Source: an optimization exercise on an open RTL-to-GDS flow (aim: small area and a short achievable clock period). Production flows keep margins and buffers that such runs may drop. At most, simulation tests tie the RTL to the original design; equivalence was not proved. The series may have gaps, and a smaller design here may also do less where the tests do not look. For runs 2 to 4, only the layout was checked, not whether the RTL still works. Power is estimated from default activity; no workload was simulated.

===== flow/design.v =====
`timescale 1ns / 1ps
module iob_fp_clz #(
             parameter DATA_W = 32 
             )
  (
   input [DATA_W-1:0]                data_i,
   output reg [$clog2(DATA_W+1)-1:0] data_o
   );
   localparam BIT_W = $clog2(DATA_W+1);
   integer                         i;
   always @* begin
      data_o = DATA_W[BIT_W-1:0];
      for (i=0; i < DATA_W; i=i+1) begin
         if (data_i[i]) begin
            data_o = (DATA_W[BIT_W-1:0] - i[BIT_W-1:0] - 1);
         end
      end
   end
endmodule
`timescale 1ns / 1ps
module iob_fp_special #(
                    parameter DATA_W = 32,
                    parameter EXP_W = 8
                    )
   (
    input [DATA_W-2:0] data_i,
    output             nan_o,
    output             infinite_o,
    output             zero_o,
    output             sub_normal_o
    );
   localparam MAN_W = DATA_W-EXP_W;
   wire [EXP_W-1:0]    exponent = data_i[DATA_W-2 -: EXP_W];
   wire [MAN_W-2:0]    mantissa = data_i[MAN_W-2:0];
   wire                exp_all_ones = &exponent;
   wire                exp_zero = ~|exponent;
   wire                man_zero = ~|mantissa;
   assign nan_o        = exp_all_ones & ~man_zero;
   assign infinite_o   = exp_all_ones & man_zero;
   assign zero_o       = exp_zero & man_zero;
   assign sub_normal_o = exp_zero & ~man_zero;
endmodule
`timescale 1ns / 1ps
module iob_fp_round #(
               parameter DATA_W = 24,
               parameter EXP_W = 8
               )
  (
   input [EXP_W-1:0]    exponent_i,
   input [DATA_W+3-1:0] mantissa_i,
   output [EXP_W-1:0]   exponent_rnd_o,
   output [DATA_W-2:0]  mantissa_rnd_o
   );
   wire                 round = ~mantissa_i[2]? 1'b0:
                                ~|mantissa_i[1:0] & ~mantissa_i[3]? 1'b0: 1'b1;
   wire [DATA_W-1:0] mantissa_rnd_int = round? mantissa_i[DATA_W+3-1:3] + 1'b1: mantissa_i[DATA_W+3-1:3];
   wire allOnes = &mantissa_i[DATA_W+3-1:3];
   wire [$clog2(DATA_W)-1:0] lzc;
   iob_fp_clz #(
         .DATA_W(DATA_W)
         )
   clz0
     (
      .data_i  (mantissa_rnd_int),
      .data_o (lzc)
      );
   assign exponent_rnd_o = allOnes ? (exponent_i + 1) : exponent_i - {{(EXP_W-$clog2(DATA_W)){1'b0}},lzc};
   wire [DATA_W-2:0] mantissa_rnd_norm = mantissa_rnd_int[DATA_W-2:0] << lzc;
   assign mantissa_rnd_o = allOnes ? 0 : mantissa_rnd_norm;
endmodule
`timescale 1ns / 1ps
module iob_fp_mul #(
                parameter DATA_W = 32,
                parameter EXP_W = 8
                )
   (
    input                   clk_i,
    input                   rst_i,
    input                   start_i,
    output reg              done_o,
    input [DATA_W-1:0]      op_a_i,
    input [DATA_W-1:0]      op_b_i,
    output                  overflow_o,
    output                  underflow_o,
    output                  exception_o,
    output reg [DATA_W-1:0] res_o
    );
   localparam MAN_W = DATA_W-EXP_W;
   localparam BIAS = 2**(EXP_W-1)-1;
   localparam EXTRA = 3;
   wire                     op_a_nan, op_a_inf, op_a_zero;
   iob_fp_special #(
                .DATA_W(DATA_W),
                .EXP_W(EXP_W)
                )
   special_op_a
     (
      .data_i      (op_a_i[DATA_W-2:0]),
      .nan_o        (op_a_nan),
      .infinite_o   (op_a_inf),
      .zero_o       (op_a_zero),
      .sub_normal_o ()
      );
   wire                     op_b_nan, op_b_inf, op_b_zero;
   iob_fp_special #(
                .DATA_W(DATA_W),
                .EXP_W(EXP_W)
                )
   special_op_b
     (
      .data_i       (op_b_i[DATA_W-2:0]),
      .nan_o        (op_b_nan),
      .infinite_o   (op_b_inf),
      .zero_o       (op_b_zero),
      .sub_normal_o ()
      );
   wire                     special = op_a_nan | op_a_inf | op_b_nan | op_b_inf;
wire any_nan = op_a_nan | op_b_nan;
wire any_inf = op_a_inf | op_b_inf;
wire any_zero = op_a_zero | op_b_zero;
reg any_zero_1,any_zero_2,any_zero_3;
always @(posedge clk_i) begin
   any_zero_1 <= any_zero;
   any_zero_2 <= any_zero_1;
   any_zero_3 <= any_zero_2;
end
   wire [MAN_W-1:0]         A_Mantissa = {1'b1, op_a_i[MAN_W-2:0]};
   wire [EXP_W-1:0]         A_Exponent = op_a_i[DATA_W-2 -: EXP_W];
   wire                     A_sign     = op_a_i[DATA_W-1];
   wire [MAN_W-1:0]         B_Mantissa = {1'b1, op_b_i[MAN_W-2:0]};
   wire [EXP_W-1:0]         B_Exponent = op_b_i[DATA_W-2 -: EXP_W];
   wire                     B_sign     = op_b_i[DATA_W-1];
   reg                      A_sign_reg;
   reg [EXP_W-1:0]          A_Exponent_reg;
   reg [MAN_W-1:0]          A_Mantissa_reg;
   reg                      B_sign_reg;
   reg [EXP_W-1:0]          B_Exponent_reg;
   reg [MAN_W-1:0]          B_Mantissa_reg;
   reg                      done_int;
   always @(posedge clk_i) begin
      if (rst_i) begin
         A_sign_reg <= 1'b0;
         A_Exponent_reg <= {EXP_W{1'b0}};
         A_Mantissa_reg <= {MAN_W{1'b0}};
         B_sign_reg <= 1'b0;
         B_Exponent_reg <= {EXP_W{1'b0}};
         B_Mantissa_reg <= {MAN_W{1'b0}};
         done_int <= 1'b0;
      end else begin
         A_sign_reg <= A_sign;
         A_Exponent_reg <= A_Exponent;
         A_Mantissa_reg <= A_Mantissa;
         B_sign_reg <= B_sign;
         B_Exponent_reg <= B_Exponent;
         B_Mantissa_reg <= B_Mantissa;
         done_int <= start_i;
      end
   end
   wire                     Temp_sign = A_sign_reg ^ B_sign_reg;
   wire [EXP_W-1:0]         Temp_Exponent = A_Exponent_reg + B_Exponent_reg - BIAS;
   wire [2*MAN_W-1:0]       Temp_Mantissa = A_Mantissa_reg * B_Mantissa_reg;
   reg                      Temp_sign_reg;
   reg [EXP_W-1:0]          Temp_Exponent_reg;
   reg [MAN_W+EXTRA:0]      Temp_Mantissa_reg;
   reg                      done_int2;
   always @(posedge clk_i) begin
      if (rst_i) begin
         Temp_sign_reg <= 1'b0;
         Temp_Exponent_reg <= {EXP_W{1'b0}};
         Temp_Mantissa_reg <= {(MAN_W+EXTRA+1){1'b0}};
         done_int2 <= 1'b0;
      end else begin
         Temp_sign_reg <= Temp_sign;
         Temp_Exponent_reg <= Temp_Exponent;
         Temp_Mantissa_reg <= Temp_Mantissa[2*MAN_W-1 -: MAN_W+EXTRA+1];
         done_int2 <= done_int;
      end
   end
   wire [MAN_W+EXTRA-1:0]   Mantissa_int = Temp_Mantissa_reg[MAN_W+EXTRA]? Temp_Mantissa_reg[MAN_W+EXTRA:1] : Temp_Mantissa_reg[MAN_W+EXTRA-1:0];
   wire [EXP_W-1:0]         Exponent_int = Temp_Mantissa_reg[MAN_W+EXTRA]? Temp_Exponent_reg + 1'b1 : Temp_Exponent_reg;
   reg                      Temp_sign_reg2;
   reg [EXP_W-1:0]          Exponent_reg;
   reg [MAN_W+EXTRA-1:0]    Mantissa_reg;
   reg                      done_int3;
   always @(posedge clk_i) begin
      if (rst_i) begin
         Temp_sign_reg2 <= 1'b0;
         Exponent_reg <= {EXP_W{1'b0}};
         Mantissa_reg <= {(MAN_W+EXTRA){1'b0}};
         done_int3 <= 1'b0;
      end else begin
         Temp_sign_reg2 <= Temp_sign_reg;
         Exponent_reg <= Exponent_int;
         Mantissa_reg <= {Mantissa_int[MAN_W+EXTRA-1:1], Mantissa_int[0] | Temp_Mantissa_reg[0]};
         done_int3 <= done_int2;
      end
   end
   wire [MAN_W-2:0]         Mantissa_rnd;
   wire [EXP_W-1:0]         Exponent_rnd;
   iob_fp_round #(
           .DATA_W (MAN_W),
           .EXP_W  (EXP_W)
           )
   round0
     (
      .exponent_i     (Exponent_reg),
      .mantissa_i     (Mantissa_reg),
      .exponent_rnd_o (Exponent_rnd),
      .mantissa_rnd_o (Mantissa_rnd)
      );
   wire [MAN_W-2:0]         Mantissa = Mantissa_rnd[MAN_W-2:0];
   wire [EXP_W-1:0]         Exponent = Exponent_rnd;
   wire                     Sign = Temp_sign_reg2;
   wire [DATA_W-1:0]        res_in = any_zero_3 ? 32'b0 :
                                                  (any_nan ? {1'b0, {EXP_W{1'b1}}, 1'b1, {(DATA_W-EXP_W-2){1'b0}}} : 
                                                             (any_inf ? {Sign, {EXP_W{1'b1}}, {(DATA_W-EXP_W-1){1'b0}}} : {Sign, Exponent, Mantissa}));
   wire                     done_in = special? start_i: done_int3;
   always @(posedge clk_i) begin
      if (rst_i) begin
         res_o <= {DATA_W{1'b0}};
         done_o <= 1'b0;
      end else begin
         res_o <= res_in;
         done_o <= done_in;
      end
   end
   assign overflow_o = 1'b0;
   assign underflow_o = 1'b0;
   assign exception_o = 1'b0;
endmodule
`timescale 1ns / 1ps
module F_Mul  #(
    parameter DATA_W = 32
    )
   (
   input clk,
   input rst,
   input running,
   input [DATA_W-1:0] in0,
   input [DATA_W-1:0] in1,
   (* versat_latency = 4 *) output [DATA_W-1:0] out0
   );
wire [DATA_W-1:0] muller_out;
iob_fp_mul muller (
  .start_i(1'b1),
  .done_o (),
  .op_a_i(in0),
  .op_b_i(in1),
  .res_o(muller_out),
  .overflow_o(),
  .underflow_o(),
  .exception_o(),
  .clk_i(clk),
  .rst_i(rst)
);
assign out0 = running ? muller_out : 0;
endmodule

===== flow/run.sh =====
#!/bin/bash
# synth_recipe.tcl (not shown) runs the flow's synth.tcl, then flattens the netlist and writes it again
# the make line also repeats each setting of config.mk as NAME=value (left out here)
make -C /OpenROAD-flow-scripts/flow DESIGN_CONFIG=/design/flow/config.mk WORK_HOME=/design/flow/orfs CLKGATE_MAP_FILE= SYNTH_SCRIPT=/design/flow/synth_recipe.tcl finish

===== flow/config.mk =====
export PLATFORM = sky130hd
export DESIGN_NAME = F_Mul
export DESIGN_NICKNAME = F_Mul
export VERILOG_FILES = /design/flow/design.v
export SDC_FILE = /design/flow/constraint.sdc
export NUM_CORES = 4
export LEC_CHECK = 0
export CAP_MARGIN = 20
export CORE_MARGIN = 2
export CORE_UTILIZATION = 40
export SLEW_MARGIN = 20

===== flow/constraint.sdc =====
create_clock -name core_clock -period 10.0 [get_ports {clk}]
set_input_delay 2.0000 -clock core_clock [delete_from_list [all_inputs] [get_ports {clk}]]
set_output_delay 2.0000 -clock core_clock [all_outputs]
set_load 0.01 [all_outputs]

Run 1, close-up of the layout:
Scale bar: 5 microns. Region (120, 68) to (140, 88) microns. Cells in gray, sequential cells in the stronger gray; small squares are vias.
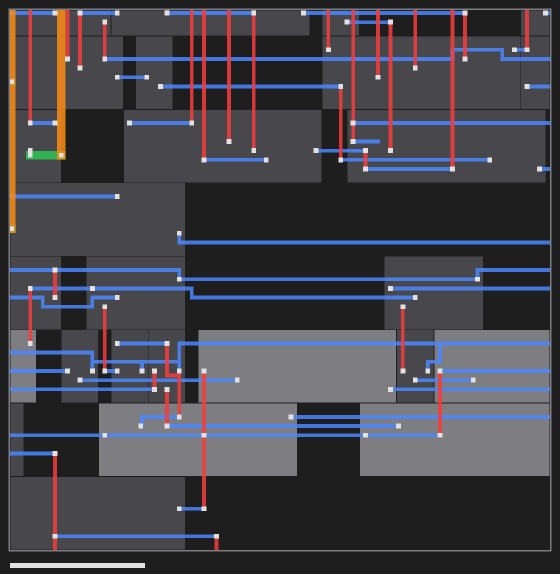
legend:
  orange:
    layer: metal 4
  green:
    layer: metal 3
  red:
    layer: metal 2
  blue:
    layer: metal 1
most frequent: nor2_1 (4), fa_1 (4), dfxtp_1 (4)
cells with their middle in the window: 18
netlist names of flops here include: muller.Mantissa_reg (4)
sequential cells in the window: 4

Run 1, wiring heat map:
The die is cut into 26 by 26 equal tiles; dark purple is low, yellow is high, scaled to the fullest tile. Values are wire area over tile area, all layers added.
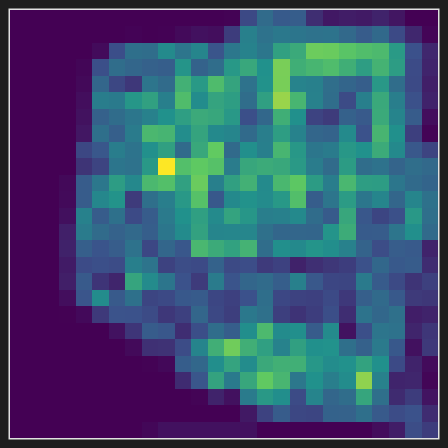
mean over tiles: 0.17
densest ninth of the die: center
emptiest ninth of the die: south-west
tiles over half the peak: 18%
nearly empty tiles: 24%
fullest tile: 0.61

==> flow_metrics.tcl, run 1 <==
set metrics [dict create \
    status "finished clean" \
    hold_class "reg -> reg" \
    intPower_w 0.00241 \
    ys_top_cells_by_area "fa_1 (37%), dfxtp_1 (13%), ha_1 (9.2%), inv_1 (7.2%), nand2_1 (6.0%)" \
    cts_hold_buf 0 \
    clock_path_buffers 2 \
    crit_path_end_kind "register" \
    yosys.area.top_type "fa_1" \
    crit_top_cell "fa_1" \
    grt_max_degree 75 \
    arrival_ns 8.51 \
    async_flop_share_pct 0 \
    hold_depth 0 \
    synth-edff-count 0 \
    rsz0062_at_grt "no" \
    max_freq_mhz 123 \
    layout_min_cycle_time_ns 8.16 \
    postCtsSetupRepairBufs 0 \
    instances_no_fill 3777 \
    port_buffers 98 \
    start_kind "register" \
    first_pass_iters 5 \
    ys_ff_latch 173 \
    cts_buffers 17 \
    yosys_warnings 2 \
    path_buf_inv 4 \
    drc 0 \
    placed_cells 3744 \
    design_area_sq_mm 0.0286 \
    start_util_pct 40.2 \
    drtIter0Drc 1229 \
    root_buffer "clkbuf_16" \
    numClockSinks 173 \
    gp_congestion 0.877 \
    drive_gt1_share_pct 4.22 \
    crit_type "reg -> reg" \
    tightest_slew_ns 1.20 \
    die_area_sq_mm 0.0679 \
    finalSetupViolations 0 \
    power.switching_w 0.00218 \
    path_cells "nand2_1 > fa_1 > inv_1 > fa_1 > fa_1 > fa_1 > fa_1 > inv_1 > fa_1 > inv_1 > fa_1 > ha_1 > a21oi_1 > o211a_1 > o21ai_0 > a211o_1 > o21ai_1 > buf_4 > o21bai_1 > a221o_1 > a211o_1 > a21o_1 > a211o_1 > and3_1" \
    final_core_util_pct 43.6 \
    reg2reg_depth 24 \
    htree_levels 4 \
    hold_slack_ns 0.332 \
    critPathSlowestCell "dfxtp_1" \
    antenna_cells 0 \
    cpLargestDelayFamily "adder cells" \
    io_pins 99 \
    yosysSeqAreaShare_pct 13.1 \
    worst_slack_ns 1.84 \
    cp.depth 24 \
    maxSlewViolCount 0 \
    synthFlopType "dfxtp_1" \
    combPwrFrac_pct 63.3 \
    yosys.area.top_type_share_pct 36.7 \
    slowest_delay_ns 1.12 \
    cts_tree "built" \
    required_ns 10.35 \
    rows 94 \
    finalNetCount 3643 \
    synthCells 2917 \
    synthMostInstantiatedCell "inv_1" \
    dp_slack_ns 1.94 \
    syn_avg_cell_area_sq_um 9.03 \
    ant_nets 0 \
    grt_pass1_vias 21300 \
    finalCritPeriodShare_pct 81.6 \
    largest_reg_flops 32 \
    via_count 19800 \
    p_clk_share_pct 15.5 \
    setup_tns_ns 0 \
    p_per_area_mw_per_mm2 161 \
    synth_nets 3660 \
    grt-ovfl-total 0 \
    netlist_top_cells_count "inv_1 (504), fa_1 (483), nand2_1 (423), and2_1 (240), ha_1 (193)" \
    wirelength_mm 71.2 \
    cellLeakagePower_nw 13.0 \
    max_cap_violations 0 \
    wl_per_cell_microns 18.8 \
    crit_fanout 24 \
    place_area_sq_mm 0.0279 \
    finalPower_w 0.00459 \
    post_cts_resized 0 \
    insertion_delay_ns 0.47 \
    power_frac_seq_pct 21.2 \
    synth_area_sq_mm 0.0263 \
    clk_pin_slew_ns 0.08 \
    relSlewSlack_pct 19.7 \
    antenna_found_initial 0 \
    fin_worst_skew_ns 0.0177 \
    reg2reg_slack_ns 1.84 \
    synth_cell_type_count 91 \
    grt_pass1_wl_mm 115 \
    hold_viol 0 \
    viasPerCell 5.25 \
    area_growth_pct 8.37 \
    swShare_pct 47.5 \
    dp_hpwl_mm 54.5 \
]
Run 1, congestion heat map:
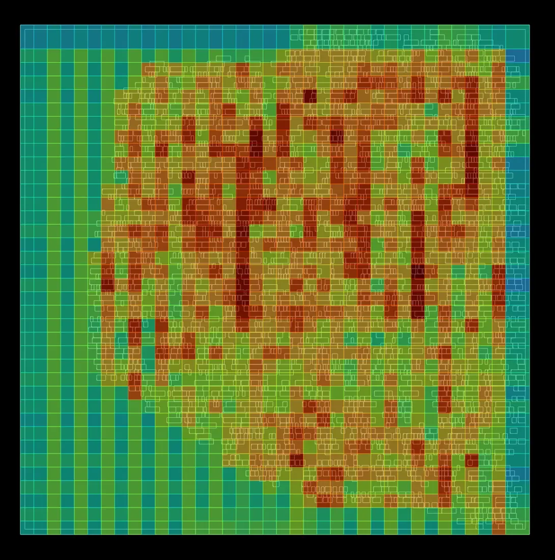
grt met1 use: 29.3%
global-route usage over all layers: 21.7%
met2 usage: 36.2%
met3 Use GR: 2.59%

Run 1, power grid:
Scale bar: 100 microns. Pins as bars on the die edge. Tap cells in gray.
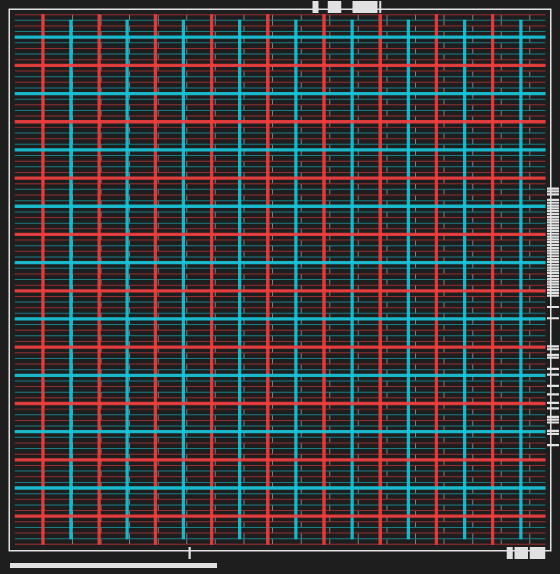
legend:
  cyan:
    net: VDD
  red:
    net: VSS
met4 straps: 18
tap cells: 864
signal pins: 99
met1 rails: 95
rows: 94
Die X: 261 microns
core box area: 0.0655 sq mm
Die Ht: 261 microns
Max VDD drop: 108 uV

-- run 1: worst paths after layout --
check / endpoint / from
setup / recovery: muller.Temp_Mantissa_reg[25]$_SDFF_PP0_ / muller.B_Mantissa_reg[3]$_SDFF_PP0_
hold / removal: muller.any_zero_2$_DFF_P_ / muller.any_zero_1$_DFF_P_
setup reg to reg: muller.Temp_Mantissa_reg[25]$_SDFF_PP0_ / muller.B_Mantissa_reg[3]$_SDFF_PP0_
hold reg to reg: muller.any_zero_2$_DFF_P_ / muller.any_zero_1$_DFF_P_
-- run 1: metal layers --
metal  GRT usage [%]  share of wire, %  vias to the layer above
met5               0                 0                        -
met4            7.35               2.9                        0
met3            2.59               6.3                      114
met2            36.2                47                      711
met1            29.3                43                    10000
li1                -                 -                     8969
-- run 1: cell usage in the layout, fill, tap and decap left out, drive strengths merged, types with 7 or more instances in the layout --
cell,n
inv,513
fa,483
nand2,426
and2,242
ha,193
dfxtp,173
nor2,113
clkdlybuf4s50,97
nor2b,75
mux2i,61
a21oi,51
xnor2,45
o21ai,45
xor2,36
nand3,35
nor3,28
a21o,27
nand4,25
buf,23
nor4,23
clkbuf,18
and3,16
o211ai,15
a311oi,11
mux2,9
and4,8
a31oi,8
o21bai,7
o31ai,7
-- run 1: kinds of logic after synthesis --
family	count (synthesis)	synth area share, %
adder cells (fa/ha/maj)	676	45.9
buffers and inverters	662	9.76
AO/OA/AOI/OAI	234	6.25
XOR/XNOR	81	2.72
AND/OR/NAND/NOR	1021	19.5
multiplexers	70	2.74
flip-flops	173	13.1
-- run 1: cell type report --
| class | instances | area (sq um) |
|---|---|---|
| inverters | 506 | 1900 |
| flip-flops and latches | 173 | 3480 |
| clock inverters | 14 | 184 |
| fillers | 6299 | 37000 |
| clock buffers | 18 | 439 |
| repair buffers | 120 | 1150 |
| multi-input cells | 2082 | 20300 |
| well taps | 864 | 1080 |
-- run 1: power by group through the flow --
stage | registers, W | logic [W] | clock network, W
final | 0.000973 | 0.00291 | 0.000709
after global routing | 0.000991 | 0.00327 | 0.000752
after CTS | 0.000971 | 0.00291 | 0.000724
after detailed placement | 0.000987 | 0.00289 | 0
after global placement | 0.000984 | 0.00284 | 0
after floorplan | 0.000876 | 0.00221 | 0
Run 1, gate-type map:
Scale bar: 100 microns.
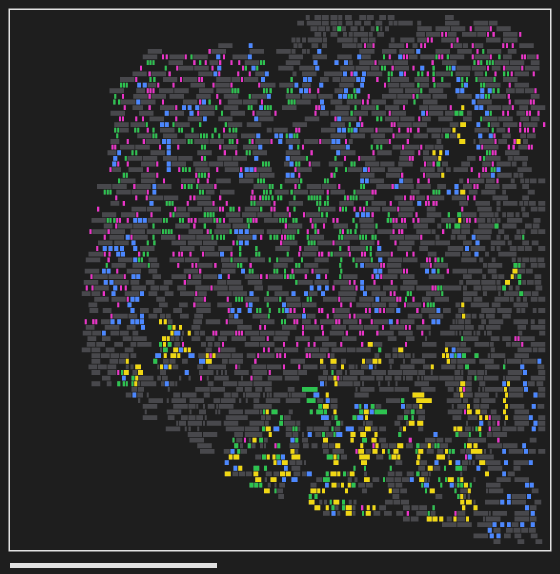

--- run 2: outline of the changes from run 1 ---
flow/design.v: 257 -> 1011 lines; modules unchanged: 0
  F_Mul: edited, 26 -> 1010 lines
  removed: iob_fp_clz, iob_fp_special, iob_fp_round, iob_fp_mul
Run 2, gate-type map:
Scale bar: 100 microns.
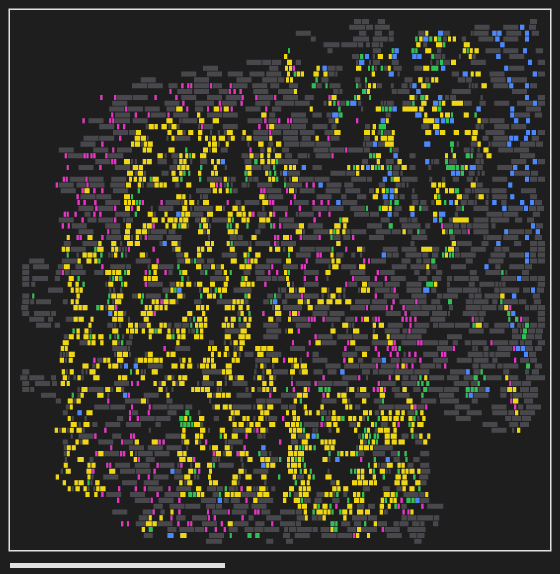
legend:
  yellow:
    family: aoi and oai cells
    cells: 964
  blue:
    family: and/or cells
    cells: 129
  magenta:
    family: inv cells
    cells: 324
  green:
    family: nand cells
    cells: 284

==> run 2 against run 1 <==
Still clean. Final cell count increased by 1.5%. Worst setup slack improved by 2.2 ns. Maximum frequency increased by 38%. Worst hold slack about the same. Global-route usage increased by 7.0 points. Critical endpoint is now c2$_DFF_P_.
==> flow_metrics.tcl, run 2 <==
set metrics [dict create \
    status "finished clean" \
    antenna_cells 0 \
    drive_gt1_share_pct 5.34 \
    hold_viol 0 \
    layout_commonest_cell "inv_1" \
    p_per_area_mw_per_mm2 270 \
    port_buffers 98 \
    wl_per_cell_microns 23.7 \
    synthMostInstantiatedCell "inv_1" \
    relSlewSlack_pct 21.4 \
    max_freq_mhz 169 \
    slowest_delay_ns 0.96 \
    crit_fanout 79 \
    instances_no_fill 3833 \
    drc 0 \
    layout_min_cycle_time_ns 5.92 \
    finalPower_w 0.00713 \
    hold_class "reg -> reg" \
    yosys_warnings 1 \
    numClockSinks 190 \
    finalCritPeriodShare_pct 59.2 \
    synth_cell_type_count 83 \
    placed_cells 3801 \
    async_flop_share_pct 0 \
    dp_hpwl_mm 63.8 \
    yosys.area.top_type "fa_1" \
    cts_buffers 17 \
    htree_levels 4 \
    netlist_top_cells_count "inv_1 (320), nor2_1 (309), clkbuf_1 (274), fa_1 (258), a21oi_1 (240)" \
    rsz0062_at_grt "no" \
    synth-edff-count 0 \
    start_kind "register" \
    path_buf_inv 4 \
    wirelength_mm 90.7 \
    synthFlopType "dfxtp_1" \
    fin_worst_skew_ns 0.0265 \
    clock_path_buffers 2 \
    most-common-layout-cells "inv_1 (320), nor2_1 (305), fa_1 (258)" \
    setup_tns_ns 0 \
    synthCells 3183 \
    grt_pass1_wl_mm 139 \
    cts_hold_buf 0 \
    synth_area_sq_mm 0.0245 \
    path_cells "buf_4 > inv_1 > nor2_1 > nand2_1 > o21ai_0 > a21oi_1 > ha_1 > fa_1 > inv_1 > fa_1 > inv_1 > fa_1 > fa_1 > ha_1 > a2111oi_0 > a31oi_1" \
    max_cap_violations 0 \
    crit_path_end_kind "register" \
    finalSetupViolations 0 \
    required_ns 10.39 \
    arrival_ns 6.31 \
    gp_congestion 0.936 \
    area_growth_pct 7.72 \
    via_count 24000 \
    max-vdd-ir-drop_uv 157 \
    insertion_delay_ns 0.51 \
    die_area_sq_mm 0.0633 \
    ys_top_cells_by_area "fa_1 (21%), dfxtp_1 (16%), ha_1 (5.0%), a21oi_1 (4.9%), inv_1 (4.9%)" \
    crit_top_cell "fa_1" \
    tightest_slew_ns 1.17 \
    start_util_pct 40.5 \
    rows 90 \
    synth_nets 3605 \
    grt_pass1_vias 22700 \
    critPathSlowestCell "nor2_1" \
    ys_ff_latch 190 \
]
Run 2, power grid:
Scale bar: 100 microns. Pins as bars on the die edge. Tap cells in gray.
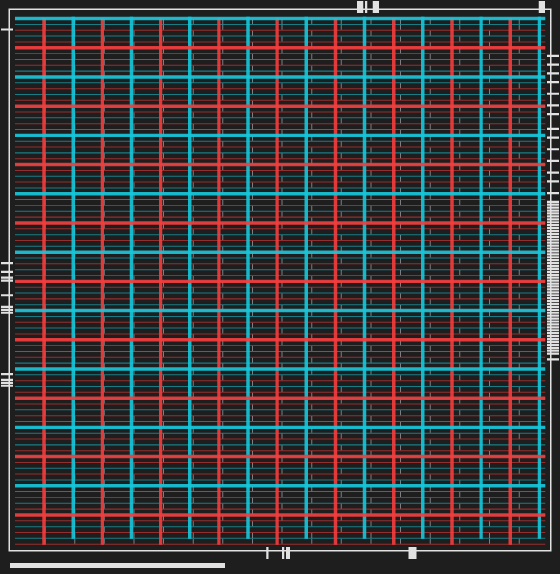
legend:
  cyan:
    net: VDD
  red:
    net: VSS
met5 straps: 18
met1 rails: 91
signal pins: 99
met4 straps: 18
rows: 90

[run 2: cell count changes in the layout (fill, tap and decap cells not counted), moves of 115 or more]
cell | before | now
o21ai_0 | 40 | 195
a211oi_1 | 4 | 119
fa_1 | 483 | 258
and2_1 | 240 | 82
inv_1 | 504 | 320
nand2_1 | 423 | 218
a21oi_1 | 49 | 240
nor2_1 | 113 | 305
[run 2: logic make-up after synthesis]
family,synth area share [%]
buffers and inverters,10.2
xor gates and xnor gates,2.57
AOI/OAI and AO/OA,28.2
DFF,15.5
and+or+nand+nor,15.2
adders and majority gates,28.0
muxes,0.250
[run 2: power breakdown]
part,switching [W],internal (W),total (W)
Combinational,0.00331,0.00200,0.00531
Sequential,0.0000960,0.000994,0.00109
Clock,0.000394,0.000340,0.000733
Total,0.00380,0.00334,0.00713
[run 2: worst paths after layout]
kind	endpoint	slack, ns	cells past startpoint	from
min	e2[6]$_DFF_P_	0.33	0	e1[6]$_DFF_P_
max reg2reg	c2$_DFF_P_	4.08	16	fb1[3]$_DFF_P_
max	c2$_DFF_P_	4.08	16	fb1[3]$_DFF_P_
min reg2reg	e2[6]$_DFF_P_	0.33	0	e1[6]$_DFF_P_
[run 2: through the flow]
step | instance area [sq um] | utilization, % | hold slack (ns) | setup slack [ns]
3_5_place_dp | 25800 | 42.6 | 0.314 | 4.22
3_3_place_gp | 25800 | 42.6 | 0.313 | 4.30
2_1_floorplan | 24500 | - | 0.310 | 5.27
4_1_cts | 26400 | 43.7 | 0.332 | 4.22
6_report | 26400 | 43.7 | 0.332 | 4.08
5_1_grt | 26400 | 43.7 | 0.338 | 3.83
[run 2: layout make-up]
| class | instances | area (sq um) |
|---|---|---|
| Timing Repair Buffer | 175 | 1560 |
| Clock buffer | 17 | 425 |
| Fill cell | 5997 | 34100 |
| Sequential cell | 190 | 3830 |
| Clock inverter | 15 | 184 |
| Multi-Input combinational cell | 2330 | 18200 |
| Inverter | 324 | 1220 |
| Tap cell | 782 | 978 |
[run 2: routing by layer]
metal	routed length, microns	global-route usage, %
met1	37800	39.3
met2	39200	44.0
met3	10200	6.65
met4	3460	10.6
met5	0	0
Run 2, congestion heat map:
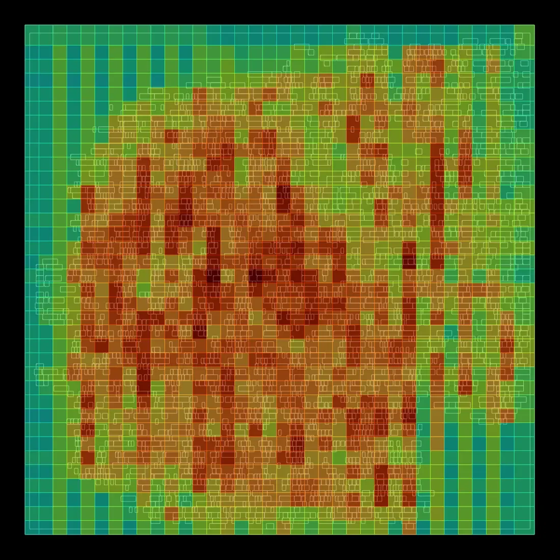

==> run 3, diff against run 2 <==
--- a/flow/design.v
+++ b/flow/design.v
@@ -20,18 +20,54 @@
    wire any_inf = (a_eff & a_mz) | (b_eff & b_mz);
    reg        s1, z1, v1;
    reg [7:0]  e1;
-   reg [22:0] fa1, fb1;
+   reg [22:0] fa1;
+   reg [11:0] bone, btwo;    
+   reg [10:0] bneg;          
    always @(posedge clk) begin
       z1  <= a_zero | b_zero;
       v1  <= ~rst;
       s1  <= in0[31] ^ in1[31];
       e1  <= in0[30:23] + in1[30:23] + 8'd129;
       fa1 <= in0[22:0];
-      fb1 <= in1[22:0];
+      bone[0] <= in1[0] ^ 1'b0;
+      btwo[0] <= (in1[1] & ~in1[0] & ~1'b0) | (~in1[1] & in1[0] & 1'b0);
+      bneg[0] <= in1[1];
+      bone[1] <= in1[2] ^ in1[1];
+      btwo[1] <= (in1[3] & ~in1[2] & ~in1[1]) | (~in1[3] & in1[2] & in1[1]);
+      bneg[1] <= in1[3];
+      bone[2] <= in1[4] ^ in1[3];
+      btwo[2] <= (in1[5] & ~in1[4] & ~in1[3]) | (~in1[5] & in1[4] & in1[3]);
+      bneg[2] <= in1[5];
+      bone[3] <= in1[6] ^ in1[5];
+      btwo[3] <= (in1[7] & ~in1[6] & ~in1[5]) | (~in1[7] & in1[6] & in1[5]);
+      bneg[3] <= in1[7];
+      bone[4] <= in1[8] ^ in1[7];
+      btwo[4] <= (in1[9] & ~in1[8] & ~in1[7]) | (~in1[9] & in1[8] & in1[7]);
+      bneg[4] <= in1[9];
+      bone[5] <= in1[10] ^ in1[9];
+      btwo[5] <= (in1[11] & ~in1[10] & ~in1[9]) | (~in1[11] & in1[10] & in1[9]);
+      bneg[5] <= in1[11];
+      bone[6] <= in1[12] ^ in1[11];
+      btwo[6] <= (in1[13] & ~in1[12] & ~in1[11]) | (~in1[13] & in1[12] & in1[11]);
+      bneg[6] <= in1[13];
+      bone[7] <= in1[14] ^ in1[13];
+      btwo[7] <= (in1[15] & ~in1[14] & ~in1[13]) | (~in1[15] & in1[14] & in1[13]);
+      bneg[7] <= in1[15];
+      bone[8] <= in1[16] ^ in1[15];
+      btwo[8] <= (in1[17] & ~in1[16] & ~in1[15]) | (~in1[17] & in1[16] & in1[15]);
+      bneg[8] <= in1[17];
+      bone[9] <= in1[18] ^ in1[17];
+      btwo[9] <= (in1[19] & ~in1[18] & ~in1[17]) | (~in1[19] & in1[18] & in1[17]);
+      bneg[9] <= in1[19];
+      bone[10] <= in1[20] ^ in1[19];
+      btwo[10] <= (in1[21] & ~in1[20] & ~in1[19]) | (~in1[21] & in1[20] & in1[19]);
+      bneg[10] <= in1[21];
+      bone[11] <= in1[22] ^ in1[21];
+      btwo[11] <= (1'b1 & ~in1[22] & ~in1[21]) | (~1'b1 & in1[22] & in1[21]);
    end
-   wire neg0 = fb1[1];
-   wire one0 = fb1[0] ^ 1'b0;
-   wire two0 = (fb1[1] & ~fb1[0] & ~1'b0) | (~fb1[1] & fb1[0] & 1'b0);
+   wire neg0 = bneg[0];
+   wire one0 = bone[0];
+   wire two0 = btwo[0];
    wire pp0_0 = ((one0 & fa1[0]) | (two0 & 1'b0)) ^ neg0;
    wire pp0_1 = ((one0 & fa1[1]) | (two0 & fa1[0])) ^ neg0;
    wire pp0_2 = ((one0 & fa1[2]) | (two0 & fa1[1])) ^ neg0;
@@ -57,9 +93,9 @@
    wire pp0_22 = ((one0 & fa1[22]) | (two0 & fa1[21])) ^ neg0;
    wire pp0_23 = ((one0 & 1'b1) | (two0 & fa1[22])) ^ neg0;
    wire pp0_24 = ((one0 & 1'b0) | (two0 & 1'b1)) ^ neg0;
-   wire neg1 = fb1[3];
-   wire one1 = fb1[2] ^ fb1[1];
-   wire two1 = (fb1[3] & ~fb1[2] & ~fb1[1]) | (~fb1[3] & fb1[2] & fb1[1]);
+   wire neg1 = bneg[1];
+   wire one1 = bone[1];
+   wire two1 = btwo[1];
    wire pp1_0 = ((one1 & fa1[0]) | (two1 & 1'b0)) ^ neg1;
    wire pp1_1 = ((one1 & fa1[1]) | (two1 & fa1[0])) ^ neg1;
    wire pp1_2 = ((one1 & fa1[2]) | (two1 & fa1[1])) ^ neg1;
@@ -85,9 +121,9 @@
    wire pp1_22 = ((one1 & fa1[22]) | (two1 & fa1[21])) ^ neg1;
    wire pp1_23 = ((one1 & 1'b1) | (two1 & fa1[22])) ^ neg1;
    wire pp1_24 = ((one1 & 1'b0) | (two1 & 1'b1)) ^ neg1;
-   wire neg2 = fb1[5];
-   wire one2 = fb1[4] ^ fb1[3];
-   wire two2 = (fb1[5] & ~fb1[4] & ~fb1[3]) | (~fb1[5] & fb1[4] & fb1[3]);
+   wire neg2 = bneg[2];
+   wire one2 = bone[2];
+   wire two2 = btwo[2];
    wire pp2_0 = ((one2 & fa1[0]) | (two2 & 1'b0)) ^ neg2;
    wire pp2_1 = ((one2 & fa1[1]) | (two2 & fa1[0])) ^ neg2;
    wire pp2_2 = ((one2 & fa1[2]) | (two2 & fa1[1])) ^ neg2;
@@ -113,9 +149,9 @@
    wire pp2_22 = ((one2 & fa1[22]) | (two2 & fa1[21])) ^ neg2;
    wire pp2_23 = ((one2 & 1'b1) | (two2 & fa1[22])) ^ neg2;
    wire pp2_24 = ((one2 & 1'b0) | (two2 & 1'b1)) ^ neg2;
-   wire neg3 = fb1[7];
-   wire one3 = fb1[6] ^ fb1[5];
-   wire two3 = (fb1[7] & ~fb1[6] & ~fb1[5]) | (~fb1[7] & fb1[6] & fb1[5]);
+   wire neg3 = bneg[3];
+   wire one3 = bone[3];
+   wire two3 = btwo[3];
    wire pp3_0 = ((one3 & fa1[0]) | (two3 & 1'b0)) ^ neg3;
    wire pp3_1 = ((one3 & fa1[1]) | (two3 & fa1[0])) ^ neg3;
    wire pp3_2 = ((one3 & fa1[2]) | (two3 & fa1[1])) ^ neg3;
@@ -141,9 +177,9 @@
    wire pp3_22 = ((one3 & fa1[22]) | (two3 & fa1[21])) ^ neg3;
    wire pp3_23 = ((one3 & 1'b1) | (two3 & fa1[22])) ^ neg3;
    wire pp3_24 = ((one3 & 1'b0) | (two3 & 1'b1)) ^ neg3;
-   wire neg4 = fb1[9];
-   wire one4 = fb1[8] ^ fb1[7];
-   wire two4 = (fb1[9] & ~fb1[8] & ~fb1[7]) | (~fb1[9] & fb1[8] & fb1[7]);
+   wire neg4 = bneg[4];
+   wire one4 = bone[4];
+   wire two4 = btwo[4];
    wire pp4_0 = ((one4 & fa1[0]) | (two4 & 1'b0)) ^ neg4;
    wire pp4_1 = ((one4 & fa1[1]) | (two4 & fa1[0])) ^ neg4;
    wire pp4_2 = ((one4 & fa1[2]) | (two4 & fa1[1])) ^ neg4;
@@ -169,9 +205,9 @@
    wire pp4_22 = ((one4 & fa1[22]) | (two4 & fa1[21])) ^ neg4;
    wire pp4_23 = ((one4 & 1'b1) | (two4 & fa1[22])) ^ neg4;
    wire pp4_24 = ((one4 & 1'b0) | (two4 & 1'b1)) ^ neg4;
-   wire neg5 = fb1[11];
-   wire one5 = fb1[10] ^ fb1[9];
-   wire two5 = (fb1[11] & ~fb1[10] & ~fb1[9]) | (~fb1[11] & fb1[10] & fb1[9]);
+   wire neg5 = bneg[5];
+   wire one5 = bone[5];
+   wire two5 = btwo[5];
    wire pp5_0 = ((one5 & fa1[0]) | (two5 & 1'b0)) ^ neg5;
    wire pp5_1 = ((one5 & fa1[1]) | (two5 & fa1[0])) ^ neg5;
    wire pp5_2 = ((one5 & fa1[2]) | (two5 & fa1[1])) ^ neg5;
@@ -197,9 +233,9 @@
    wire pp5_22 = ((one5 & fa1[22]) | (two5 & fa1[21])) ^ neg5;
    wire pp5_23 = ((one5 & 1'b1) | (two5 & fa1[22])) ^ neg5;
    wire pp5_24 = ((one5 & 1'b0) | (two5 & 1'b1)) ^ neg5;
-   wire neg6 = fb1[13];
-   wire one6 = fb1[12] ^ fb1[11];
-   wire two6 = (fb1[13] & ~fb1[12] & ~fb1[11]) | (~fb1[13] & fb1[12] & fb1[11]);
+   wire neg6 = bneg[6];
+   wire one6 = bone[6];
+   wire two6 = btwo[6];
    wire pp6_0 = ((one6 & fa1[0]) | (two6 & 1'b0)) ^ neg6;
    wire pp6_1 = ((one6 & fa1[1]) | (two6 & fa1[0])) ^ neg6;
    wire pp6_2 = ((one6 & fa1[2]) | (two6 & fa1[1])) ^ neg6;
@@ -225,9 +261,9 @@
    wire pp6_22 = ((one6 & fa1[22]) | (two6 & fa1[21])) ^ neg6;
    wire pp6_23 = ((one6 & 1'b1) | (two6 & fa1[22])) ^ neg6;
    wire pp6_24 = ((one6 & 1'b0) | (two6 & 1'b1)) ^ neg6;
-   wire neg7 = fb1[15];
-   wire one7 = fb1[14] ^ fb1[13];
-   wire two7 = (fb1[15] & ~fb1[14] & ~fb1[13]) | (~fb1[15] & fb1[14] & fb1[13]);
+   wire neg7 = bneg[7];
+   wire one7 = bone[7];
+   wire two7 = btwo[7];
    wire pp7_0 = ((one7 & fa1[0]) | (two7 & 1'b0)) ^ neg7;
    wire pp7_1 = ((one7 & fa1[1]) | (two7 & fa1[0])) ^ neg7;
    wire pp7_2 = ((one7 & fa1[2]) | (two7 & fa1[1])) ^ neg7;
@@ -253,9 +289,9 @@
    wire pp7_22 = ((one7 & fa1[22]) | (two7 & fa1[21])) ^ neg7;
    wire pp7_23 = ((one7 & 1'b1) | (two7 & fa1[22])) ^ neg7;
    wire pp7_24 = ((one7 & 1'b0) | (two7 & 1'b1)) ^ neg7;
-   wire neg8 = fb1[17];
-   wire one8 = fb1[16] ^ fb1[15];
-   wire two8 = (fb1[17] & ~fb1[16] & ~fb1[15]) | (~fb1[17] & fb1[16] & fb1[15]);
+   wire neg8 = bneg[8];
+   wire one8 = bone[8];
+   wire two8 = btwo[8];
    wire pp8_0 = ((one8 & fa1[0]) | (two8 & 1'b0)) ^ neg8;
    wire pp8_1 = ((one8 & fa1[1]) | (two8 & fa1[0])) ^ neg8;
    wire pp8_2 = ((one8 & fa1[2]) | (two8 & fa1[1])) ^ neg8;
@@ -281,9 +317,9 @@
    wire pp8_22 = ((one8 & fa1[22]) | (two8 & fa1[21])) ^ neg8;
    wire pp8_23 = ((one8 & 1'b1) | (two8 & fa1[22])) ^ neg8;
    wire pp8_24 = ((one8 & 1'b0) | (two8 & 1'b1)) ^ neg8;
-   wire neg9 = fb1[19];
-   wire one9 = fb1[18] ^ fb1[17];
-   wire two9 = (fb1[19] & ~fb1[18] & ~fb1[17]) | (~fb1[19] & fb1[18] & fb1[17]);
+   wire neg9 = bneg[9];
+   wire one9 = bone[9];
+   wire two9 = btwo[9];
    wire pp9_0 = ((one9 & fa1[0]) | (two9 & 1'b0)) ^ neg9;
    wire pp9_1 = ((one9 & fa1[1]) | (two9 & fa1[0])) ^ neg9;
    wire pp9_2 = ((one9 & fa1[2]) | (two9 & fa1[1])) ^ neg9;
@@ -309,9 +345,9 @@
    wire pp9_22 = ((one9 & fa1[22]) | (two9 & fa1[21])) ^ neg9;
    wire pp9_23 = ((one9 & 1'b1) | (two9 & fa1[22])) ^ neg9;
    wire pp9_24 = ((one9 & 1'b0) | (two9 & 1'b1)) ^ neg9;
-   wire neg10 = fb1[21];
-   wire one10 = fb1[20] ^ fb1[19];
-   wire two10 = (fb1[21] & ~fb1[20] & ~fb1[19]) | (~fb1[21] & fb1[20] & fb1[19]);
+   wire neg10 = bneg[10];
+   wire one10 = bone[10];
+   wire two10 = btwo[10];
    wire pp10_0 = ((one10 & fa1[0]) | (two10 & 1'b0)) ^ neg10;
    wire pp10_1 = ((one10 & fa1[1]) | (two10 & fa1[0])) ^ neg10;
    wire pp10_2 = ((one10 & fa1[2]) | (two10 & fa1[1])) ^ neg10;
@@ -338,8 +374,8 @@
    wire pp10_23 = ((one10 & 1'b1) | (two10 & fa1[22])) ^ neg10;
    wire pp10_24 = ((one10 & 1'b0) | (two10 & 1'b1)) ^ neg10;
    wire neg11 = 1'b1;
-   wire one11 = fb1[22] ^ fb1[21];
-   wire two11 = (1'b1 & ~fb1[22] & ~fb1[21]) | (~1'b1 & fb1[22] & fb1[21]);
+   wire one11 = bone[11];
+   wire two11 = btwo[11];
    wire pp11_0 = ((one11 & fa1[0]) | (two11 & 1'b0)) ^ neg11;
    wire pp11_1 = ((one11 & fa1[1]) | (two11 & fa1[0])) ^ neg11;
    wire pp11_2 = ((one11 & fa1[2]) | (two11 & fa1[1])) ^ neg11;
--- a/flow/config.mk
+++ b/flow/config.mk
@@ -8,4 +8,5 @@
 export CAP_MARGIN = 20
 export CORE_MARGIN = 2
 export CORE_UTILIZATION = 40
+export SETUP_SLACK_MARGIN = 5
 export SLEW_MARGIN = 20
Run 3, congestion heat map:
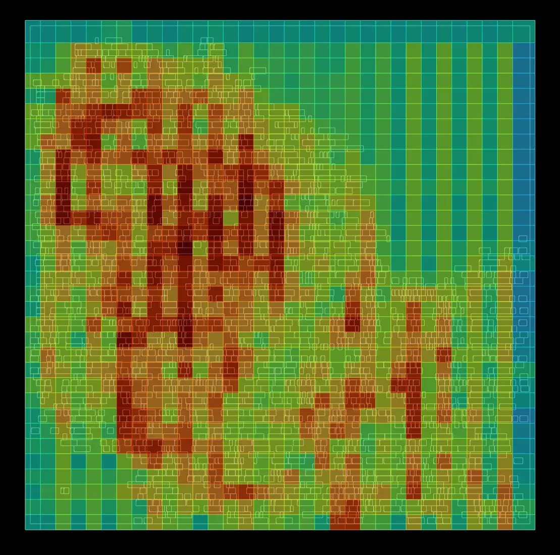
met3 Use GR: 4.47%
grt met1 use: 28.3%

Run 3, power grid:
Scale bar: 50 microns. Pins as bars on the die edge. Tap cells in gray.
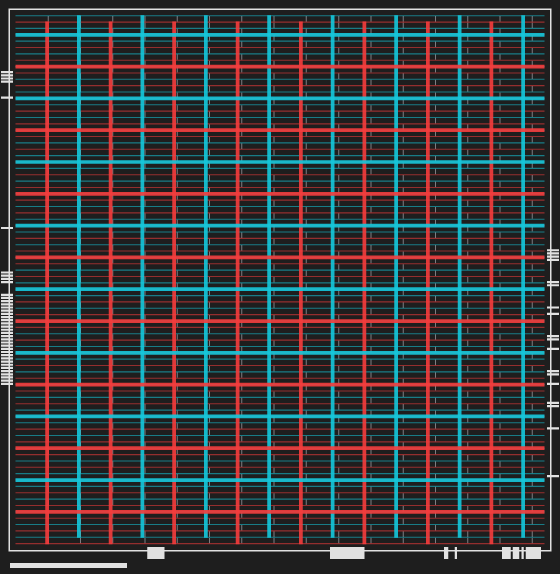
legend:
  red:
    net: VSS
  cyan:
    net: VDD
signal pins: 99
met4 straps: 16
rows: 83
met5 straps: 16
met1 rails: 84

==> run 3 against run 2 <==
Sequential share of layout area grew 3.0 points. Largest power group unchanged. Wire length shrank 37%. Highest routed layer unchanged. Non-clock buffer count shrank 16. Global-route usage shrank 7.1 points. Area after synthesis shrank 16%. Worst setup slack gained 1.1 ns. Critical endpoint is now out0[19]. Critical path depth shrank 13. Still clean on timing, DRC and antenna. Combinational power grew 7.2%. Total power grew 7.9%. Register-to-register slack gained 1.1 ns.
==> flow_metrics.tcl, run 3 <==
set metrics [dict create \
    io_pins 99 \
    die_w_microns 231 \
    setup_tns_ns 0 \
    r2r-end "w3[14]$_SDFF_PP0_" \
    multi_input_area_sq_mm 0.0148 \
    grt.total_usage_pct 21.6 \
    yosys_warnings 1 \
    finalSetupViolations 0 \
    crit_type "in -> out" \
    antenna_found_initial 0 \
    netlist_top_cells_count "inv_1 (315), xnor2_1 (279), a22oi_1 (260), fa_1 (258), dfxtp_1 (202)" \
    worst_slack_ns 5.14 \
    syn_avg_cell_area_sq_um 9.33 \
    path_buf_inv 2 \
    worstReg2RegStart "c2$_DFF_P_" \
    dp_slack_ns 4.26 \
    hold_viol 0 \
    synth_nets 2630 \
    synth-edff-count 0 \
    synthCells 2208 \
    synth_area_sq_mm 0.0206 \
    die-height_microns 231 \
    fillers 4926 \
    ys_ff_latch 202 \
    port_buffers 98 \
    final_core_util_pct 45.2 \
    hold_slack_ns 0.326 \
    finalCritPeriodShare_pct 48.6 \
    rsz0062_at_grt "yes" \
    synth_fa_ha_area_share_pct 31.0 \
    clk_pin_slew_ns 0.06 \
    layout_commonest_cell "inv_1" \
    rows 83 \
    layout_min_cycle_time_ns 4.86 \
    synth-compound-area-share_pct 16.1 \
    start_kind "input pin" \
    clock_path_buffers 3 \
    arrival_ns 2.86 \
    dp_hpwl_mm 41.0 \
    crit_path_end_kind "output pin" \
    yosysSeqAreaShare_pct 19.6 \
    area_growth_pct 12.1 \
    grt_max_degree 36 \
    synthSimpleGateAreaFrac_pct 9.23 \
    coreArea_sq_mm 0.0511 \
    most-common-layout-cells "inv_1 (315), xnor2_1 (278), a22oi_1 (260)" \
    design_area_sq_mm 0.0231 \
    htree_levels 1 \
    reg2reg_slack_ns 5.19 \
    ys_top_cells_by_area "fa_1 (25%), dfxtp_1 (20%), xnor2_1 (12%), a22oi_1 (9.5%), ha_1 (5.9%)" \
    hold_path_startpoint "e1[0]$_DFF_P_" \
    slowest_delay_ns 0.54 \
    swShare_pct 49.7 \
    insertion_delay_ns 0.55 \
    status "finished clean" \
    drtIter0Drc 1373 \
    required_ns 8.00 \
    p_per_area_mw_per_mm2 333 \
    numClockSinks 202 \
    path_cells "buf_6 > and2_1 > clkdlybuf4s50_1" \
    reg2reg_depth 17 \
    max_freq_mhz 206 \
    intPower_w 0.00387 \
    wirelength_mm 57.4 \
    first_pass_iters 6 \
    maxSlewViolCount 0 \
    root_buffer "clkbuf_16" \
    tightest_slew_ns 0.891 \
    die_area_sq_mm 0.0533 \
    max_cap_violations 0 \
    grt-ovfl-total 0 \
    power_frac_seq_pct 15.0 \
    async_flop_share_pct 0 \
    cts_tree "built" \
    grt_pass1_wl_mm 91.4 \
    ant_nets 0 \
    power.switching_w 0.00383 \
    hold_depth 0 \
    cellLeakagePower_nw 9.71 \
    synthMostInstantiatedCell "inv_1" \
    synth_cell_type_count 68 \
    cpLargestDelayFamily "buffers and inverters" \
    synth_top_family_by_area "adder cells" \
    synth_xor_area_share_pct 14.5 \
    place_area_sq_mm 0.0222 \
    finalNetCount 2649 \
    hold_class "reg -> reg" \
    drive_gt1_share_pct 6.29 \
    max-vdd-ir-drop_uv 197 \
    antenna_cells 0 \
    cts_buffers 24 \
    p_clk_share_pct 11.1 \
    fin_worst_skew_ns 0.0349 \
    crit_fanout 32 \
    yosys.area.top_type_share_pct 25.1 \
    synthMuxAreaShare_pct 0.456 \
    wl_per_cell_microns 19.6 \
    viasPerCell 5.49 \
    holdPathEnd "e2[0]$_DFF_P_" \
    drc 0 \
    seq_area_sq_mm 0.00405 \
    start_util_pct 40.3 \
    combPwrFrac_pct 74.0 \
    critPathSlowestCell "clkdlybuf4s50_1" \
    gp_congestion 0.887 \
    synthFlopType "dfxtp_1" \
    via_count 16000 \
    relSlewSlack_pct 40.5 \
    cts_hold_buf 0 \
    grt_pass1_vias 16700 \
    yosys.area.top_type "fa_1" \
]
-- run 3: cell types whose count changed after synthesis, moves of 152 or more --
| cell | before | now |
|---|---|---|
| o21ai_0 | 195 | 36 |
| a21oi_1 | 240 | 59 |
| nand2_1 | 218 | 58 |
| a22oi_1 | 108 | 260 |
| xnor2_1 | 40 | 279 |
| nor2_1 | 309 | 59 |
-- run 3: worst max path at each step --
stage                    start                end  slack (ns)  cells past startpoint
2_1_floorplan  bneg[0]$_DFF_P_         c2$_DFF_P_        5.33                     17
3_3_place_gp           running           out0[16]        4.33                      3
3_5_place_dp           running           out0[19]        4.26                      3
4_1_cts                running           out0[19]        5.05                      3
5_1_grt             c2$_DFF_P_  w3[18]$_SDFF_PP0_        4.84                     18
6_report               running           out0[19]        5.14                      3
-- run 3: stage by stage --
| step | power (W) | instances |
|---|---|---|
| global placement | 0.00662 | 2880 |
| CTS | 0.00770 | 2922 |
| finish | 0.00769 | 2923 |
| detailed placement | 0.00678 | 2880 |
| floorplan | 0.00533 | 2208 |
| global route | 0.00863 | 2923 |
-- run 3: kinds of logic (layout without fill, tap and decap cells) --
kind of cell | after synthesis | in the layout
adder cells (fa/ha/maj) | 355 | 355
buffers and inverters | 487 | 522
multiplexers | 9 | 9
AND/OR/NAND/NOR | 351 | 351
AO/OA/AOI/OAI | 463 | 463
XOR/XNOR | 341 | 341
flip-flops | 202 | 202
-- run 3: area by class of cell --
cell class / instances / share of cell area (%)
flip-flops and latches: 202 / 17.5
inverters: 321 / 5.22
well taps: 680 / 3.68
repair buffers: 159 / 6.27
clock inverters: 12 / 0.612
multi-input cells: 1519 / 63.9
clock buffers: 30 / 2.74
-- run 3: layer usage --
layer	GRT usage (%)	part of all wire [%]
met2	34.9	46
met1	28.3	42
met4	8.43	3.6
met5	0	0
met3	4.47	8.7
-- run 3: power by group through the flow --
stage	Sequential, W	Clock, W	Combinational, W
after floorplan	0.00114	0	0.00419
after global placement	0.00117	0	0.00545
after detailed placement	0.00117	0	0.00561
after CTS	0.00115	0.000881	0.00566
after global routing	0.00117	0.000912	0.00655
final	0.00115	0.000853	0.00569
-- run 3: repair_timing --
action	in CTS	in global routing
endpoints found under the setup margin	43	15
gates cloned	0	0
pin swaps	0	2
resized for setup	11	13
buffers inserted	0	1
Run 3, wiring heat map:
The die is cut into 23 by 23 equal tiles; dark purple is low, yellow is high, scaled to the fullest tile. Values are wire area over tile area, all layers added.
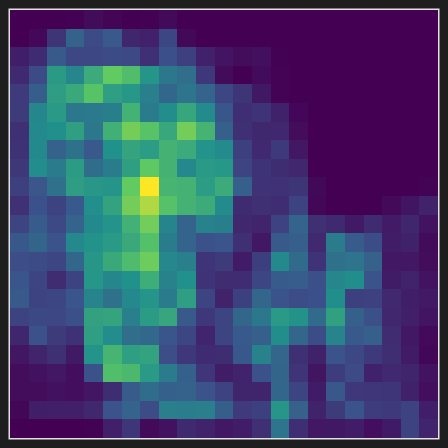

==> run 4, diff against run 3 <==
--- a/flow/config.mk
+++ b/flow/config.mk
@@ -8,5 +8,6 @@
 export CAP_MARGIN = 20
 export CORE_MARGIN = 2
 export CORE_UTILIZATION = 40
+export CTS_BUF_LIST = sky130_fd_sc_hd__clkbuf_4 sky130_fd_sc_hd__clkbuf_8
 export SETUP_SLACK_MARGIN = 5
 export SLEW_MARGIN = 20
Run 4, wiring heat map:
The die is cut into 23 by 23 equal tiles; dark purple is low, yellow is high, scaled to the fullest tile. Values are wire area over tile area, all layers added.
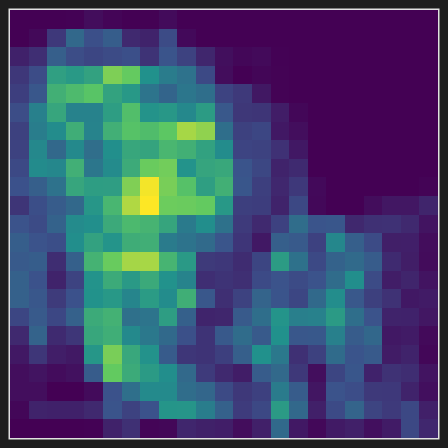
mean over tiles: 0.18
emptiest ninth of the die: north-east
fullest tile: 0.72
nearly empty tiles: 21%
WL/cell: 19.6 microns
Vias: 16.0k
global-route usage over all layers: 21.8%
drt total wl: 57.6 mm

==> run 4 against run 3 <==
Cell area increased by 0.17%. Total power about the same. Non-clock buffer count increased by 1. Global-route usage rose by 0.16 points. Flip-flop and latch count unchanged. Count of clock-buffer cells in the layout increased by 21. Largest power group unchanged. Area after synthesis unchanged. Worst setup slack worse by 0.0021 ns. Maximum frequency barely moved. Synthesized cell count unchanged. Highest routed layer unchanged.
==> flow_metrics.tcl, run 4 <==
set metrics [dict create \
    status "finished clean" \
    path_buf_inv 2 \
    cp.depth 3 \
    layout_min_cycle_time_ns 4.87 \
    async_flop_share_pct 0 \
    dp_slack_ns 4.26 \
    path_cells "buf_6 > and2_1 > clkdlybuf4s50_1" \
    critPathSlowestCell "clkdlybuf4s50_1" \
    area_growth_pct 12.3 \
    gp_congestion 0.887 \
    cp-startpoint "running" \
    instances_no_fill 2943 \
    cts_tree "built" \
    hold_class "reg -> reg" \
    routed.top_layer "met4" \
    met2WireLength_mm 26.3 \
    worstSetupEndpoint "out0[19]" \
    antenna_found_initial 0 \
    coreArea_sq_mm 0.0511 \
    r2r-end "c2$_DFF_P_" \
    die_area_sq_mm 0.0533 \
    yosys_warnings 1 \
    rows 83 \
    crit_type "in -> out" \
    max-vdd-ir-drop_uv 144 \
    worst_slack_ns 5.13 \
    cts_hold_buf 0 \
    cpLargestDelayFamily "buffers and inverters" \
    clock_path_buffers 3 \
    grt_max_degree 36 \
    insertion_delay_ns 0.58 \
    synthCells 2208 \
    most-common-layout-cells "inv_1 (315), xnor2_1 (277), a22oi_1 (260)" \
    synthMostInstantiatedCell "inv_1" \
    drc 0 \
    first_pass_iters 6 \
    clk_pin_slew_ns 0.06 \
    reg2reg_depth 16 \
    crit_path_end_kind "output pin" \
    finalNetCount 2662 \
    maxSlewViolCount 0 \
    ys_top_cells_by_area "fa_1 (25%), dfxtp_1 (20%), xnor2_1 (12%), a22oi_1 (9.5%), ha_1 (5.9%)" \
    cts_buffers 36 \
    synth_cell_type_count 68 \
    ys_ff_latch 202 \
    placed_cells 2880 \
    drtIter0Drc 1378 \
    yosysSeqAreaShare_pct 19.6 \
    fin_worst_skew_ns 0.0277 \
    crit_fanout 32 \
    m1WireLength_mm 24.0 \
    htree_levels 2 \
    worstReg2RegStart "btwo[4]$_DFF_P_" \
    syn_avg_cell_area_sq_um 9.33 \
    required_ns 8.00 \
    top_usage_layer "met2" \
    numClockSinks 202 \
    drive_gt1_share_pct 7.60 \
    tightest_slew_ns 0.956 \
    finalSetupViolations 0 \
    hold_viol 0 \
    viasPerCell 5.44 \
    die-height_microns 231 \
    place_area_sq_mm 0.0222 \
    grt_pass1_vias 16900 \
    yosys.area.top_type "fa_1" \
    setup_tns_ns 0 \
    antenna_cells 0 \
    yosys.area.top_type_share_pct 25.1 \
    max_freq_mhz 206 \
    cellLeakagePower_nw 9.77 \
    synth-edff-count 0 \
    relSlewSlack_pct 35.8 \
    start_kind "input pin" \
    layout_commonest_cell "inv_1" \
    port_buffers 98 \
    wl_met3_mm 5.03 \
    hold_slack_ns 0.322 \
    die_w_microns 231 \
    ant_nets 0 \
    design_area_sq_mm 0.0231 \
    io_pins 99 \
    reg2reg_slack_ns 5.22 \
    start_util_pct 40.3 \
    synth_area_sq_mm 0.0206 \
    grt-ovfl-total 0 \
    finalPower_w 0.00769 \
    synth_nets 2630 \
    rsz0062_at_grt "no" \
    root_buffer "clkbuf_8" \
    grt_pass1_wl_mm 91.5 \
    use_met2_pct 34.8 \
    grtUsageMet3_pct 4.85 \
    dp_hpwl_mm 41.0 \
    slowest_delay_ns 0.54 \
    finalCritPeriodShare_pct 48.7 \
    synthFlopType "dfxtp_1" \
    netlist_top_cells_count "inv_1 (315), xnor2_1 (279), a22oi_1 (260), fa_1 (258), dfxtp_1 (202)" \
    max_cap_violations 0 \
    p_per_area_mw_per_mm2 332 \
    arrival_ns 2.87 \
]
Run 4, congestion heat map:
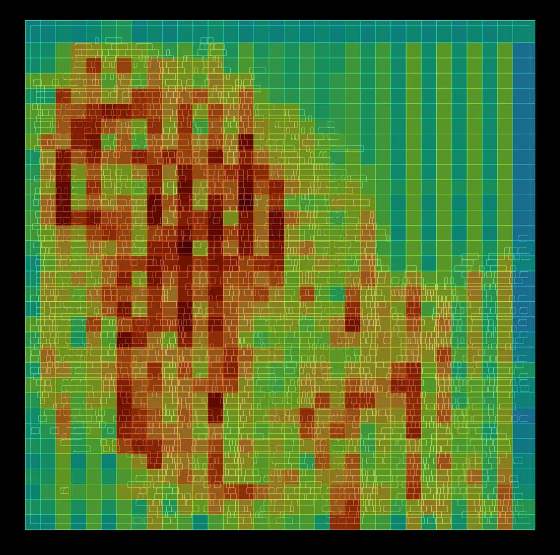
post-layout util: 45.3%
grt met1 use: 28.1%

## run 4: changes by cell type in the layout (fill, tap and decap cells not counted), sizes merged
| cell | delta |
|---|---|
| clkinv | -2 |
| clkbuf | +21 |
| buf | +1 |
## run 4: cells by family after synthesis
kind of cell / after synthesis / share of synthesized area (%)
adders and majority gates: 355 / 31.0
muxes: 9 / 0.456
DFF: 202 / 19.6
and+or+nand+nor: 351 / 9.23
buffers and inverters: 487 / 9.07
xor gates and xnor gates: 341 / 14.5
AOI/OAI and AO/OA: 463 / 16.1
## run 4: repair_timing
action,4_1_cts,5_1_grt
pin swaps,0,3
setup endpoints to repair,45,15
setup buffers,0,2
gates resized for setup,13,23
## run 4: layout make-up
| class | count | area, sq um |
|---|---|---|
| Fill cell | 4931 | 28000 |
| Multi-Input combinational cell | 1519 | 14800 |
| Sequential cell | 202 | 4050 |
| Timing Repair Buffer | 160 | 1470 |
| Inverter | 321 | 1210 |
| Tap cell | 680 | 851 |
| Clock buffer | 51 | 633 |
| Clock inverter | 10 | 118 |
## run 4: power breakdown
part | switching (W) | internal [W] | leakage, nW
combinational | 0.00342 | 0.00232 | 7.69
clock | 0.000342 | 0.000462 | 0.389
sequential | 0.0000784 | 0.00107 | 1.68
## run 4: worst min-delay path by stage
stage | start | end | slack [ns] | cells after the start
5_1_grt | e1[3]$_DFF_P_ | e2[3]$_DFF_P_ | 0.32 | 0
3_5_place_dp | e1[1]$_DFF_P_ | e2[1]$_DFF_P_ | 0.31 | 0
6_report | e1[3]$_DFF_P_ | e2[3]$_DFF_P_ | 0.32 | 0
4_1_cts | e1[3]$_DFF_P_ | e2[3]$_DFF_P_ | 0.32 | 0
2_1_floorplan | e1[0]$_DFF_P_ | e2[0]$_DFF_P_ | 0.31 | 0
3_3_place_gp | e1[5]$_DFF_P_ | e2[5]$_DFF_P_ | 0.31 | 0
## run 4: worst register-to-register path, cell delays in order (launching register included)
cell and delay, ns:
dfxtp_1 0.80, buf_4 0.34, a22oi_1 0.13, xnor2_1 0.17
fa_1 0.55, inv_1 0.06, fa_1 0.53, inv_1 0.05
fa_1 0.50, inv_1 0.05, fa_1 0.53, inv_1 0.04
ha_1 0.30, a21o_1 0.18, a21o_1 0.17, a21oi_1 0.15
o21ai_0 0.13
Run 4, gate-type map:
Scale bar: 50 microns.
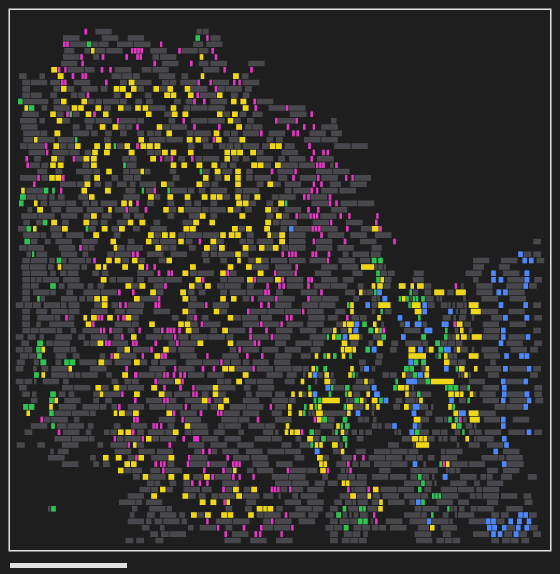

==> run 5, diff against run 4 <==
--- a/flow/design.v
+++ b/flow/design.v
@@ -1007,31 +1007,129 @@
       x2 <= {tc590, tc588, tc586, tc584, tc582, tc580, tc578, tc576, tc574, tc572, tc570, tc568, tc566, tc564, tc562, tc560, tc558, tc556, tc554, tc552, tc550, tc548, tc546, tc544, tc542, tc540, tc538, tc536};
       y2 <= {ts591, ts589, ts587, ts585, ts583, ts581, ts579, ts577, ts575, ts573, ts571, ts569, ts567, ts565, ts563, ts561, ts559, ts557, ts555, ts553, ts551, ts549, ts547, ts545, ts543, ts541, ts539, ts537};
    end
-   wire [27:0] hsum = x2 + y2 + c2;
-   wire [27:0] T = hsum[27 -: 28];
+   wire [27:0] cpa_p = x2 ^ y2;
+   wire [27:0] cpa_g = x2 & y2;
+   wire cpa_g0c = cpa_g[0] | (cpa_p[0] & c2);
+   wire cpa_G1 = cpa_g[1] | (cpa_p[1] & cpa_g0c);
+   wire cpa_P1 = cpa_p[1] & cpa_p[0];
+   wire cpa_G2 = cpa_g[3] | (cpa_p[3] & cpa_g[2]);
+   wire cpa_P2 = cpa_p[3] & cpa_p[2];
+   wire cpa_G3 = cpa_g[5] | (cpa_p[5] & cpa_g[4]);
+   wire cpa_P3 = cpa_p[5] & cpa_p[4];
+   wire cpa_G4 = cpa_g[7] | (cpa_p[7] & cpa_g[6]);
+   wire cpa_P4 = cpa_p[7] & cpa_p[6];
+   wire cpa_G5 = cpa_g[9] | (cpa_p[9] & cpa_g[8]);
+   wire cpa_P5 = cpa_p[9] & cpa_p[8];
+   wire cpa_G6 = cpa_g[11] | (cpa_p[11] & cpa_g[10]);
+   wire cpa_P6 = cpa_p[11] & cpa_p[10];
+   wire cpa_G7 = cpa_g[13] | (cpa_p[13] & cpa_g[12]);
+   wire cpa_P7 = cpa_p[13] & cpa_p[12];
+   wire cpa_G8 = cpa_g[15] | (cpa_p[15] & cpa_g[14]);
+   wire cpa_P8 = cpa_p[15] & cpa_p[14];
+   wire cpa_G9 = cpa_g[17] | (cpa_p[17] & cpa_g[16]);
+   wire cpa_P9 = cpa_p[17] & cpa_p[16];
+   wire cpa_G10 = cpa_g[19] | (cpa_p[19] & cpa_g[18]);
+   wire cpa_P10 = cpa_p[19] & cpa_p[18];
+   wire cpa_G11 = cpa_g[21] | (cpa_p[21] & cpa_g[20]);
+   wire cpa_P11 = cpa_p[21] & cpa_p[20];
+   wire cpa_G12 = cpa_g[23] | (cpa_p[23] & cpa_g[22]);
+   wire cpa_P12 = cpa_p[23] & cpa_p[22];
+   wire cpa_G13 = cpa_g[25] | (cpa_p[25] & cpa_g[24]);
+   wire cpa_P13 = cpa_p[25] & cpa_p[24];
+   wire cpa_G14 = cpa_g[27] | (cpa_p[27] & cpa_g[26]);
+   wire cpa_P14 = cpa_p[27] & cpa_p[26];
+   wire cpa_G15 = cpa_G2 | (cpa_P2 & cpa_G1);
+   wire cpa_P15 = cpa_P2 & cpa_P1;
+   wire cpa_G16 = cpa_G4 | (cpa_P4 & cpa_G3);
+   wire cpa_P16 = cpa_P4 & cpa_P3;
+   wire cpa_G17 = cpa_G6 | (cpa_P6 & cpa_G5);
+   wire cpa_P17 = cpa_P6 & cpa_P5;
+   wire cpa_G18 = cpa_G8 | (cpa_P8 & cpa_G7);
+   wire cpa_P18 = cpa_P8 & cpa_P7;
+   wire cpa_G19 = cpa_G10 | (cpa_P10 & cpa_G9);
+   wire cpa_P19 = cpa_P10 & cpa_P9;
+   wire cpa_G20 = cpa_G12 | (cpa_P12 & cpa_G11);
+   wire cpa_P20 = cpa_P12 & cpa_P11;
+   wire cpa_G21 = cpa_G14 | (cpa_P14 & cpa_G13);
+   wire cpa_P21 = cpa_P14 & cpa_P13;
+   wire cpa_G22 = cpa_G16 | (cpa_P16 & cpa_G15);
+   wire cpa_P22 = cpa_P16 & cpa_P15;
+   wire cpa_G23 = cpa_G18 | (cpa_P18 & cpa_G17);
+   wire cpa_P23 = cpa_P18 & cpa_P17;
+   wire cpa_G24 = cpa_G20 | (cpa_P20 & cpa_G19);
+   wire cpa_P24 = cpa_P20 & cpa_P19;
+   wire cpa_G25 = cpa_G23 | (cpa_P23 & cpa_G22);
+   wire cpa_P25 = cpa_P23 & cpa_P22;
+   wire cpa_G26 = cpa_G24 | (cpa_P24 & cpa_G25);
+   wire cpa_P26 = cpa_P24 & cpa_P25;
+   wire cpa_G27 = cpa_G17 | (cpa_P17 & cpa_G22);
+   wire cpa_P27 = cpa_P17 & cpa_P22;
+   wire cpa_G28 = cpa_G19 | (cpa_P19 & cpa_G25);
+   wire cpa_P28 = cpa_P19 & cpa_P25;
+   wire cpa_G29 = cpa_G21 | (cpa_P21 & cpa_G26);
+   wire cpa_P29 = cpa_P21 & cpa_P26;
+   wire cpa_G30 = cpa_G3 | (cpa_P3 & cpa_G15);
+   wire cpa_P30 = cpa_P3 & cpa_P15;
+   wire cpa_G31 = cpa_G5 | (cpa_P5 & cpa_G22);
+   wire cpa_P31 = cpa_P5 & cpa_P22;
+   wire cpa_G32 = cpa_G7 | (cpa_P7 & cpa_G27);
+   wire cpa_P32 = cpa_P7 & cpa_P27;
+   wire cpa_G33 = cpa_G9 | (cpa_P9 & cpa_G25);
+   wire cpa_P33 = cpa_P9 & cpa_P25;
+   wire cpa_G34 = cpa_G11 | (cpa_P11 & cpa_G28);
+   wire cpa_P34 = cpa_P11 & cpa_P28;
+   wire cpa_G35 = cpa_G13 | (cpa_P13 & cpa_G26);
+   wire cpa_P35 = cpa_P13 & cpa_P26;
+   wire cpa_G36 = cpa_g[2] | (cpa_p[2] & cpa_G1);
+   wire cpa_P36 = cpa_p[2] & cpa_P1;
+   wire cpa_G37 = cpa_g[4] | (cpa_p[4] & cpa_G15);
+   wire cpa_P37 = cpa_p[4] & cpa_P15;
+   wire cpa_G38 = cpa_g[6] | (cpa_p[6] & cpa_G30);
+   wire cpa_P38 = cpa_p[6] & cpa_P30;
+   wire cpa_G39 = cpa_g[8] | (cpa_p[8] & cpa_G22);
+   wire cpa_P39 = cpa_p[8] & cpa_P22;
+   wire cpa_G40 = cpa_g[10] | (cpa_p[10] & cpa_G31);
+   wire cpa_P40 = cpa_p[10] & cpa_P31;
+   wire cpa_G41 = cpa_g[12] | (cpa_p[12] & cpa_G27);
+   wire cpa_P41 = cpa_p[12] & cpa_P27;
+   wire cpa_G42 = cpa_g[14] | (cpa_p[14] & cpa_G32);
+   wire cpa_P42 = cpa_p[14] & cpa_P32;
+   wire cpa_G43 = cpa_g[16] | (cpa_p[16] & cpa_G25);
+   wire cpa_P43 = cpa_p[16] & cpa_P25;
+   wire cpa_G44 = cpa_g[18] | (cpa_p[18] & cpa_G33);
+   wire cpa_P44 = cpa_p[18] & cpa_P33;
+   wire cpa_G45 = cpa_g[20] | (cpa_p[20] & cpa_G28);
+   wire cpa_P45 = cpa_p[20] & cpa_P28;
+   wire cpa_G46 = cpa_g[22] | (cpa_p[22] & cpa_G34);
+   wire cpa_P46 = cpa_p[22] & cpa_P34;
+   wire cpa_G47 = cpa_g[24] | (cpa_p[24] & cpa_G26);
+   wire cpa_P47 = cpa_p[24] & cpa_P26;
+   wire cpa_G48 = cpa_g[26] | (cpa_p[26] & cpa_G35);
+   wire cpa_P48 = cpa_p[26] & cpa_P35;
+   wire [27:0] cpa_s = cpa_p ^ {cpa_G48, cpa_G35, cpa_G47, cpa_G26, cpa_G46, cpa_G34, cpa_G45, cpa_G28, cpa_G44, cpa_G33, cpa_G43, cpa_G25, cpa_G42, cpa_G32, cpa_G41, cpa_G27, cpa_G40, cpa_G31, cpa_G39, cpa_G22, cpa_G38, cpa_G30, cpa_G37, cpa_G15, cpa_G36, cpa_G1, cpa_g0c, c2};
+   wire [27:0] T = cpa_s[27 -: 28];
    wire        hi = T[27];
    wire [23:0] m24 = hi ? T[27:4] : T[26:3];
    wire        g   = hi ? T[3] : T[2];
    wire        r   = hi ? T[2] : T[1];
    wire        st  = hi ? (T[1] | T[0]) : T[0];
-   wire        rnd = g & (r | st | m24[0]);
-   wire        all_ones = &m24;
-   wire [23:0] mr = m24 + rnd;
-   wire [22:0] mant = all_ones ? 23'd0 : mr[22:0];
-   wire [7:0]  expo = e2 + {7'd0, hi} + {7'd0, all_ones};
-   reg [31:0] w3;
-   reg        z3;
+   reg [23:0] m3;
+   reg [7:0]  e3;
+   reg        rnd3, s3, n3, k3, z3;
    always @(posedge clk) begin
-      z3 <= z2;
-      if (rst)
-         w3 <= 32'h74000000;
-      else if (n2)
-         w3 <= {s2, expo, mant};
-      else if (k2)
-         w3 <= 32'h34800000;
-      else
-         w3 <= 32'h74000000;
+      z3   <= z2;
+      m3   <= m24;
+      rnd3 <= g & (r | st | m24[0]);
+      e3   <= e2 + {7'd0, hi};
+      s3   <= s2;
+      n3   <= ~rst & n2;
+      k3   <= ~rst & k2;
    end
+   wire [23:0] mr = m3 + {23'd0, rnd3};
+   wire        all_ones = &m3;
+   wire [22:0] mant = all_ones ? 23'd0 : mr[22:0];
+   wire [7:0]  expo = e3 + {7'd0, all_ones};
+   wire [31:0] w = n3 ? {s3, expo, mant} : (k3 ? 32'h34800000 : 32'h74000000);
    reg [31:0] res;
    always @(posedge clk) begin
       if (rst | z3)
@@ -1039,9 +1137,9 @@
       else if (any_nan)
          res <= 32'h7fc00000;
       else if (any_inf)
-         res <= {w3[31], 8'hff, 23'd0};
+         res <= {w[31], 8'hff, 23'd0};
       else
-         res <= w3;
+         res <= w;
    end
    assign out0 = running ? res : {DATA_W{1'b0}};
 endmodule
--- a/flow/config.mk
+++ b/flow/config.mk
@@ -8,6 +8,5 @@
 export CAP_MARGIN = 20
 export CORE_MARGIN = 2
 export CORE_UTILIZATION = 40
-export CTS_BUF_LIST = sky130_fd_sc_hd__clkbuf_4 sky130_fd_sc_hd__clkbuf_8
 export SETUP_SLACK_MARGIN = 5
 export SLEW_MARGIN = 20
Run 5, gate-type map:
Scale bar: 50 microns.
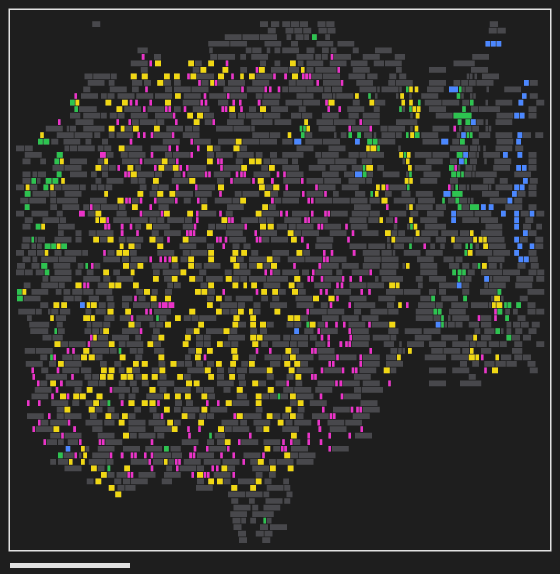
legend:
  green:
    family: nand cells
    cells: 103
  blue:
    family: and/or cells
    cells: 51
  magenta:
    family: inv cells
    cells: 328
  yellow:
    family: aoi and oai cells
    cells: 350

==> run 5 against run 4 <==
Still clean on timing, DRC and antenna. Non-clock buffer count increased by 11. Critical path depth unchanged. Flip-flop and latch count increased by 3. Clock skew decreased by 0.017 ns. Total power decreased by 16%. Synthesized cell count decreased by 9.1%. Global-route usage about the same. Critical path type unchanged.
==> flow_metrics.tcl, run 5 <==
set metrics [dict create \
    setup_tns_ns 0 \
    grt-ovfl-total 0 \
    largest_reg_flops 32 \
    yosys.area.top_type_share_pct 27.8 \
    finalSetupViolations 0 \
    crit_type "in -> out" \
    wirelength_mm 54.0 \
    root_buffer "clkbuf_16" \
    coreArea_sq_mm 0.0479 \
    swShare_pct 45.8 \
    wl_per_cell_microns 20.1 \
    hold_viol 0 \
    syn_avg_cell_area_sq_um 9.72 \
    routed.top_layer "met4" \
    placed_cells 2627 \
    synth_cell_type_count 51 \
    numClockSinks 205 \
    yosys.area.top_type "fa_1" \
    ys_ff_latch 205 \
    instances_no_fill 2688 \
    ys_top_cells_by_area "fa_1 (28%), dfxtp_1 (21%), xnor2_1 (12%), a22oi_1 (10%), inv_1 (6.2%)" \
    area_growth_pct 12.9 \
    rsz0062_at_grt "no" \
    max_cap_violations 0 \
    drive_gt1_share_pct 6.85 \
    clk_pin_slew_ns 0.06 \
    port_buffers 98 \
    combPwrFrac_pct 66.9 \
    synthMostInstantiatedCell "inv_1" \
    yosys_warnings 1 \
    power_frac_seq_pct 20.0 \
    dp_hpwl_mm 37.5 \
    path_buf_inv 2 \
    crit_fanout 32 \
    finalPower_w 0.00645 \
    crit_path_end_kind "output pin" \
    yosysSeqAreaShare_pct 21.0 \
    die_w_microns 225 \
    antenna_cells 0 \
    cts_hold_buf 0 \
    ant_nets 0 \
    critPathSlowestCell "clkdlybuf4s50_1" \
    hold_class "reg -> reg" \
    m1WireLength_mm 22.7 \
    max_freq_mhz 203 \
    max-vdd-ir-drop_uv 213 \
    wl_met3_mm 4.91 \
    grt_max_degree 50 \
    path_cells "buf_4 > and2_1 > clkdlybuf4s50_1" \
    met2WireLength_mm 24.5 \
    first_pass_iters 5 \
    die_area_sq_mm 0.0506 \
    die-height_microns 225 \
    drc 0 \
    tightest_slew_ns 0.843 \
    grt_pass1_vias 15400 \
    cts_tree "built" \
    async_flop_share_pct 0 \
    status "finished clean" \
    design_area_sq_mm 0.0220 \
    synth-edff-count 0 \
    grt_pass1_wl_mm 86.0 \
    synthFlopType "dfxtp_1" \
    power.switching_w 0.00296 \
    netlist_top_cells_count "inv_1 (324), xnor2_1 (275), fa_1 (271), a22oi_1 (260), dfxtp_1 (205)" \
    fin_worst_skew_ns 0.0106 \
    grt.total_usage_pct 21.7 \
    clock_path_buffers 3 \
    gp_congestion 0.858 \
    start_util_pct 40.7 \
    insertion_delay_ns 0.54 \
    layout_commonest_cell "inv_1" \
    p_clk_share_pct 13.1 \
    slowest_delay_ns 0.55 \
    p_per_area_mw_per_mm2 293 \
    maxSlewViolCount 0 \
    antenna_found_initial 0 \
    arrival_ns 2.93 \
    layout_min_cycle_time_ns 4.93 \
    viasPerCell 5.40 \
    relSlewSlack_pct 43.6 \
    worst_slack_ns 5.07 \
    final_core_util_pct 45.9 \
    intPower_w 0.00349 \
    finalNetCount 2492 \
    rows 80 \
    htree_levels 1 \
    most-common-layout-cells "inv_1 (321), xnor2_1 (274), fa_1 (271)" \
    drtIter0Drc 1221 \
    hold_slack_ns 0.326 \
    fillers 4545 \
    synth_area_sq_mm 0.0195 \
    start_kind "input pin" \
    via_count 14500 \
    required_ns 8.00 \
    cpLargestDelayFamily "buffers and inverters" \
    synth_nets 2443 \
    finalCritPeriodShare_pct 49.3 \
    place_area_sq_mm 0.0211 \
    cts_buffers 25 \
    dp_slack_ns 4.25 \
    cellLeakagePower_nw 9.49 \
    regMostFlops "res" \
    io_pins 99 \
    synthCells 2008 \
]
Run 5, power grid:
Scale bar: 50 microns. Pins as bars on the die edge. Tap cells in gray.
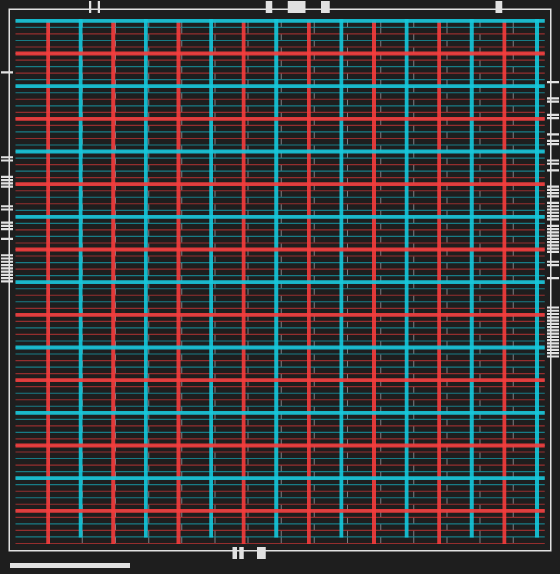
legend:
  red:
    net: VSS
  cyan:
    net: VDD
signal pins: 99
tap cells: 615

run 5: worst paths after layout:
check / startpoint / end / slack [ns] / cells after the start
setup / recovery: running / out0[27] / 5.07 / 3
hold / removal: e1[3]$_DFF_P_ / e2[3]$_DFF_P_ / 0.33 / 0
setup reg to reg: fa1[11]$_DFF_P_ / c2$_DFF_P_ / 5.18 / 17
hold reg to reg: e1[3]$_DFF_P_ / e2[3]$_DFF_P_ / 0.33 / 0
run 5: cells by family (layout without fill, tap and decap cells):
logic type / after synthesis / after routing / share of synthesized area, %
flops: 205 / 205 / 21.0
compound gates: 375 / 375 / 13.5
mux: 5 / 5 / 0.276
simple gates: 239 / 239 / 6.57
buf+inv: 477 / 542 / 9.34
fa+ha+maj: 368 / 368 / 34.0
xor+xnor: 339 / 339 / 15.2
run 5: timing repair:
item / CTS / global route
endpoints found under the setup margin: 33 / 1
setup buffers: 0 / 18
gates resized for setup: 8 / 7
run 5: power by group through the flow:
| stage | sequential (W) | clock [W] | combinational [W] |
|---|---|---|---|
| 2_1_floorplan | 0.00127 | 0 | 0.00307 |
| 3_3_place_gp | 0.00130 | 0 | 0.00415 |
| 3_5_place_dp | 0.00131 | 0 | 0.00430 |
| 4_1_cts | 0.00130 | 0.000870 | 0.00434 |
| 5_1_grt | 0.00132 | 0.000903 | 0.00501 |
| 6_report | 0.00129 | 0.000844 | 0.00431 |
run 5: final cells by class:
| type | instances | area, sq um | share of cell area [%] |
|---|---|---|---|
| clock buffers | 32 | 692 | 3.14 |
| repair buffers | 171 | 1530 | 6.95 |
| well taps | 615 | 769 | 3.49 |
| multi-input cells | 1326 | 13600 | 61.7 |
| flip-flops and latches | 205 | 4110 | 18.7 |
| clock inverters | 11 | 75.1 | 0.341 |
| inverters | 328 | 1250 | 5.66 |
run 5: worst register-to-register path, delay by kind of cell, from the launching register on:
kind | cells | cell delay [ns]
buffers and inverters | 4 | 0.21
and+or+nand+nor | 1 | 0.15
AOI/OAI and AO/OA | 6 | 1.00
adders and majority gates | 5 | 2.40
DFF | 1 | 0.74
xor gates and xnor gates | 1 | 0.19
run 5: layer usage:
| metal | vias to the layer above | track usage [%] |
|---|---|---|
| met5 | - | 0.880 |
| met4 | 0 | 7.97 |
| met3 | 113 | 5.26 |
| met2 | 656 | 35.1 |
| met1 | 7168 | 28.2 |
| li1 | 6581 | - |
Run 5, close-up of the layout:
Scale bar: 5 microns. Region (102, 57) to (122, 77) microns. Cells in gray, sequential cells in the stronger gray; small squares are vias.
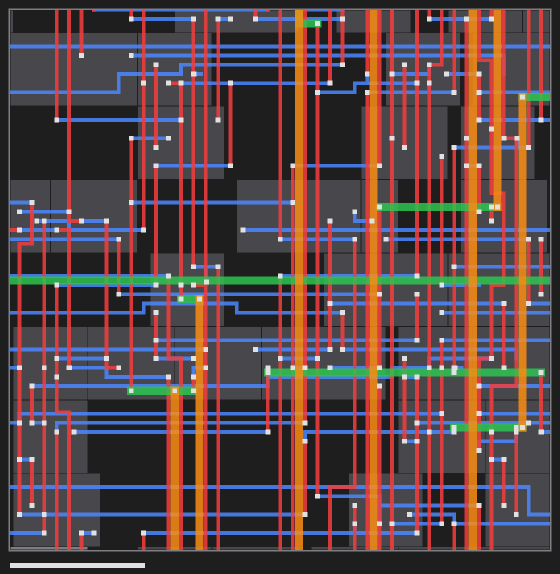

==> run 6, diff against run 5 <==
==> flow/flow/run.sh (new file) <==
#!/bin/bash
# Standard ORFS flow with one extra step between synthesis and floorplan:
# flow/invpush.py re-polarises full adders in the synthesised netlist to drop
# the inverters Yosys' extract_fa leaves between them (registers untouched).
set -euo pipefail
R=$(pwd)/orfs/results/${FLOW_PLATFORM}/F_Mul/base
bash standard.sh "$R/1_2_yosys.v" > synth.log 2>&1
cp "$R/1_2_yosys.v" yosys_orig.v
python3 flow/invpush.py yosys_orig.v "$R/1_2_yosys.v" > invpush.log 2>&1
bash standard.sh finish BUFFER_PORTS_ARGS="-buffer_cell sky130_fd_sc_hd__buf_1" > layout.log 2>&1
==> flow/flow/invpush.py (new file) <==
#!/usr/bin/env python3
"""Re-polarise full adders in a mapped sky130 netlist to remove inverters.

A full adder is self-dual: FA(~a,~b,~c) = (~s, ~co).  Yosys' extract_fa leaves
an inverter on many adder-to-adder nets.  This pass chooses, for each fa cell,
whether it computes the true or the complemented outputs so that as few nets as
possible need an inverter, removes the inverters that only served the adder
network and adds one inverter per net that still needs the other polarity.
usage: invpush.py in.v out.v
"""
import re, sys, collections

src = open(sys.argv[1]).read()
m = re.search(r'\bmodule\s+(\S+)\s*\(', src)
body_start = src.index(';', m.end()) + 1
end = src.rindex('endmodule')
header = src[:body_start]
body = src[body_start:end]

cell_re = re.compile(r'^\s*(sky130_fd_sc_hd__\w+)\s+(\\\S+\s|\S+)\s*\((.*?)\);\s*$', re.S | re.M)
pin_re = re.compile(r'\.(\w+)\(\s*(.*?)\s*\)\s*(?:,|$)', re.S)

items = []      # ('text', str) or ('cell', [type, name, [(pin, net)]])
pos = 0
for cm in cell_re.finditer(body):
    if cm.start() > pos:
        items.append(('text', body[pos:cm.start()]))
    typ, name, pins = cm.group(1), cm.group(2).strip(), cm.group(3)
    pl = [(p, n.strip()) for p, n in pin_re.findall(pins)]
    items.append(('cell', [typ, name, pl]))
    pos = cm.end()
items.append(('text', body[pos:]))

ports = set()
for pm in re.finditer(r'^\s*(input|output)\s*(\[(\d+):(\d+)\])?\s*([^;]+);', src, re.M):
    names = [x.strip() for x in pm.group(5).split(',')]
    for nm in names:
        if pm.group(2):
            hi, lo = int(pm.group(3)), int(pm.group(4))
            for i in range(min(hi, lo), max(hi, lo) + 1):
                ports.add('%s[%d]' % (nm, i))
        ports.add(nm)

OUT = {'X', 'Y', 'Q', 'Q_N', 'SUM', 'COUT', 'HI', 'LO'}
def is_inv(t): return re.match(r'sky130_fd_sc_hd__(clk)?inv_\d+$', t) is not None
def is_buf(t): return re.match(r'sky130_fd_sc_hd__(clk)?buf_\d+$', t) is not None
def is_fa(t): return re.match(r'sky130_fd_sc_hd__fa_\d+$', t) is not None
def is_xor(t): return re.match(r'sky130_fd_sc_hd__x(n)?or2_\d+$', t) is not None

cells = [it[1] for it in items if it[0] == 'cell']
driver = {}
for ci, (t, n, pl) in enumerate(cells):
    for p, net in pl:
        if p in OUT:
            driver[net] = ci

# inverters that may be collapsed: output not a port
inv_in = {}
def collapsible(c):
    t, n, pl = c
    if not (is_inv(t) or is_buf(t)): return False
    d = dict(pl)
    return (d.get('Y', d.get('X')) not in ports)
for ci, c in enumerate(cells):
    if collapsible(c):
        d = dict(c[2])
        if is_inv(c[0]):
            inv_in[d['Y']] = (d['A'], 1)
        else:
            inv_in[d['X']] = (d['A'], 0)

def lit(net):
    par = 0
    seen = 0
    while net in inv_in and seen < 100:
        net, q = inv_in[net]; par ^= q; seen += 1
    return net, par

fas = [ci for ci, c in enumerate(cells) if is_fa(c[0]) or is_xor(c[0])]
infl = [is_fa(cells[ci][0]) for ci in fas]   # inputs flip too (full adders)
fa_idx = {ci: k for k, ci in enumerate(fas)}
phi = [0] * len(fas)
flippable = [True] * len(fas)
for k, ci in enumerate(fas):
    for p, net in cells[ci][2]:
        if p in OUT and net in ports:
            flippable[k] = False

# loads per base net: list of (cell index, pin, parity)
loads = collections.defaultdict(list)
for ci, (t, n, pl) in enumerate(cells):
    if collapsible(cells[ci]):
        continue
    for p, net in pl:
        if p in OUT: continue
        b, par = lit(net)
        loads[b].append((ci, p, par))

def base_phase(b):
    ci = driver.get(b)
    if ci is not None and ci in fa_idx:
        return phi[fa_idx[ci]]
    return 0

def need(b):
    """1 if base net b needs an inverted copy."""
    av = base_phase(b)
    for ci, p, par in loads[b]:
        req = par ^ (phi[fa_idx[ci]] if ci in fa_idx and infl[fa_idx[ci]] else 0)
        if req != av:
            return 1
    return 0

def touched(k):
    ci = fas[k]
    s = set()
    for p, net in cells[ci][2]:
        if p in OUT:
            s.add(net)
        elif infl[k]:
            s.add(lit(net)[0])
    return s

before = sum(need(b) for b in list(loads))
changed = True
it = 0
while changed and it < 50:
    changed = False; it += 1
    for k in range(len(fas)):
        if not flippable[k]: continue
        ts = touched(k)
        c0 = sum(need(b) for b in ts)
        phi[k] ^= 1
        c1 = sum(need(b) for b in ts)
        if c1 < c0:
            changed = True
        else:
            phi[k] ^= 1
import random
random.seed(1)
cur = sum(need(b) for b in list(loads))
best = cur; bestphi = list(phi)
flip_ok = [k for k in range(len(fas)) if flippable[k]]
T = 1.0
for step in range(300000):
    k = random.choice(flip_ok)
    ts = touched(k)
    c0 = sum(need(b) for b in ts)
    phi[k] ^= 1
    c1 = sum(need(b) for b in ts)
    d = c1 - c0
    if d <= 0 or random.random() < pow(2.718, -d / T):
        cur += d
        if cur < best:
            best = cur; bestphi = list(phi)
    else:
        phi[k] ^= 1
    T = max(0.02, 1.0 * (1 - step / 250000.0))
phi[:] = bestphi
after = sum(need(b) for b in list(loads))
n_old_inv = sum(1 for c in cells if collapsible(c))
sys.stderr.write("invpush: %d fa, %d flipped, collapsible inverters %d, inverted nets needed before %d after %d\n"
                 % (len(fas), sum(phi), n_old_inv, before, after))

# rebuild
newinv = {}
newwires = []
def inv_of(b):
    if b not in newinv:
        nm = '_invp%d_' % len(newinv)
        newinv[b] = nm
        newwires.append(nm)
    return newinv[b]

# nets driven by a flipped cell carry the complement now: rename them
ren = {}
for k, ci in enumerate(fas):
    if phi[k]:
        for p, net in cells[ci][2]:
            if p in OUT:
                ren[net] = '_ipn%d_' % len(ren)
                newwires.append(ren[net])
R = lambda x: ren.get(x, x)
for ci, (t, n, pl) in enumerate(cells):
    if collapsible(cells[ci]):
        continue
    newpl = []
    for p, net in pl:
        if p in OUT:
            newpl.append((p, R(net))); continue
        b, par = lit(net)
        req = par ^ (phi[fa_idx[ci]] if ci in fa_idx and infl[fa_idx[ci]] else 0)
        newpl.append((p, R(b) if req == base_phase(b) else inv_of(b)))
    cells[ci][2] = newpl
    if ci in fa_idx and phi[fa_idx[ci]] and is_xor(t):
        cells[ci][0] = t.replace('xnor2', 'XOR2').replace('xor2', 'xnor2').replace('XOR2', 'xor2')
        op = 'Y' if 'xnor2' in cells[ci][0] else 'X'
        cells[ci][2] = [(op if p in ('X', 'Y') else p, net) for p, net in cells[ci][2]]

def esc(x):
    return x + ' ' if x.startswith('\\') else x
out = [header]
out.append('\n' + ''.join('  wire %s;\n' % w for w in newwires))
k = 0
for kind, v in items:
    if kind == 'text':
        out.append(v)
    else:
        t, n, pl = v
        if collapsible(v):
            continue
        out.append('  %s %s (\n%s\n  );\n' % (t, n if not n.startswith('\\') else n + ' ', ',\n'.join('    .%s(%s)' % (p, esc(net)) for p, net in pl)))
for b, nm in newinv.items():
    out.append('  sky130_fd_sc_hd__inv_1 _invpc%s (\n    .A(%s),\n    .Y(%s)\n  );\n' % (nm[5:], esc(R(b)), nm))
out.append('endmodule\n')
open(sys.argv[2], 'w').write(''.join(out))
==> flow/standard.sh (new file) <==
#!/bin/bash
# synth_recipe.tcl (not shown) runs the flow's synth.tcl, then flattens the netlist and writes it again
# the make line also repeats each setting of config.mk as NAME=value (left out here)
make -C /OpenROAD-flow-scripts/flow DESIGN_CONFIG=/design/flow/config.mk WORK_HOME=/design/flow/orfs CLKGATE_MAP_FILE= SYNTH_SCRIPT=/design/flow/synth_recipe.tcl "${@:-finish}"
removed: flow/run.sh
Run 6, close-up of the layout:
Scale bar: 5 microns. Region (98, 55) to (118, 75) microns. Cells in gray, sequential cells in the stronger gray; small squares are vias.
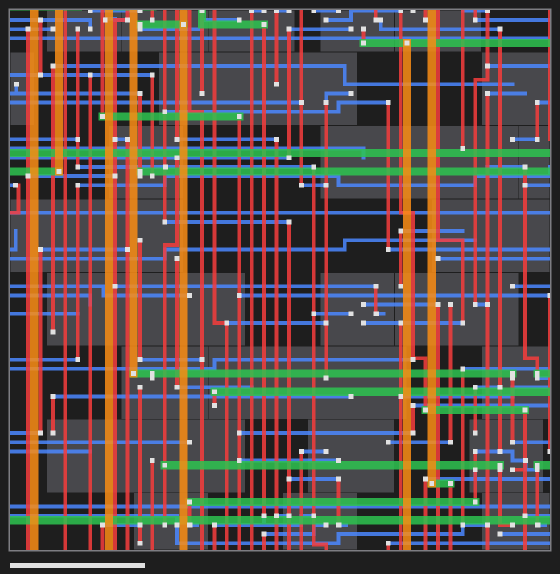
legend:
  green:
    layer: metal 3
  red:
    layer: metal 2
  blue:
    layer: metal 1
  orange:
    layer: metal 4
cells with their middle in the window: 22
most frequent: a22oi_1 (8), fa_1 (7), xnor2_1 (4)
sequential cells in the window: 0

Run 6, gate-type map:
Scale bar: 50 microns.
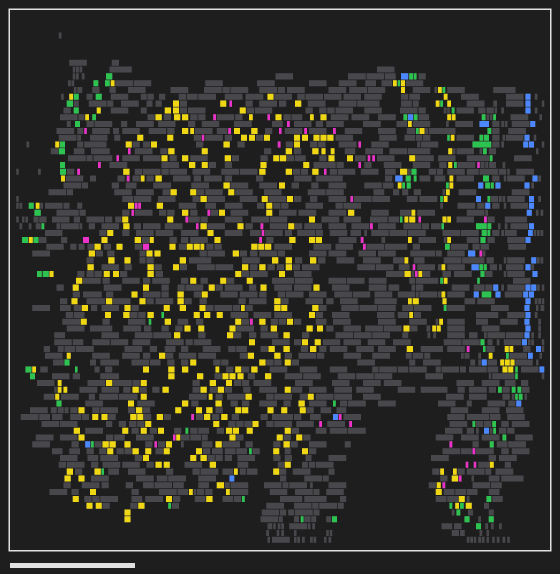
legend:
  magenta:
    family: inv cells
    cells: 56
  yellow:
    family: aoi and oai cells
    cells: 350
  blue:
    family: and/or cells
    cells: 51
  green:
    family: nand cells
    cells: 103
    where: spread over the die
Non-Filler Instances: 2374
commonest non-fill, non-tap cell in the layout: fa_1
multi-input gate share of the layout cell area: 67.1%

==> run 6 against run 5 <==
Largest power group unchanged. Critical path type is now reg -> reg. Synthesized cell count shrank 21%. Die area decreased by 8.1%. Wire length up 0.82%. First-iteration DRC count is 4.0% higher. Sequential share of layout area is 1.6 points higher. Worst setup slack better by 0.26 ns.
==> flow_metrics.tcl, run 6 <==
set metrics [dict create \
    grt_pass1_wl_mm 85.4 \
    tightest_slew_ns 1.12 \
    clk_pin_slew_ns 0.06 \
    insertion_delay_ns 0.56 \
    finalNetCount 2201 \
    clock_path_buffers 3 \
    area_growth_pct 13.2 \
    p_clk_share_pct 14.0 \
    holdPathEnd "e2[6]$_DFF_P_" \
    max_freq_mhz 214 \
    layout_min_cycle_time_ns 4.67 \
    rsz0062_at_grt "no" \
    combPwrFrac_pct 65.3 \
    crit_type "reg -> reg" \
    hold_viol 0 \
    antenna_cells 0 \
    worst_slack_ns 5.33 \
    drc 0 \
    drtIter0Drc 1270 \
    power.switching_w 0.00278 \
    most-common-layout-cells "fa_1 (271), a22oi_1 (260), xnor2_1 (201)" \
    viasPerCell 5.66 \
    maxSlewViolCount 0 \
    hold_path_startpoint "e1[6]$_DFF_P_" \
    dp_slack_ns 4.83 \
    finalSetupViolations 0 \
    max_cap_violations 0 \
    root_buffer "clkbuf_16" \
    htree_levels 1 \
    start_kind "register" \
    drive_gt1_share_pct 6.90 \
    antenna_found_initial 0 \
    crit_fanout 26 \
    grt.total_usage_pct 23.7 \
    fillers 4123 \
    synthCells 1587 \
    arrival_ns 5.12 \
    grt-ovfl-total 0 \
    gp_congestion 0.914 \
    cellLeakagePower_nw 7.84 \
    wirelength_mm 54.4 \
    cts_tree "built" \
    worstReg2RegStart "fa1[16]$_DFF_P_" \
    reg2reg_depth 15 \
    crit_path_end_kind "register" \
    grtUsageMet3_pct 5.36 \
    relSlewSlack_pct 25.2 \
    rows 77 \
    required_ns 10.45 \
    power_frac_seq_pct 20.6 \
    finalCritPeriodShare_pct 46.7 \
    wl_per_cell_microns 22.9 \
    reg2reg_slack_ns 5.33 \
    status "finished clean" \
    hold_class "reg -> reg" \
    max-vdd-ir-drop_uv 276 \
    synth_area_sq_mm 0.0179 \
    first_pass_iters 7 \
    top_usage_layer "met2" \
    syn_avg_cell_area_sq_um 11.3 \
    die_area_sq_mm 0.0465 \
    hold_depth 0 \
    largest_reg_flops 32 \
    numClockSinks 205 \
    cts_buffers 23 \
    die_w_microns 216 \
    synth_nets 2022 \
    design_area_sq_mm 0.0203 \
    regMostFlops "res" \
    gr-usage-met1_pct 30.9 \
    ant_nets 0 \
    setup_tns_ns 0 \
    coreArea_sq_mm 0.0442 \
    dp_hpwl_mm 36.8 \
    swShare_pct 43.8 \
    grt_pass1_vias 14400 \
    fin_worst_skew_ns 0.0262 \
    die-height_microns 216 \
    r2r-end "c2$_DFF_P_" \
    start_util_pct 40.5 \
    use_met2_pct 38.5 \
    p_per_area_mw_per_mm2 313 \
    grt_max_degree 50 \
    port_buffers 98 \
    yosys_warnings 1 \
    intPower_w 0.00356 \
    place_area_sq_mm 0.0194 \
    io_pins 99 \
    via_count 13400 \
]
-- run 6: how the worst max path moves through the flow --
| stage | endpoint | startpoint |
|---|---|---|
| floorplan | c2$_DFF_P_ | bneg[0]$_DFF_P_ |
| global placement | c2$_DFF_P_ | fa1[15]$_DFF_P_ |
| detailed placement | c2$_DFF_P_ | fa1[15]$_DFF_P_ |
| CTS | c2$_DFF_P_ | btwo[0]$_DFF_P_ |
| global route | c2$_DFF_P_ | bneg[1]$_DFF_P_ |
| finish | c2$_DFF_P_ | fa1[16]$_DFF_P_ |
-- run 6: routing by layer --
metal / wire [microns] / share of wire [%]
met5: 0 / 0
met3: 5330 / 9.8
met1: 22100 / 41
met2: 24600 / 45
met4: 2360 / 4.3
-- run 6: what timing repair did --
item	4_1_cts	5_1_grt
setup buffers	0	6
setup endpoints to repair	8	1
gates cloned	0	0
hold buffers	0	0
gates resized for setup	3	9
-- run 6: critical path, stage by stage (launching register included) --
cell,delay [ns]
dfxtp_1,0.34
buf_4,0.36
a22oi_1,0.15
xnor2_1,0.16
ha_1,0.31
fa_1,0.52
fa_1,0.47
fa_1,0.53
fa_1,0.50
ha_1,0.33
a21o_1,0.18
a21o_1,0.18
a21oi_1,0.15
o21ai_0,0.13
nor3_1,0.16
a21oi_1,0.08
-- run 6: through the flow --
stage               hold slack (ns)  util, %  std cells  power (W)
CTS                           0.332     45.7       2368    0.00638
floorplan                     0.310        -       1587    0.00418
detailed placement            0.314     43.9       2327    0.00545
finish                        0.329     45.8       2374    0.00634
global route                  0.333     45.8       2374    0.00702
global placement              0.311     43.9       2327    0.00534
-- run 6: final cells by class --
class,instances,area [sq um],area share [%]
Multi-Input combinational cell,1326,13600,67.1
Sequential cell,205,4120,20.3
Timing Repair Buffer,154,790,3.90
Tap cell,592,741,3.65
Clock buffer,29,638,3.15
Inverter,56,218,1.07
Clock inverter,12,161,0.796
-- run 6: power by group through the flow --
stage,sequential (W),clock [W],combinational [W]
finish,0.00131,0.000890,0.00414
global placement,0.00132,0,0.00402
CTS,0.00131,0.000920,0.00415
floorplan,0.00133,0,0.00285
detailed placement,0.00132,0,0.00412
global route,0.00134,0.000947,0.00473
Run 6, wiring heat map:
The die is cut into 22 by 22 equal tiles; dark purple is low, yellow is high, scaled to the fullest tile. Values are wire area over tile area, all layers added.
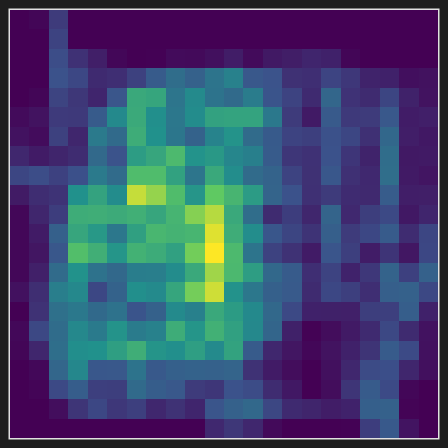

==> run 7, diff against run 6 <==
--- a/flow/design.v
+++ b/flow/design.v
@@ -993,22 +993,22 @@
    wire tc590 = (ts499 & pp11_24) | (ts499 & tc498) | (pp11_24 & tc498);
    wire ts591 = 1'b1 ^ tc500;
    wire tc592 = 1'b1 & tc500;
-   wire [20:0] low_sum = {1'b0, {tc534, tc532, tc530, tc528, tc526, tc524, tc522, tc520, tc518, tc516, tc514, tc512, tc510, tc508, tc506, tc504, tc502, ts501, pp0_1, neg0}} + {1'b0, {ts535, ts533, ts531, ts529, ts527, ts525, ts523, ts521, ts519, ts517, ts515, ts513, ts511, ts509, ts507, ts505, ts503, pp1_0, 1'b0, pp0_0}};
+   wire [14:0] low_sum = {1'b0, {tc522, tc520, tc518, tc516, tc514, tc512, tc510, tc508, tc506, tc504, tc502, ts501, pp0_1, neg0}} + {1'b0, {ts523, ts521, ts519, ts517, ts515, ts513, ts511, ts509, ts507, ts505, ts503, pp1_0, 1'b0, pp0_0}};
    reg        s2, z2, n2, k2, c2;
    reg [7:0]  e2;
-   reg [27:0] x2, y2;
+   reg [33:0] x2, y2;
    always @(posedge clk) begin
       s2 <= s1;
       z2 <= z1;
       e2 <= e1;
       n2 <= ~rst & v1;
       k2 <= ~rst;
-      c2 <= low_sum[20];
-      x2 <= {tc590, tc588, tc586, tc584, tc582, tc580, tc578, tc576, tc574, tc572, tc570, tc568, tc566, tc564, tc562, tc560, tc558, tc556, tc554, tc552, tc550, tc548, tc546, tc544, tc542, tc540, tc538, tc536};
-      y2 <= {ts591, ts589, ts587, ts585, ts583, ts581, ts579, ts577, ts575, ts573, ts571, ts569, ts567, ts565, ts563, ts561, ts559, ts557, ts555, ts553, ts551, ts549, ts547, ts545, ts543, ts541, ts539, ts537};
+      c2 <= low_sum[14];
+      x2 <= {tc590, tc588, tc586, tc584, tc582, tc580, tc578, tc576, tc574, tc572, tc570, tc568, tc566, tc564, tc562, tc560, tc558, tc556, tc554, tc552, tc550, tc548, tc546, tc544, tc542, tc540, tc538, tc536, tc534, tc532, tc530, tc528, tc526, tc524};
+      y2 <= {ts591, ts589, ts587, ts585, ts583, ts581, ts579, ts577, ts575, ts573, ts571, ts569, ts567, ts565, ts563, ts561, ts559, ts557, ts555, ts553, ts551, ts549, ts547, ts545, ts543, ts541, ts539, ts537, ts535, ts533, ts531, ts529, ts527, ts525};
    end
-   wire [27:0] cpa_p = x2 ^ y2;
-   wire [27:0] cpa_g = x2 & y2;
+   wire [33:0] cpa_p = x2 ^ y2;
+   wire [33:0] cpa_g = x2 & y2;
    wire cpa_g0c = cpa_g[0] | (cpa_p[0] & c2);
    wire cpa_G1 = cpa_g[1] | (cpa_p[1] & cpa_g0c);
    wire cpa_P1 = cpa_p[1] & cpa_p[0];
@@ -1038,76 +1038,100 @@
    wire cpa_P13 = cpa_p[25] & cpa_p[24];
    wire cpa_G14 = cpa_g[27] | (cpa_p[27] & cpa_g[26]);
    wire cpa_P14 = cpa_p[27] & cpa_p[26];
-   wire cpa_G15 = cpa_G2 | (cpa_P2 & cpa_G1);
-   wire cpa_P15 = cpa_P2 & cpa_P1;
-   wire cpa_G16 = cpa_G4 | (cpa_P4 & cpa_G3);
-   wire cpa_P16 = cpa_P4 & cpa_P3;
-   wire cpa_G17 = cpa_G6 | (cpa_P6 & cpa_G5);
-   wire cpa_P17 = cpa_P6 & cpa_P5;
-   wire cpa_G18 = cpa_G8 | (cpa_P8 & cpa_G7);
-   wire cpa_P18 = cpa_P8 & cpa_P7;
-   wire cpa_G19 = cpa_G10 | (cpa_P10 & cpa_G9);
-   wire cpa_P19 = cpa_P10 & cpa_P9;
-   wire cpa_G20 = cpa_G12 | (cpa_P12 & cpa_G11);
-   wire cpa_P20 = cpa_P12 & cpa_P11;
-   wire cpa_G21 = cpa_G14 | (cpa_P14 & cpa_G13);
-   wire cpa_P21 = cpa_P14 & cpa_P13;
-   wire cpa_G22 = cpa_G16 | (cpa_P16 & cpa_G15);
-   wire cpa_P22 = cpa_P16 & cpa_P15;
-   wire cpa_G23 = cpa_G18 | (cpa_P18 & cpa_G17);
-   wire cpa_P23 = cpa_P18 & cpa_P17;
-   wire cpa_G24 = cpa_G20 | (cpa_P20 & cpa_G19);
-   wire cpa_P24 = cpa_P20 & cpa_P19;
-   wire cpa_G25 = cpa_G23 | (cpa_P23 & cpa_G22);
-   wire cpa_P25 = cpa_P23 & cpa_P22;
-   wire cpa_G26 = cpa_G24 | (cpa_P24 & cpa_G25);
-   wire cpa_P26 = cpa_P24 & cpa_P25;
-   wire cpa_G27 = cpa_G17 | (cpa_P17 & cpa_G22);
-   wire cpa_P27 = cpa_P17 & cpa_P22;
-   wire cpa_G28 = cpa_G19 | (cpa_P19 & cpa_G25);
-   wire cpa_P28 = cpa_P19 & cpa_P25;
-   wire cpa_G29 = cpa_G21 | (cpa_P21 & cpa_G26);
-   wire cpa_P29 = cpa_P21 & cpa_P26;
-   wire cpa_G30 = cpa_G3 | (cpa_P3 & cpa_G15);
-   wire cpa_P30 = cpa_P3 & cpa_P15;
-   wire cpa_G31 = cpa_G5 | (cpa_P5 & cpa_G22);
-   wire cpa_P31 = cpa_P5 & cpa_P22;
-   wire cpa_G32 = cpa_G7 | (cpa_P7 & cpa_G27);
-   wire cpa_P32 = cpa_P7 & cpa_P27;
-   wire cpa_G33 = cpa_G9 | (cpa_P9 & cpa_G25);
-   wire cpa_P33 = cpa_P9 & cpa_P25;
-   wire cpa_G34 = cpa_G11 | (cpa_P11 & cpa_G28);
-   wire cpa_P34 = cpa_P11 & cpa_P28;
-   wire cpa_G35 = cpa_G13 | (cpa_P13 & cpa_G26);
-   wire cpa_P35 = cpa_P13 & cpa_P26;
-   wire cpa_G36 = cpa_g[2] | (cpa_p[2] & cpa_G1);
-   wire cpa_P36 = cpa_p[2] & cpa_P1;
-   wire cpa_G37 = cpa_g[4] | (cpa_p[4] & cpa_G15);
-   wire cpa_P37 = cpa_p[4] & cpa_P15;
-   wire cpa_G38 = cpa_g[6] | (cpa_p[6] & cpa_G30);
-   wire cpa_P38 = cpa_p[6] & cpa_P30;
-   wire cpa_G39 = cpa_g[8] | (cpa_p[8] & cpa_G22);
-   wire cpa_P39 = cpa_p[8] & cpa_P22;
-   wire cpa_G40 = cpa_g[10] | (cpa_p[10] & cpa_G31);
-   wire cpa_P40 = cpa_p[10] & cpa_P31;
-   wire cpa_G41 = cpa_g[12] | (cpa_p[12] & cpa_G27);
-   wire cpa_P41 = cpa_p[12] & cpa_P27;
-   wire cpa_G42 = cpa_g[14] | (cpa_p[14] & cpa_G32);
-   wire cpa_P42 = cpa_p[14] & cpa_P32;
-   wire cpa_G43 = cpa_g[16] | (cpa_p[16] & cpa_G25);
-   wire cpa_P43 = cpa_p[16] & cpa_P25;
-   wire cpa_G44 = cpa_g[18] | (cpa_p[18] & cpa_G33);
-   wire cpa_P44 = cpa_p[18] & cpa_P33;
-   wire cpa_G45 = cpa_g[20] | (cpa_p[20] & cpa_G28);
-   wire cpa_P45 = cpa_p[20] & cpa_P28;
-   wire cpa_G46 = cpa_g[22] | (cpa_p[22] & cpa_G34);
-   wire cpa_P46 = cpa_p[22] & cpa_P34;
-   wire cpa_G47 = cpa_g[24] | (cpa_p[24] & cpa_G26);
-   wire cpa_P47 = cpa_p[24] & cpa_P26;
-   wire cpa_G48 = cpa_g[26] | (cpa_p[26] & cpa_G35);
-   wire cpa_P48 = cpa_p[26] & cpa_P35;
-   wire [27:0] cpa_s = cpa_p ^ {cpa_G48, cpa_G35, cpa_G47, cpa_G26, cpa_G46, cpa_G34, cpa_G45, cpa_G28, cpa_G44, cpa_G33, cpa_G43, cpa_G25, cpa_G42, cpa_G32, cpa_G41, cpa_G27, cpa_G40, cpa_G31, cpa_G39, cpa_G22, cpa_G38, cpa_G30, cpa_G37, cpa_G15, cpa_G36, cpa_G1, cpa_g0c, c2};
-   wire [27:0] T = cpa_s[27 -: 28];
+   wire cpa_G15 = cpa_g[29] | (cpa_p[29] & cpa_g[28]);
+   wire cpa_P15 = cpa_p[29] & cpa_p[28];
+   wire cpa_G16 = cpa_g[31] | (cpa_p[31] & cpa_g[30]);
+   wire cpa_P16 = cpa_p[31] & cpa_p[30];
+   wire cpa_G17 = cpa_g[33] | (cpa_p[33] & cpa_g[32]);
+   wire cpa_P17 = cpa_p[33] & cpa_p[32];
+   wire cpa_G18 = cpa_G2 | (cpa_P2 & cpa_G1);
+   wire cpa_P18 = cpa_P2 & cpa_P1;
+   wire cpa_G19 = cpa_G4 | (cpa_P4 & cpa_G3);
+   wire cpa_P19 = cpa_P4 & cpa_P3;
+   wire cpa_G20 = cpa_G6 | (cpa_P6 & cpa_G5);
+   wire cpa_P20 = cpa_P6 & cpa_P5;
+   wire cpa_G21 = cpa_G8 | (cpa_P8 & cpa_G7);
+   wire cpa_P21 = cpa_P8 & cpa_P7;
+   wire cpa_G22 = cpa_G10 | (cpa_P10 & cpa_G9);
+   wire cpa_P22 = cpa_P10 & cpa_P9;
+   wire cpa_G23 = cpa_G12 | (cpa_P12 & cpa_G11);
+   wire cpa_P23 = cpa_P12 & cpa_P11;
+   wire cpa_G24 = cpa_G14 | (cpa_P14 & cpa_G13);
+   wire cpa_P24 = cpa_P14 & cpa_P13;
+   wire cpa_G25 = cpa_G16 | (cpa_P16 & cpa_G15);
+   wire cpa_P25 = cpa_P16 & cpa_P15;
+   wire cpa_G26 = cpa_G19 | (cpa_P19 & cpa_G18);
+   wire cpa_P26 = cpa_P19 & cpa_P18;
+   wire cpa_G27 = cpa_G21 | (cpa_P21 & cpa_G20);
+   wire cpa_P27 = cpa_P21 & cpa_P20;
+   wire cpa_G28 = cpa_G23 | (cpa_P23 & cpa_G22);
+   wire cpa_P28 = cpa_P23 & cpa_P22;
+   wire cpa_G29 = cpa_G25 | (cpa_P25 & cpa_G24);
+   wire cpa_P29 = cpa_P25 & cpa_P24;
+   wire cpa_G30 = cpa_G27 | (cpa_P27 & cpa_G26);
+   wire cpa_P30 = cpa_P27 & cpa_P26;
+   wire cpa_G31 = cpa_G29 | (cpa_P29 & cpa_G28);
+   wire cpa_P31 = cpa_P29 & cpa_P28;
+   wire cpa_G32 = cpa_G31 | (cpa_P31 & cpa_G30);
+   wire cpa_P32 = cpa_P31 & cpa_P30;
+   wire cpa_G33 = cpa_G28 | (cpa_P28 & cpa_G30);
+   wire cpa_P33 = cpa_P28 & cpa_P30;
+   wire cpa_G34 = cpa_G20 | (cpa_P20 & cpa_G26);
+   wire cpa_P34 = cpa_P20 & cpa_P26;
+   wire cpa_G35 = cpa_G22 | (cpa_P22 & cpa_G30);
+   wire cpa_P35 = cpa_P22 & cpa_P30;
+   wire cpa_G36 = cpa_G24 | (cpa_P24 & cpa_G33);
+   wire cpa_P36 = cpa_P24 & cpa_P33;
+   wire cpa_G37 = cpa_G3 | (cpa_P3 & cpa_G18);
+   wire cpa_P37 = cpa_P3 & cpa_P18;
+   wire cpa_G38 = cpa_G5 | (cpa_P5 & cpa_G26);
+   wire cpa_P38 = cpa_P5 & cpa_P26;
+   wire cpa_G39 = cpa_G7 | (cpa_P7 & cpa_G34);
+   wire cpa_P39 = cpa_P7 & cpa_P34;
+   wire cpa_G40 = cpa_G9 | (cpa_P9 & cpa_G30);
+   wire cpa_P40 = cpa_P9 & cpa_P30;
+   wire cpa_G41 = cpa_G11 | (cpa_P11 & cpa_G35);
+   wire cpa_P41 = cpa_P11 & cpa_P35;
+   wire cpa_G42 = cpa_G13 | (cpa_P13 & cpa_G33);
+   wire cpa_P42 = cpa_P13 & cpa_P33;
+   wire cpa_G43 = cpa_G15 | (cpa_P15 & cpa_G36);
+   wire cpa_P43 = cpa_P15 & cpa_P36;
+   wire cpa_G44 = cpa_G17 | (cpa_P17 & cpa_G32);
+   wire cpa_P44 = cpa_P17 & cpa_P32;
+   wire cpa_G45 = cpa_g[2] | (cpa_p[2] & cpa_G1);
+   wire cpa_P45 = cpa_p[2] & cpa_P1;
+   wire cpa_G46 = cpa_g[4] | (cpa_p[4] & cpa_G18);
+   wire cpa_P46 = cpa_p[4] & cpa_P18;
+   wire cpa_G47 = cpa_g[6] | (cpa_p[6] & cpa_G37);
+   wire cpa_P47 = cpa_p[6] & cpa_P37;
+   wire cpa_G48 = cpa_g[8] | (cpa_p[8] & cpa_G26);
+   wire cpa_P48 = cpa_p[8] & cpa_P26;
+   wire cpa_G49 = cpa_g[10] | (cpa_p[10] & cpa_G38);
+   wire cpa_P49 = cpa_p[10] & cpa_P38;
+   wire cpa_G50 = cpa_g[12] | (cpa_p[12] & cpa_G34);
+   wire cpa_P50 = cpa_p[12] & cpa_P34;
+   wire cpa_G51 = cpa_g[14] | (cpa_p[14] & cpa_G39);
+   wire cpa_P51 = cpa_p[14] & cpa_P39;
+   wire cpa_G52 = cpa_g[16] | (cpa_p[16] & cpa_G30);
+   wire cpa_P52 = cpa_p[16] & cpa_P30;
+   wire cpa_G53 = cpa_g[18] | (cpa_p[18] & cpa_G40);
+   wire cpa_P53 = cpa_p[18] & cpa_P40;
+   wire cpa_G54 = cpa_g[20] | (cpa_p[20] & cpa_G35);
+   wire cpa_P54 = cpa_p[20] & cpa_P35;
+   wire cpa_G55 = cpa_g[22] | (cpa_p[22] & cpa_G41);
+   wire cpa_P55 = cpa_p[22] & cpa_P41;
+   wire cpa_G56 = cpa_g[24] | (cpa_p[24] & cpa_G33);
+   wire cpa_P56 = cpa_p[24] & cpa_P33;
+   wire cpa_G57 = cpa_g[26] | (cpa_p[26] & cpa_G42);
+   wire cpa_P57 = cpa_p[26] & cpa_P42;
+   wire cpa_G58 = cpa_g[28] | (cpa_p[28] & cpa_G36);
+   wire cpa_P58 = cpa_p[28] & cpa_P36;
+   wire cpa_G59 = cpa_g[30] | (cpa_p[30] & cpa_G43);
+   wire cpa_P59 = cpa_p[30] & cpa_P43;
+   wire cpa_G60 = cpa_g[32] | (cpa_p[32] & cpa_G32);
+   wire cpa_P60 = cpa_p[32] & cpa_P32;
+   wire [33:0] cpa_s = cpa_p ^ {cpa_G60, cpa_G32, cpa_G59, cpa_G43, cpa_G58, cpa_G36, cpa_G57, cpa_G42, cpa_G56, cpa_G33, cpa_G55, cpa_G41, cpa_G54, cpa_G35, cpa_G53, cpa_G40, cpa_G52, cpa_G30, cpa_G51, cpa_G39, cpa_G50, cpa_G34, cpa_G49, cpa_G38, cpa_G48, cpa_G26, cpa_G47, cpa_G37, cpa_G46, cpa_G18, cpa_G45, cpa_G1, cpa_g0c, c2};
+   wire [27:0] T = cpa_s[33 -: 28];
    wire        hi = T[27];
    wire [23:0] m24 = hi ? T[27:4] : T[26:3];
    wire        g   = hi ? T[3] : T[2];
==> flow/flow/run.sh (replaced) <==
#!/bin/bash
# Standard ORFS flow with one extra step between synthesis and floorplan:
# flow/invpush.py re-polarises full adders in the synthesised netlist to drop
# the inverters Yosys' extract_fa leaves between them (registers untouched).
# Ports are buffered with buf_1 (resized later by repair) and timing repair
# aims for 5.5 ns of setup slack.
set -euo pipefail
R=$(pwd)/orfs/results/${FLOW_PLATFORM}/F_Mul/base
bash standard.sh "$R/1_2_yosys.v" > synth.log 2>&1
cp "$R/1_2_yosys.v" yosys_orig.v
python3 flow/invpush.py yosys_orig.v "$R/1_2_yosys.v" > invpush.log 2>&1
bash standard.sh finish SETUP_SLACK_MARGIN=5.5 BUFFER_PORTS_ARGS="-buffer_cell sky130_fd_sc_hd__buf_1" > layout.log 2>&1
--- a/flow/config.mk
+++ b/flow/config.mk
@@ -8,5 +8,4 @@
 export CAP_MARGIN = 20
 export CORE_MARGIN = 2
 export CORE_UTILIZATION = 40
-export SETUP_SLACK_MARGIN = 5
 export SLEW_MARGIN = 20
Run 7, wiring heat map:
The die is cut into 22 by 22 equal tiles; dark purple is low, yellow is high, scaled to the fullest tile. Values are wire area over tile area, all layers added.
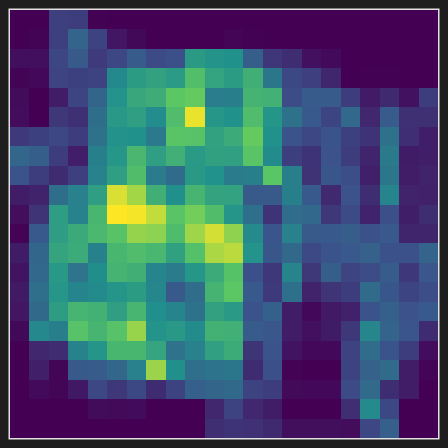
nearly empty tiles: 18%
mean over tiles: 0.19
tiles over half the peak: 24%
drt total wl: 54.5 mm
global-route usage over all layers: 23.5%
WL/cell: 22.5 microns
Vias: 13.9k

==> run 7 against run 6 <==
Clock power up 13%. Critical path type is now in -> out. Combinational power down 6.3%. Maximum frequency up 5.5%. Largest cell class unchanged. Critical path depth down 12. Worst setup slack better by 0.24 ns. Die area up 1.5%. Area after synthesis up 1.5%. Wire length up 0.22%. Sequential power up 5%. Via count up 3.1%. Still clean on timing, DRC and antenna.
==> flow_metrics.tcl, run 7 <==
set metrics [dict create \
    die-height_microns 217 \
    hold_viol 0 \
    synthCells 1616 \
    antenna_found_initial 0 \
    hold_depth 0 \
    worstReg2RegStart "fa1[10]$_DFF_P_" \
    layout_min_cycle_time_ns 4.43 \
    gp_congestion 0.872 \
    insertion_delay_ns 0.58 \
    reg2reg_slack_ns 5.60 \
    holdPathEnd "s2$_DFF_P_" \
    drtIter0Drc 1285 \
    max-vdd-ir-drop_uv 182 \
    io_pins 99 \
    synth_nets 2052 \
    arrival_ns 2.43 \
    yosys_warnings 1 \
    htree_levels 1 \
    p_per_area_mw_per_mm2 302 \
    rsz0062_at_grt "yes" \
    first_pass_iters 6 \
    drc 0 \
    viasPerCell 5.71 \
    max_cap_violations 0 \
    cellLeakagePower_nw 8.10 \
    rows 78 \
    syn_avg_cell_area_sq_um 11.2 \
    setup_tns_ns 0 \
    finalCritPeriodShare_pct 44.3 \
    grt_pass1_wl_mm 85.4 \
    dp_hpwl_mm 36.4 \
    root_buffer "clkbuf_16" \
    area_growth_pct 14.4 \
    final_core_util_pct 46.1 \
    grt_pass1_vias 14600 \
    cts_hold_buf 0 \
    port_buffers 98 \
    grt_max_degree 40 \
    die_w_microns 217 \
    tightest_slew_ns 1.22 \
    start_util_pct 40.3 \
    r2r-end "c2$_DFF_P_" \
    synth_area_sq_mm 0.0182 \
    fin_worst_skew_ns 0.0351 \
    coreArea_sq_mm 0.0451 \
    finalNetCount 2245 \
    crit_path_end_kind "output pin" \
    drive_gt1_share_pct 7.17 \
    relSlewSlack_pct 18.8 \
    numClockSinks 217 \
    reg2reg_depth 11 \
    ant_nets 0 \
    hold_path_startpoint "s1$_DFF_P_" \
    required_ns 8.00 \
    crit_fanout 32 \
    cts_buffers 25 \
    die_area_sq_mm 0.0471 \
    cts_tree "built" \
    antenna_cells 0 \
    most-common-layout-cells "fa_1 (270), a22oi_1 (255), dfxtp_1 (215)" \
    start_kind "input pin" \
    crit_type "in -> out" \
    maxSlewViolCount 0 \
    hold_class "reg -> reg" \
    finalSetupViolations 0 \
    max_freq_mhz 226 \
    status "finished clean" \
    clk_pin_slew_ns 0.06 \
    clock_path_buffers 3 \
    layout_commonest_cell "fa_1" \
    grt-ovfl-total 0 \
]
Run 7, close-up of the layout:
Scale bar: 5 microns. Region (99, 55) to (119, 75) microns. Cells in gray, sequential cells in the stronger gray; small squares are vias.
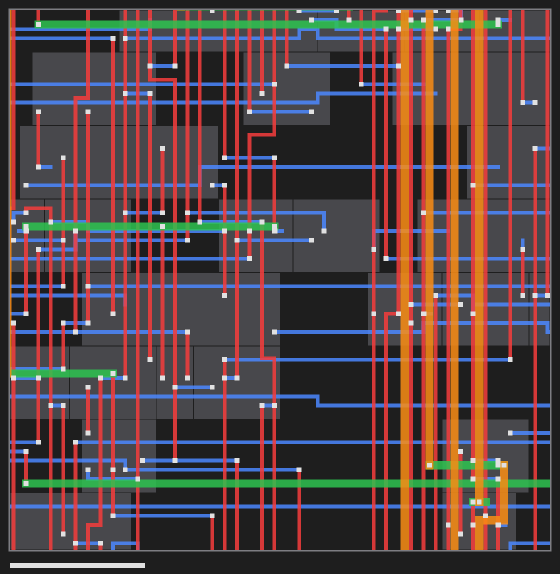
legend:
  red:
    layer: metal 2
  green:
    layer: metal 3
  blue:
    layer: metal 1
  orange:
    layer: metal 4
sequential cells in the window: 0
most frequent: xnor2_1 (7), fa_1 (6), a22oi_1 (5)
cells with their middle in the window: 22

run 7: layer usage:
layer  part of all wire [%]  track usage [%]  vias up
met5                      0                0        -
met4                    4.5             8.61        0
met3                    9.2             4.86      159
met2                     46             38.6      740
met1                     41             30.7     6880
li1                       -                -     6083
run 7: metrics by stage:
stage	instance area [sq um]	power (W)	setup slack, ns	hold slack (ns)	instances
2_1_floorplan	18200	0.00409	5.57	0.310	1616
3_3_place_gp	19700	0.00515	4.79	0.311	2371
3_5_place_dp	19700	0.00525	4.97	0.313	2371
4_1_cts	20700	0.00630	5.53	0.327	2416
5_1_grt	20800	0.00693	5.45	0.331	2427
6_report	20800	0.00627	5.57	0.326	2427
run 7: layout make-up:
type,instances,area (sq um)
inverter,66,255
multi-input combinational,1333,13600
timing repair buffer,166,893
tap,600,751
fill,4211,24300
clock buffer,33,706
clock inverter,12,210
sequential,217,4350
run 7: worst max-delay path: stages:
cell    delay, ns
buf_8        0.14
and2_1       0.14
buf_1        0.15
run 7: power breakdown:
group	internal [W]	switching (W)	total [W]	leakage, nW
combinational	0.00177	0.00211	0.00388	5.83
sequential	0.00122	0.000164	0.00138	1.82
clock	0.000628	0.000387	0.00101	0.449
total	0.00361	0.00266	0.00627	8.10
run 7: how the worst max path moves through the flow:
stage	from	to	slack (ns)	cells past startpoint
final	running	out0[0]	5.57	3
after global routing	x2[5]$_DFF_P_	m3[8]$_DFF_P_	5.45	13
after CTS	running	out0[0]	5.53	3
after detailed placement	running	out0[0]	4.97	3
after global placement	in0[22]	res[15]$_SDFF_PP0_	4.79	8
after floorplan	x2[7]$_DFF_P_	e3[6]$_DFF_P_	5.57	16
run 7: repair_timing:
| action | 4_1_cts | 5_1_grt |
|---|---|---|
| endpoints found under the setup margin | 41 | 17 |
| gates resized for setup | 7 | 8 |
| setup buffers | 0 | 11 |

==> screenshots <==
Congestion heat map.
panel A
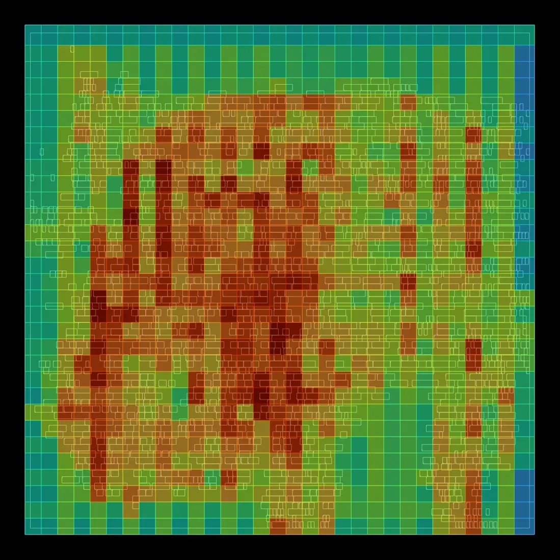
panel B
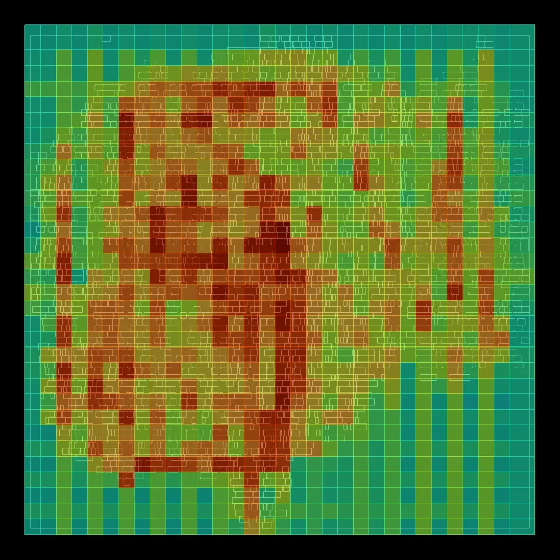
| picture | from |
|---|---|
| panel A | run 6 |
| panel B | run 5 |

[static timing again, ports no longer ideal]
In the flow no input, the clock included, has a driving cell. The finished layouts below were timed again as built, in two steps.
Step 1 (the two cells are an assumption about what drives the block):
set clk [get_ports {clk}]
set_driving_cell -lib_cell sky130_fd_sc_hd__clkbuf_16 $clk
set_driving_cell -lib_cell sky130_fd_sc_hd__buf_2 [delete_from_list [all_inputs] $clk]
Step 2 moves the port delays by t, midway between the first and last clock arrival at a register: inputs arrive t later, outputs are due t later. That takes back most of the time a late clock gives input paths.
Slacks: no drivers / after step 1 / after step 2; pairs: no drivers / after step 1.
| run | t, ns | slack for setup (ns) | worst hold slack (ns) | worst data-port slew with drivers (ns) |
|---|---|---|---|---|
| run 1 | 0.516 | 1.842 / 1.842 / 1.842 | 0.332 / 0.333 / 0.333 | 0.04 |
| run 2 | 0.567 | 4.081 / 4.081 / 4.081 | 0.332 / 0.332 / 0.332 | 0.06 |
| run 3 | 0.593 | 5.137 / 5.097 / 5.097 | 0.326 / 0.326 / 0.326 | 0.05 |
| run 4 | 0.625 | 5.135 / 5.095 / 5.095 | 0.322 / 0.322 / 0.322 | 0.05 |
| run 5 | 0.591 | 5.075 / 5.049 / 5.049 | 0.326 / 0.326 / 0.326 | 0.04 |
| run 6 | 0.601 | 5.330 / 5.330 / 5.330 | 0.329 / 0.329 / 0.329 | 0.05 |
| run 7 | 0.624 | 5.574 / 5.520 / 5.203 | 0.326 / 0.326 / 0.326 | 0.05 |
After both steps every run listed still meets setup and hold. For run 7, which loses most, drivers alone change the setup slack by -0.054 ns; drivers and shift together by -0.371 ns.
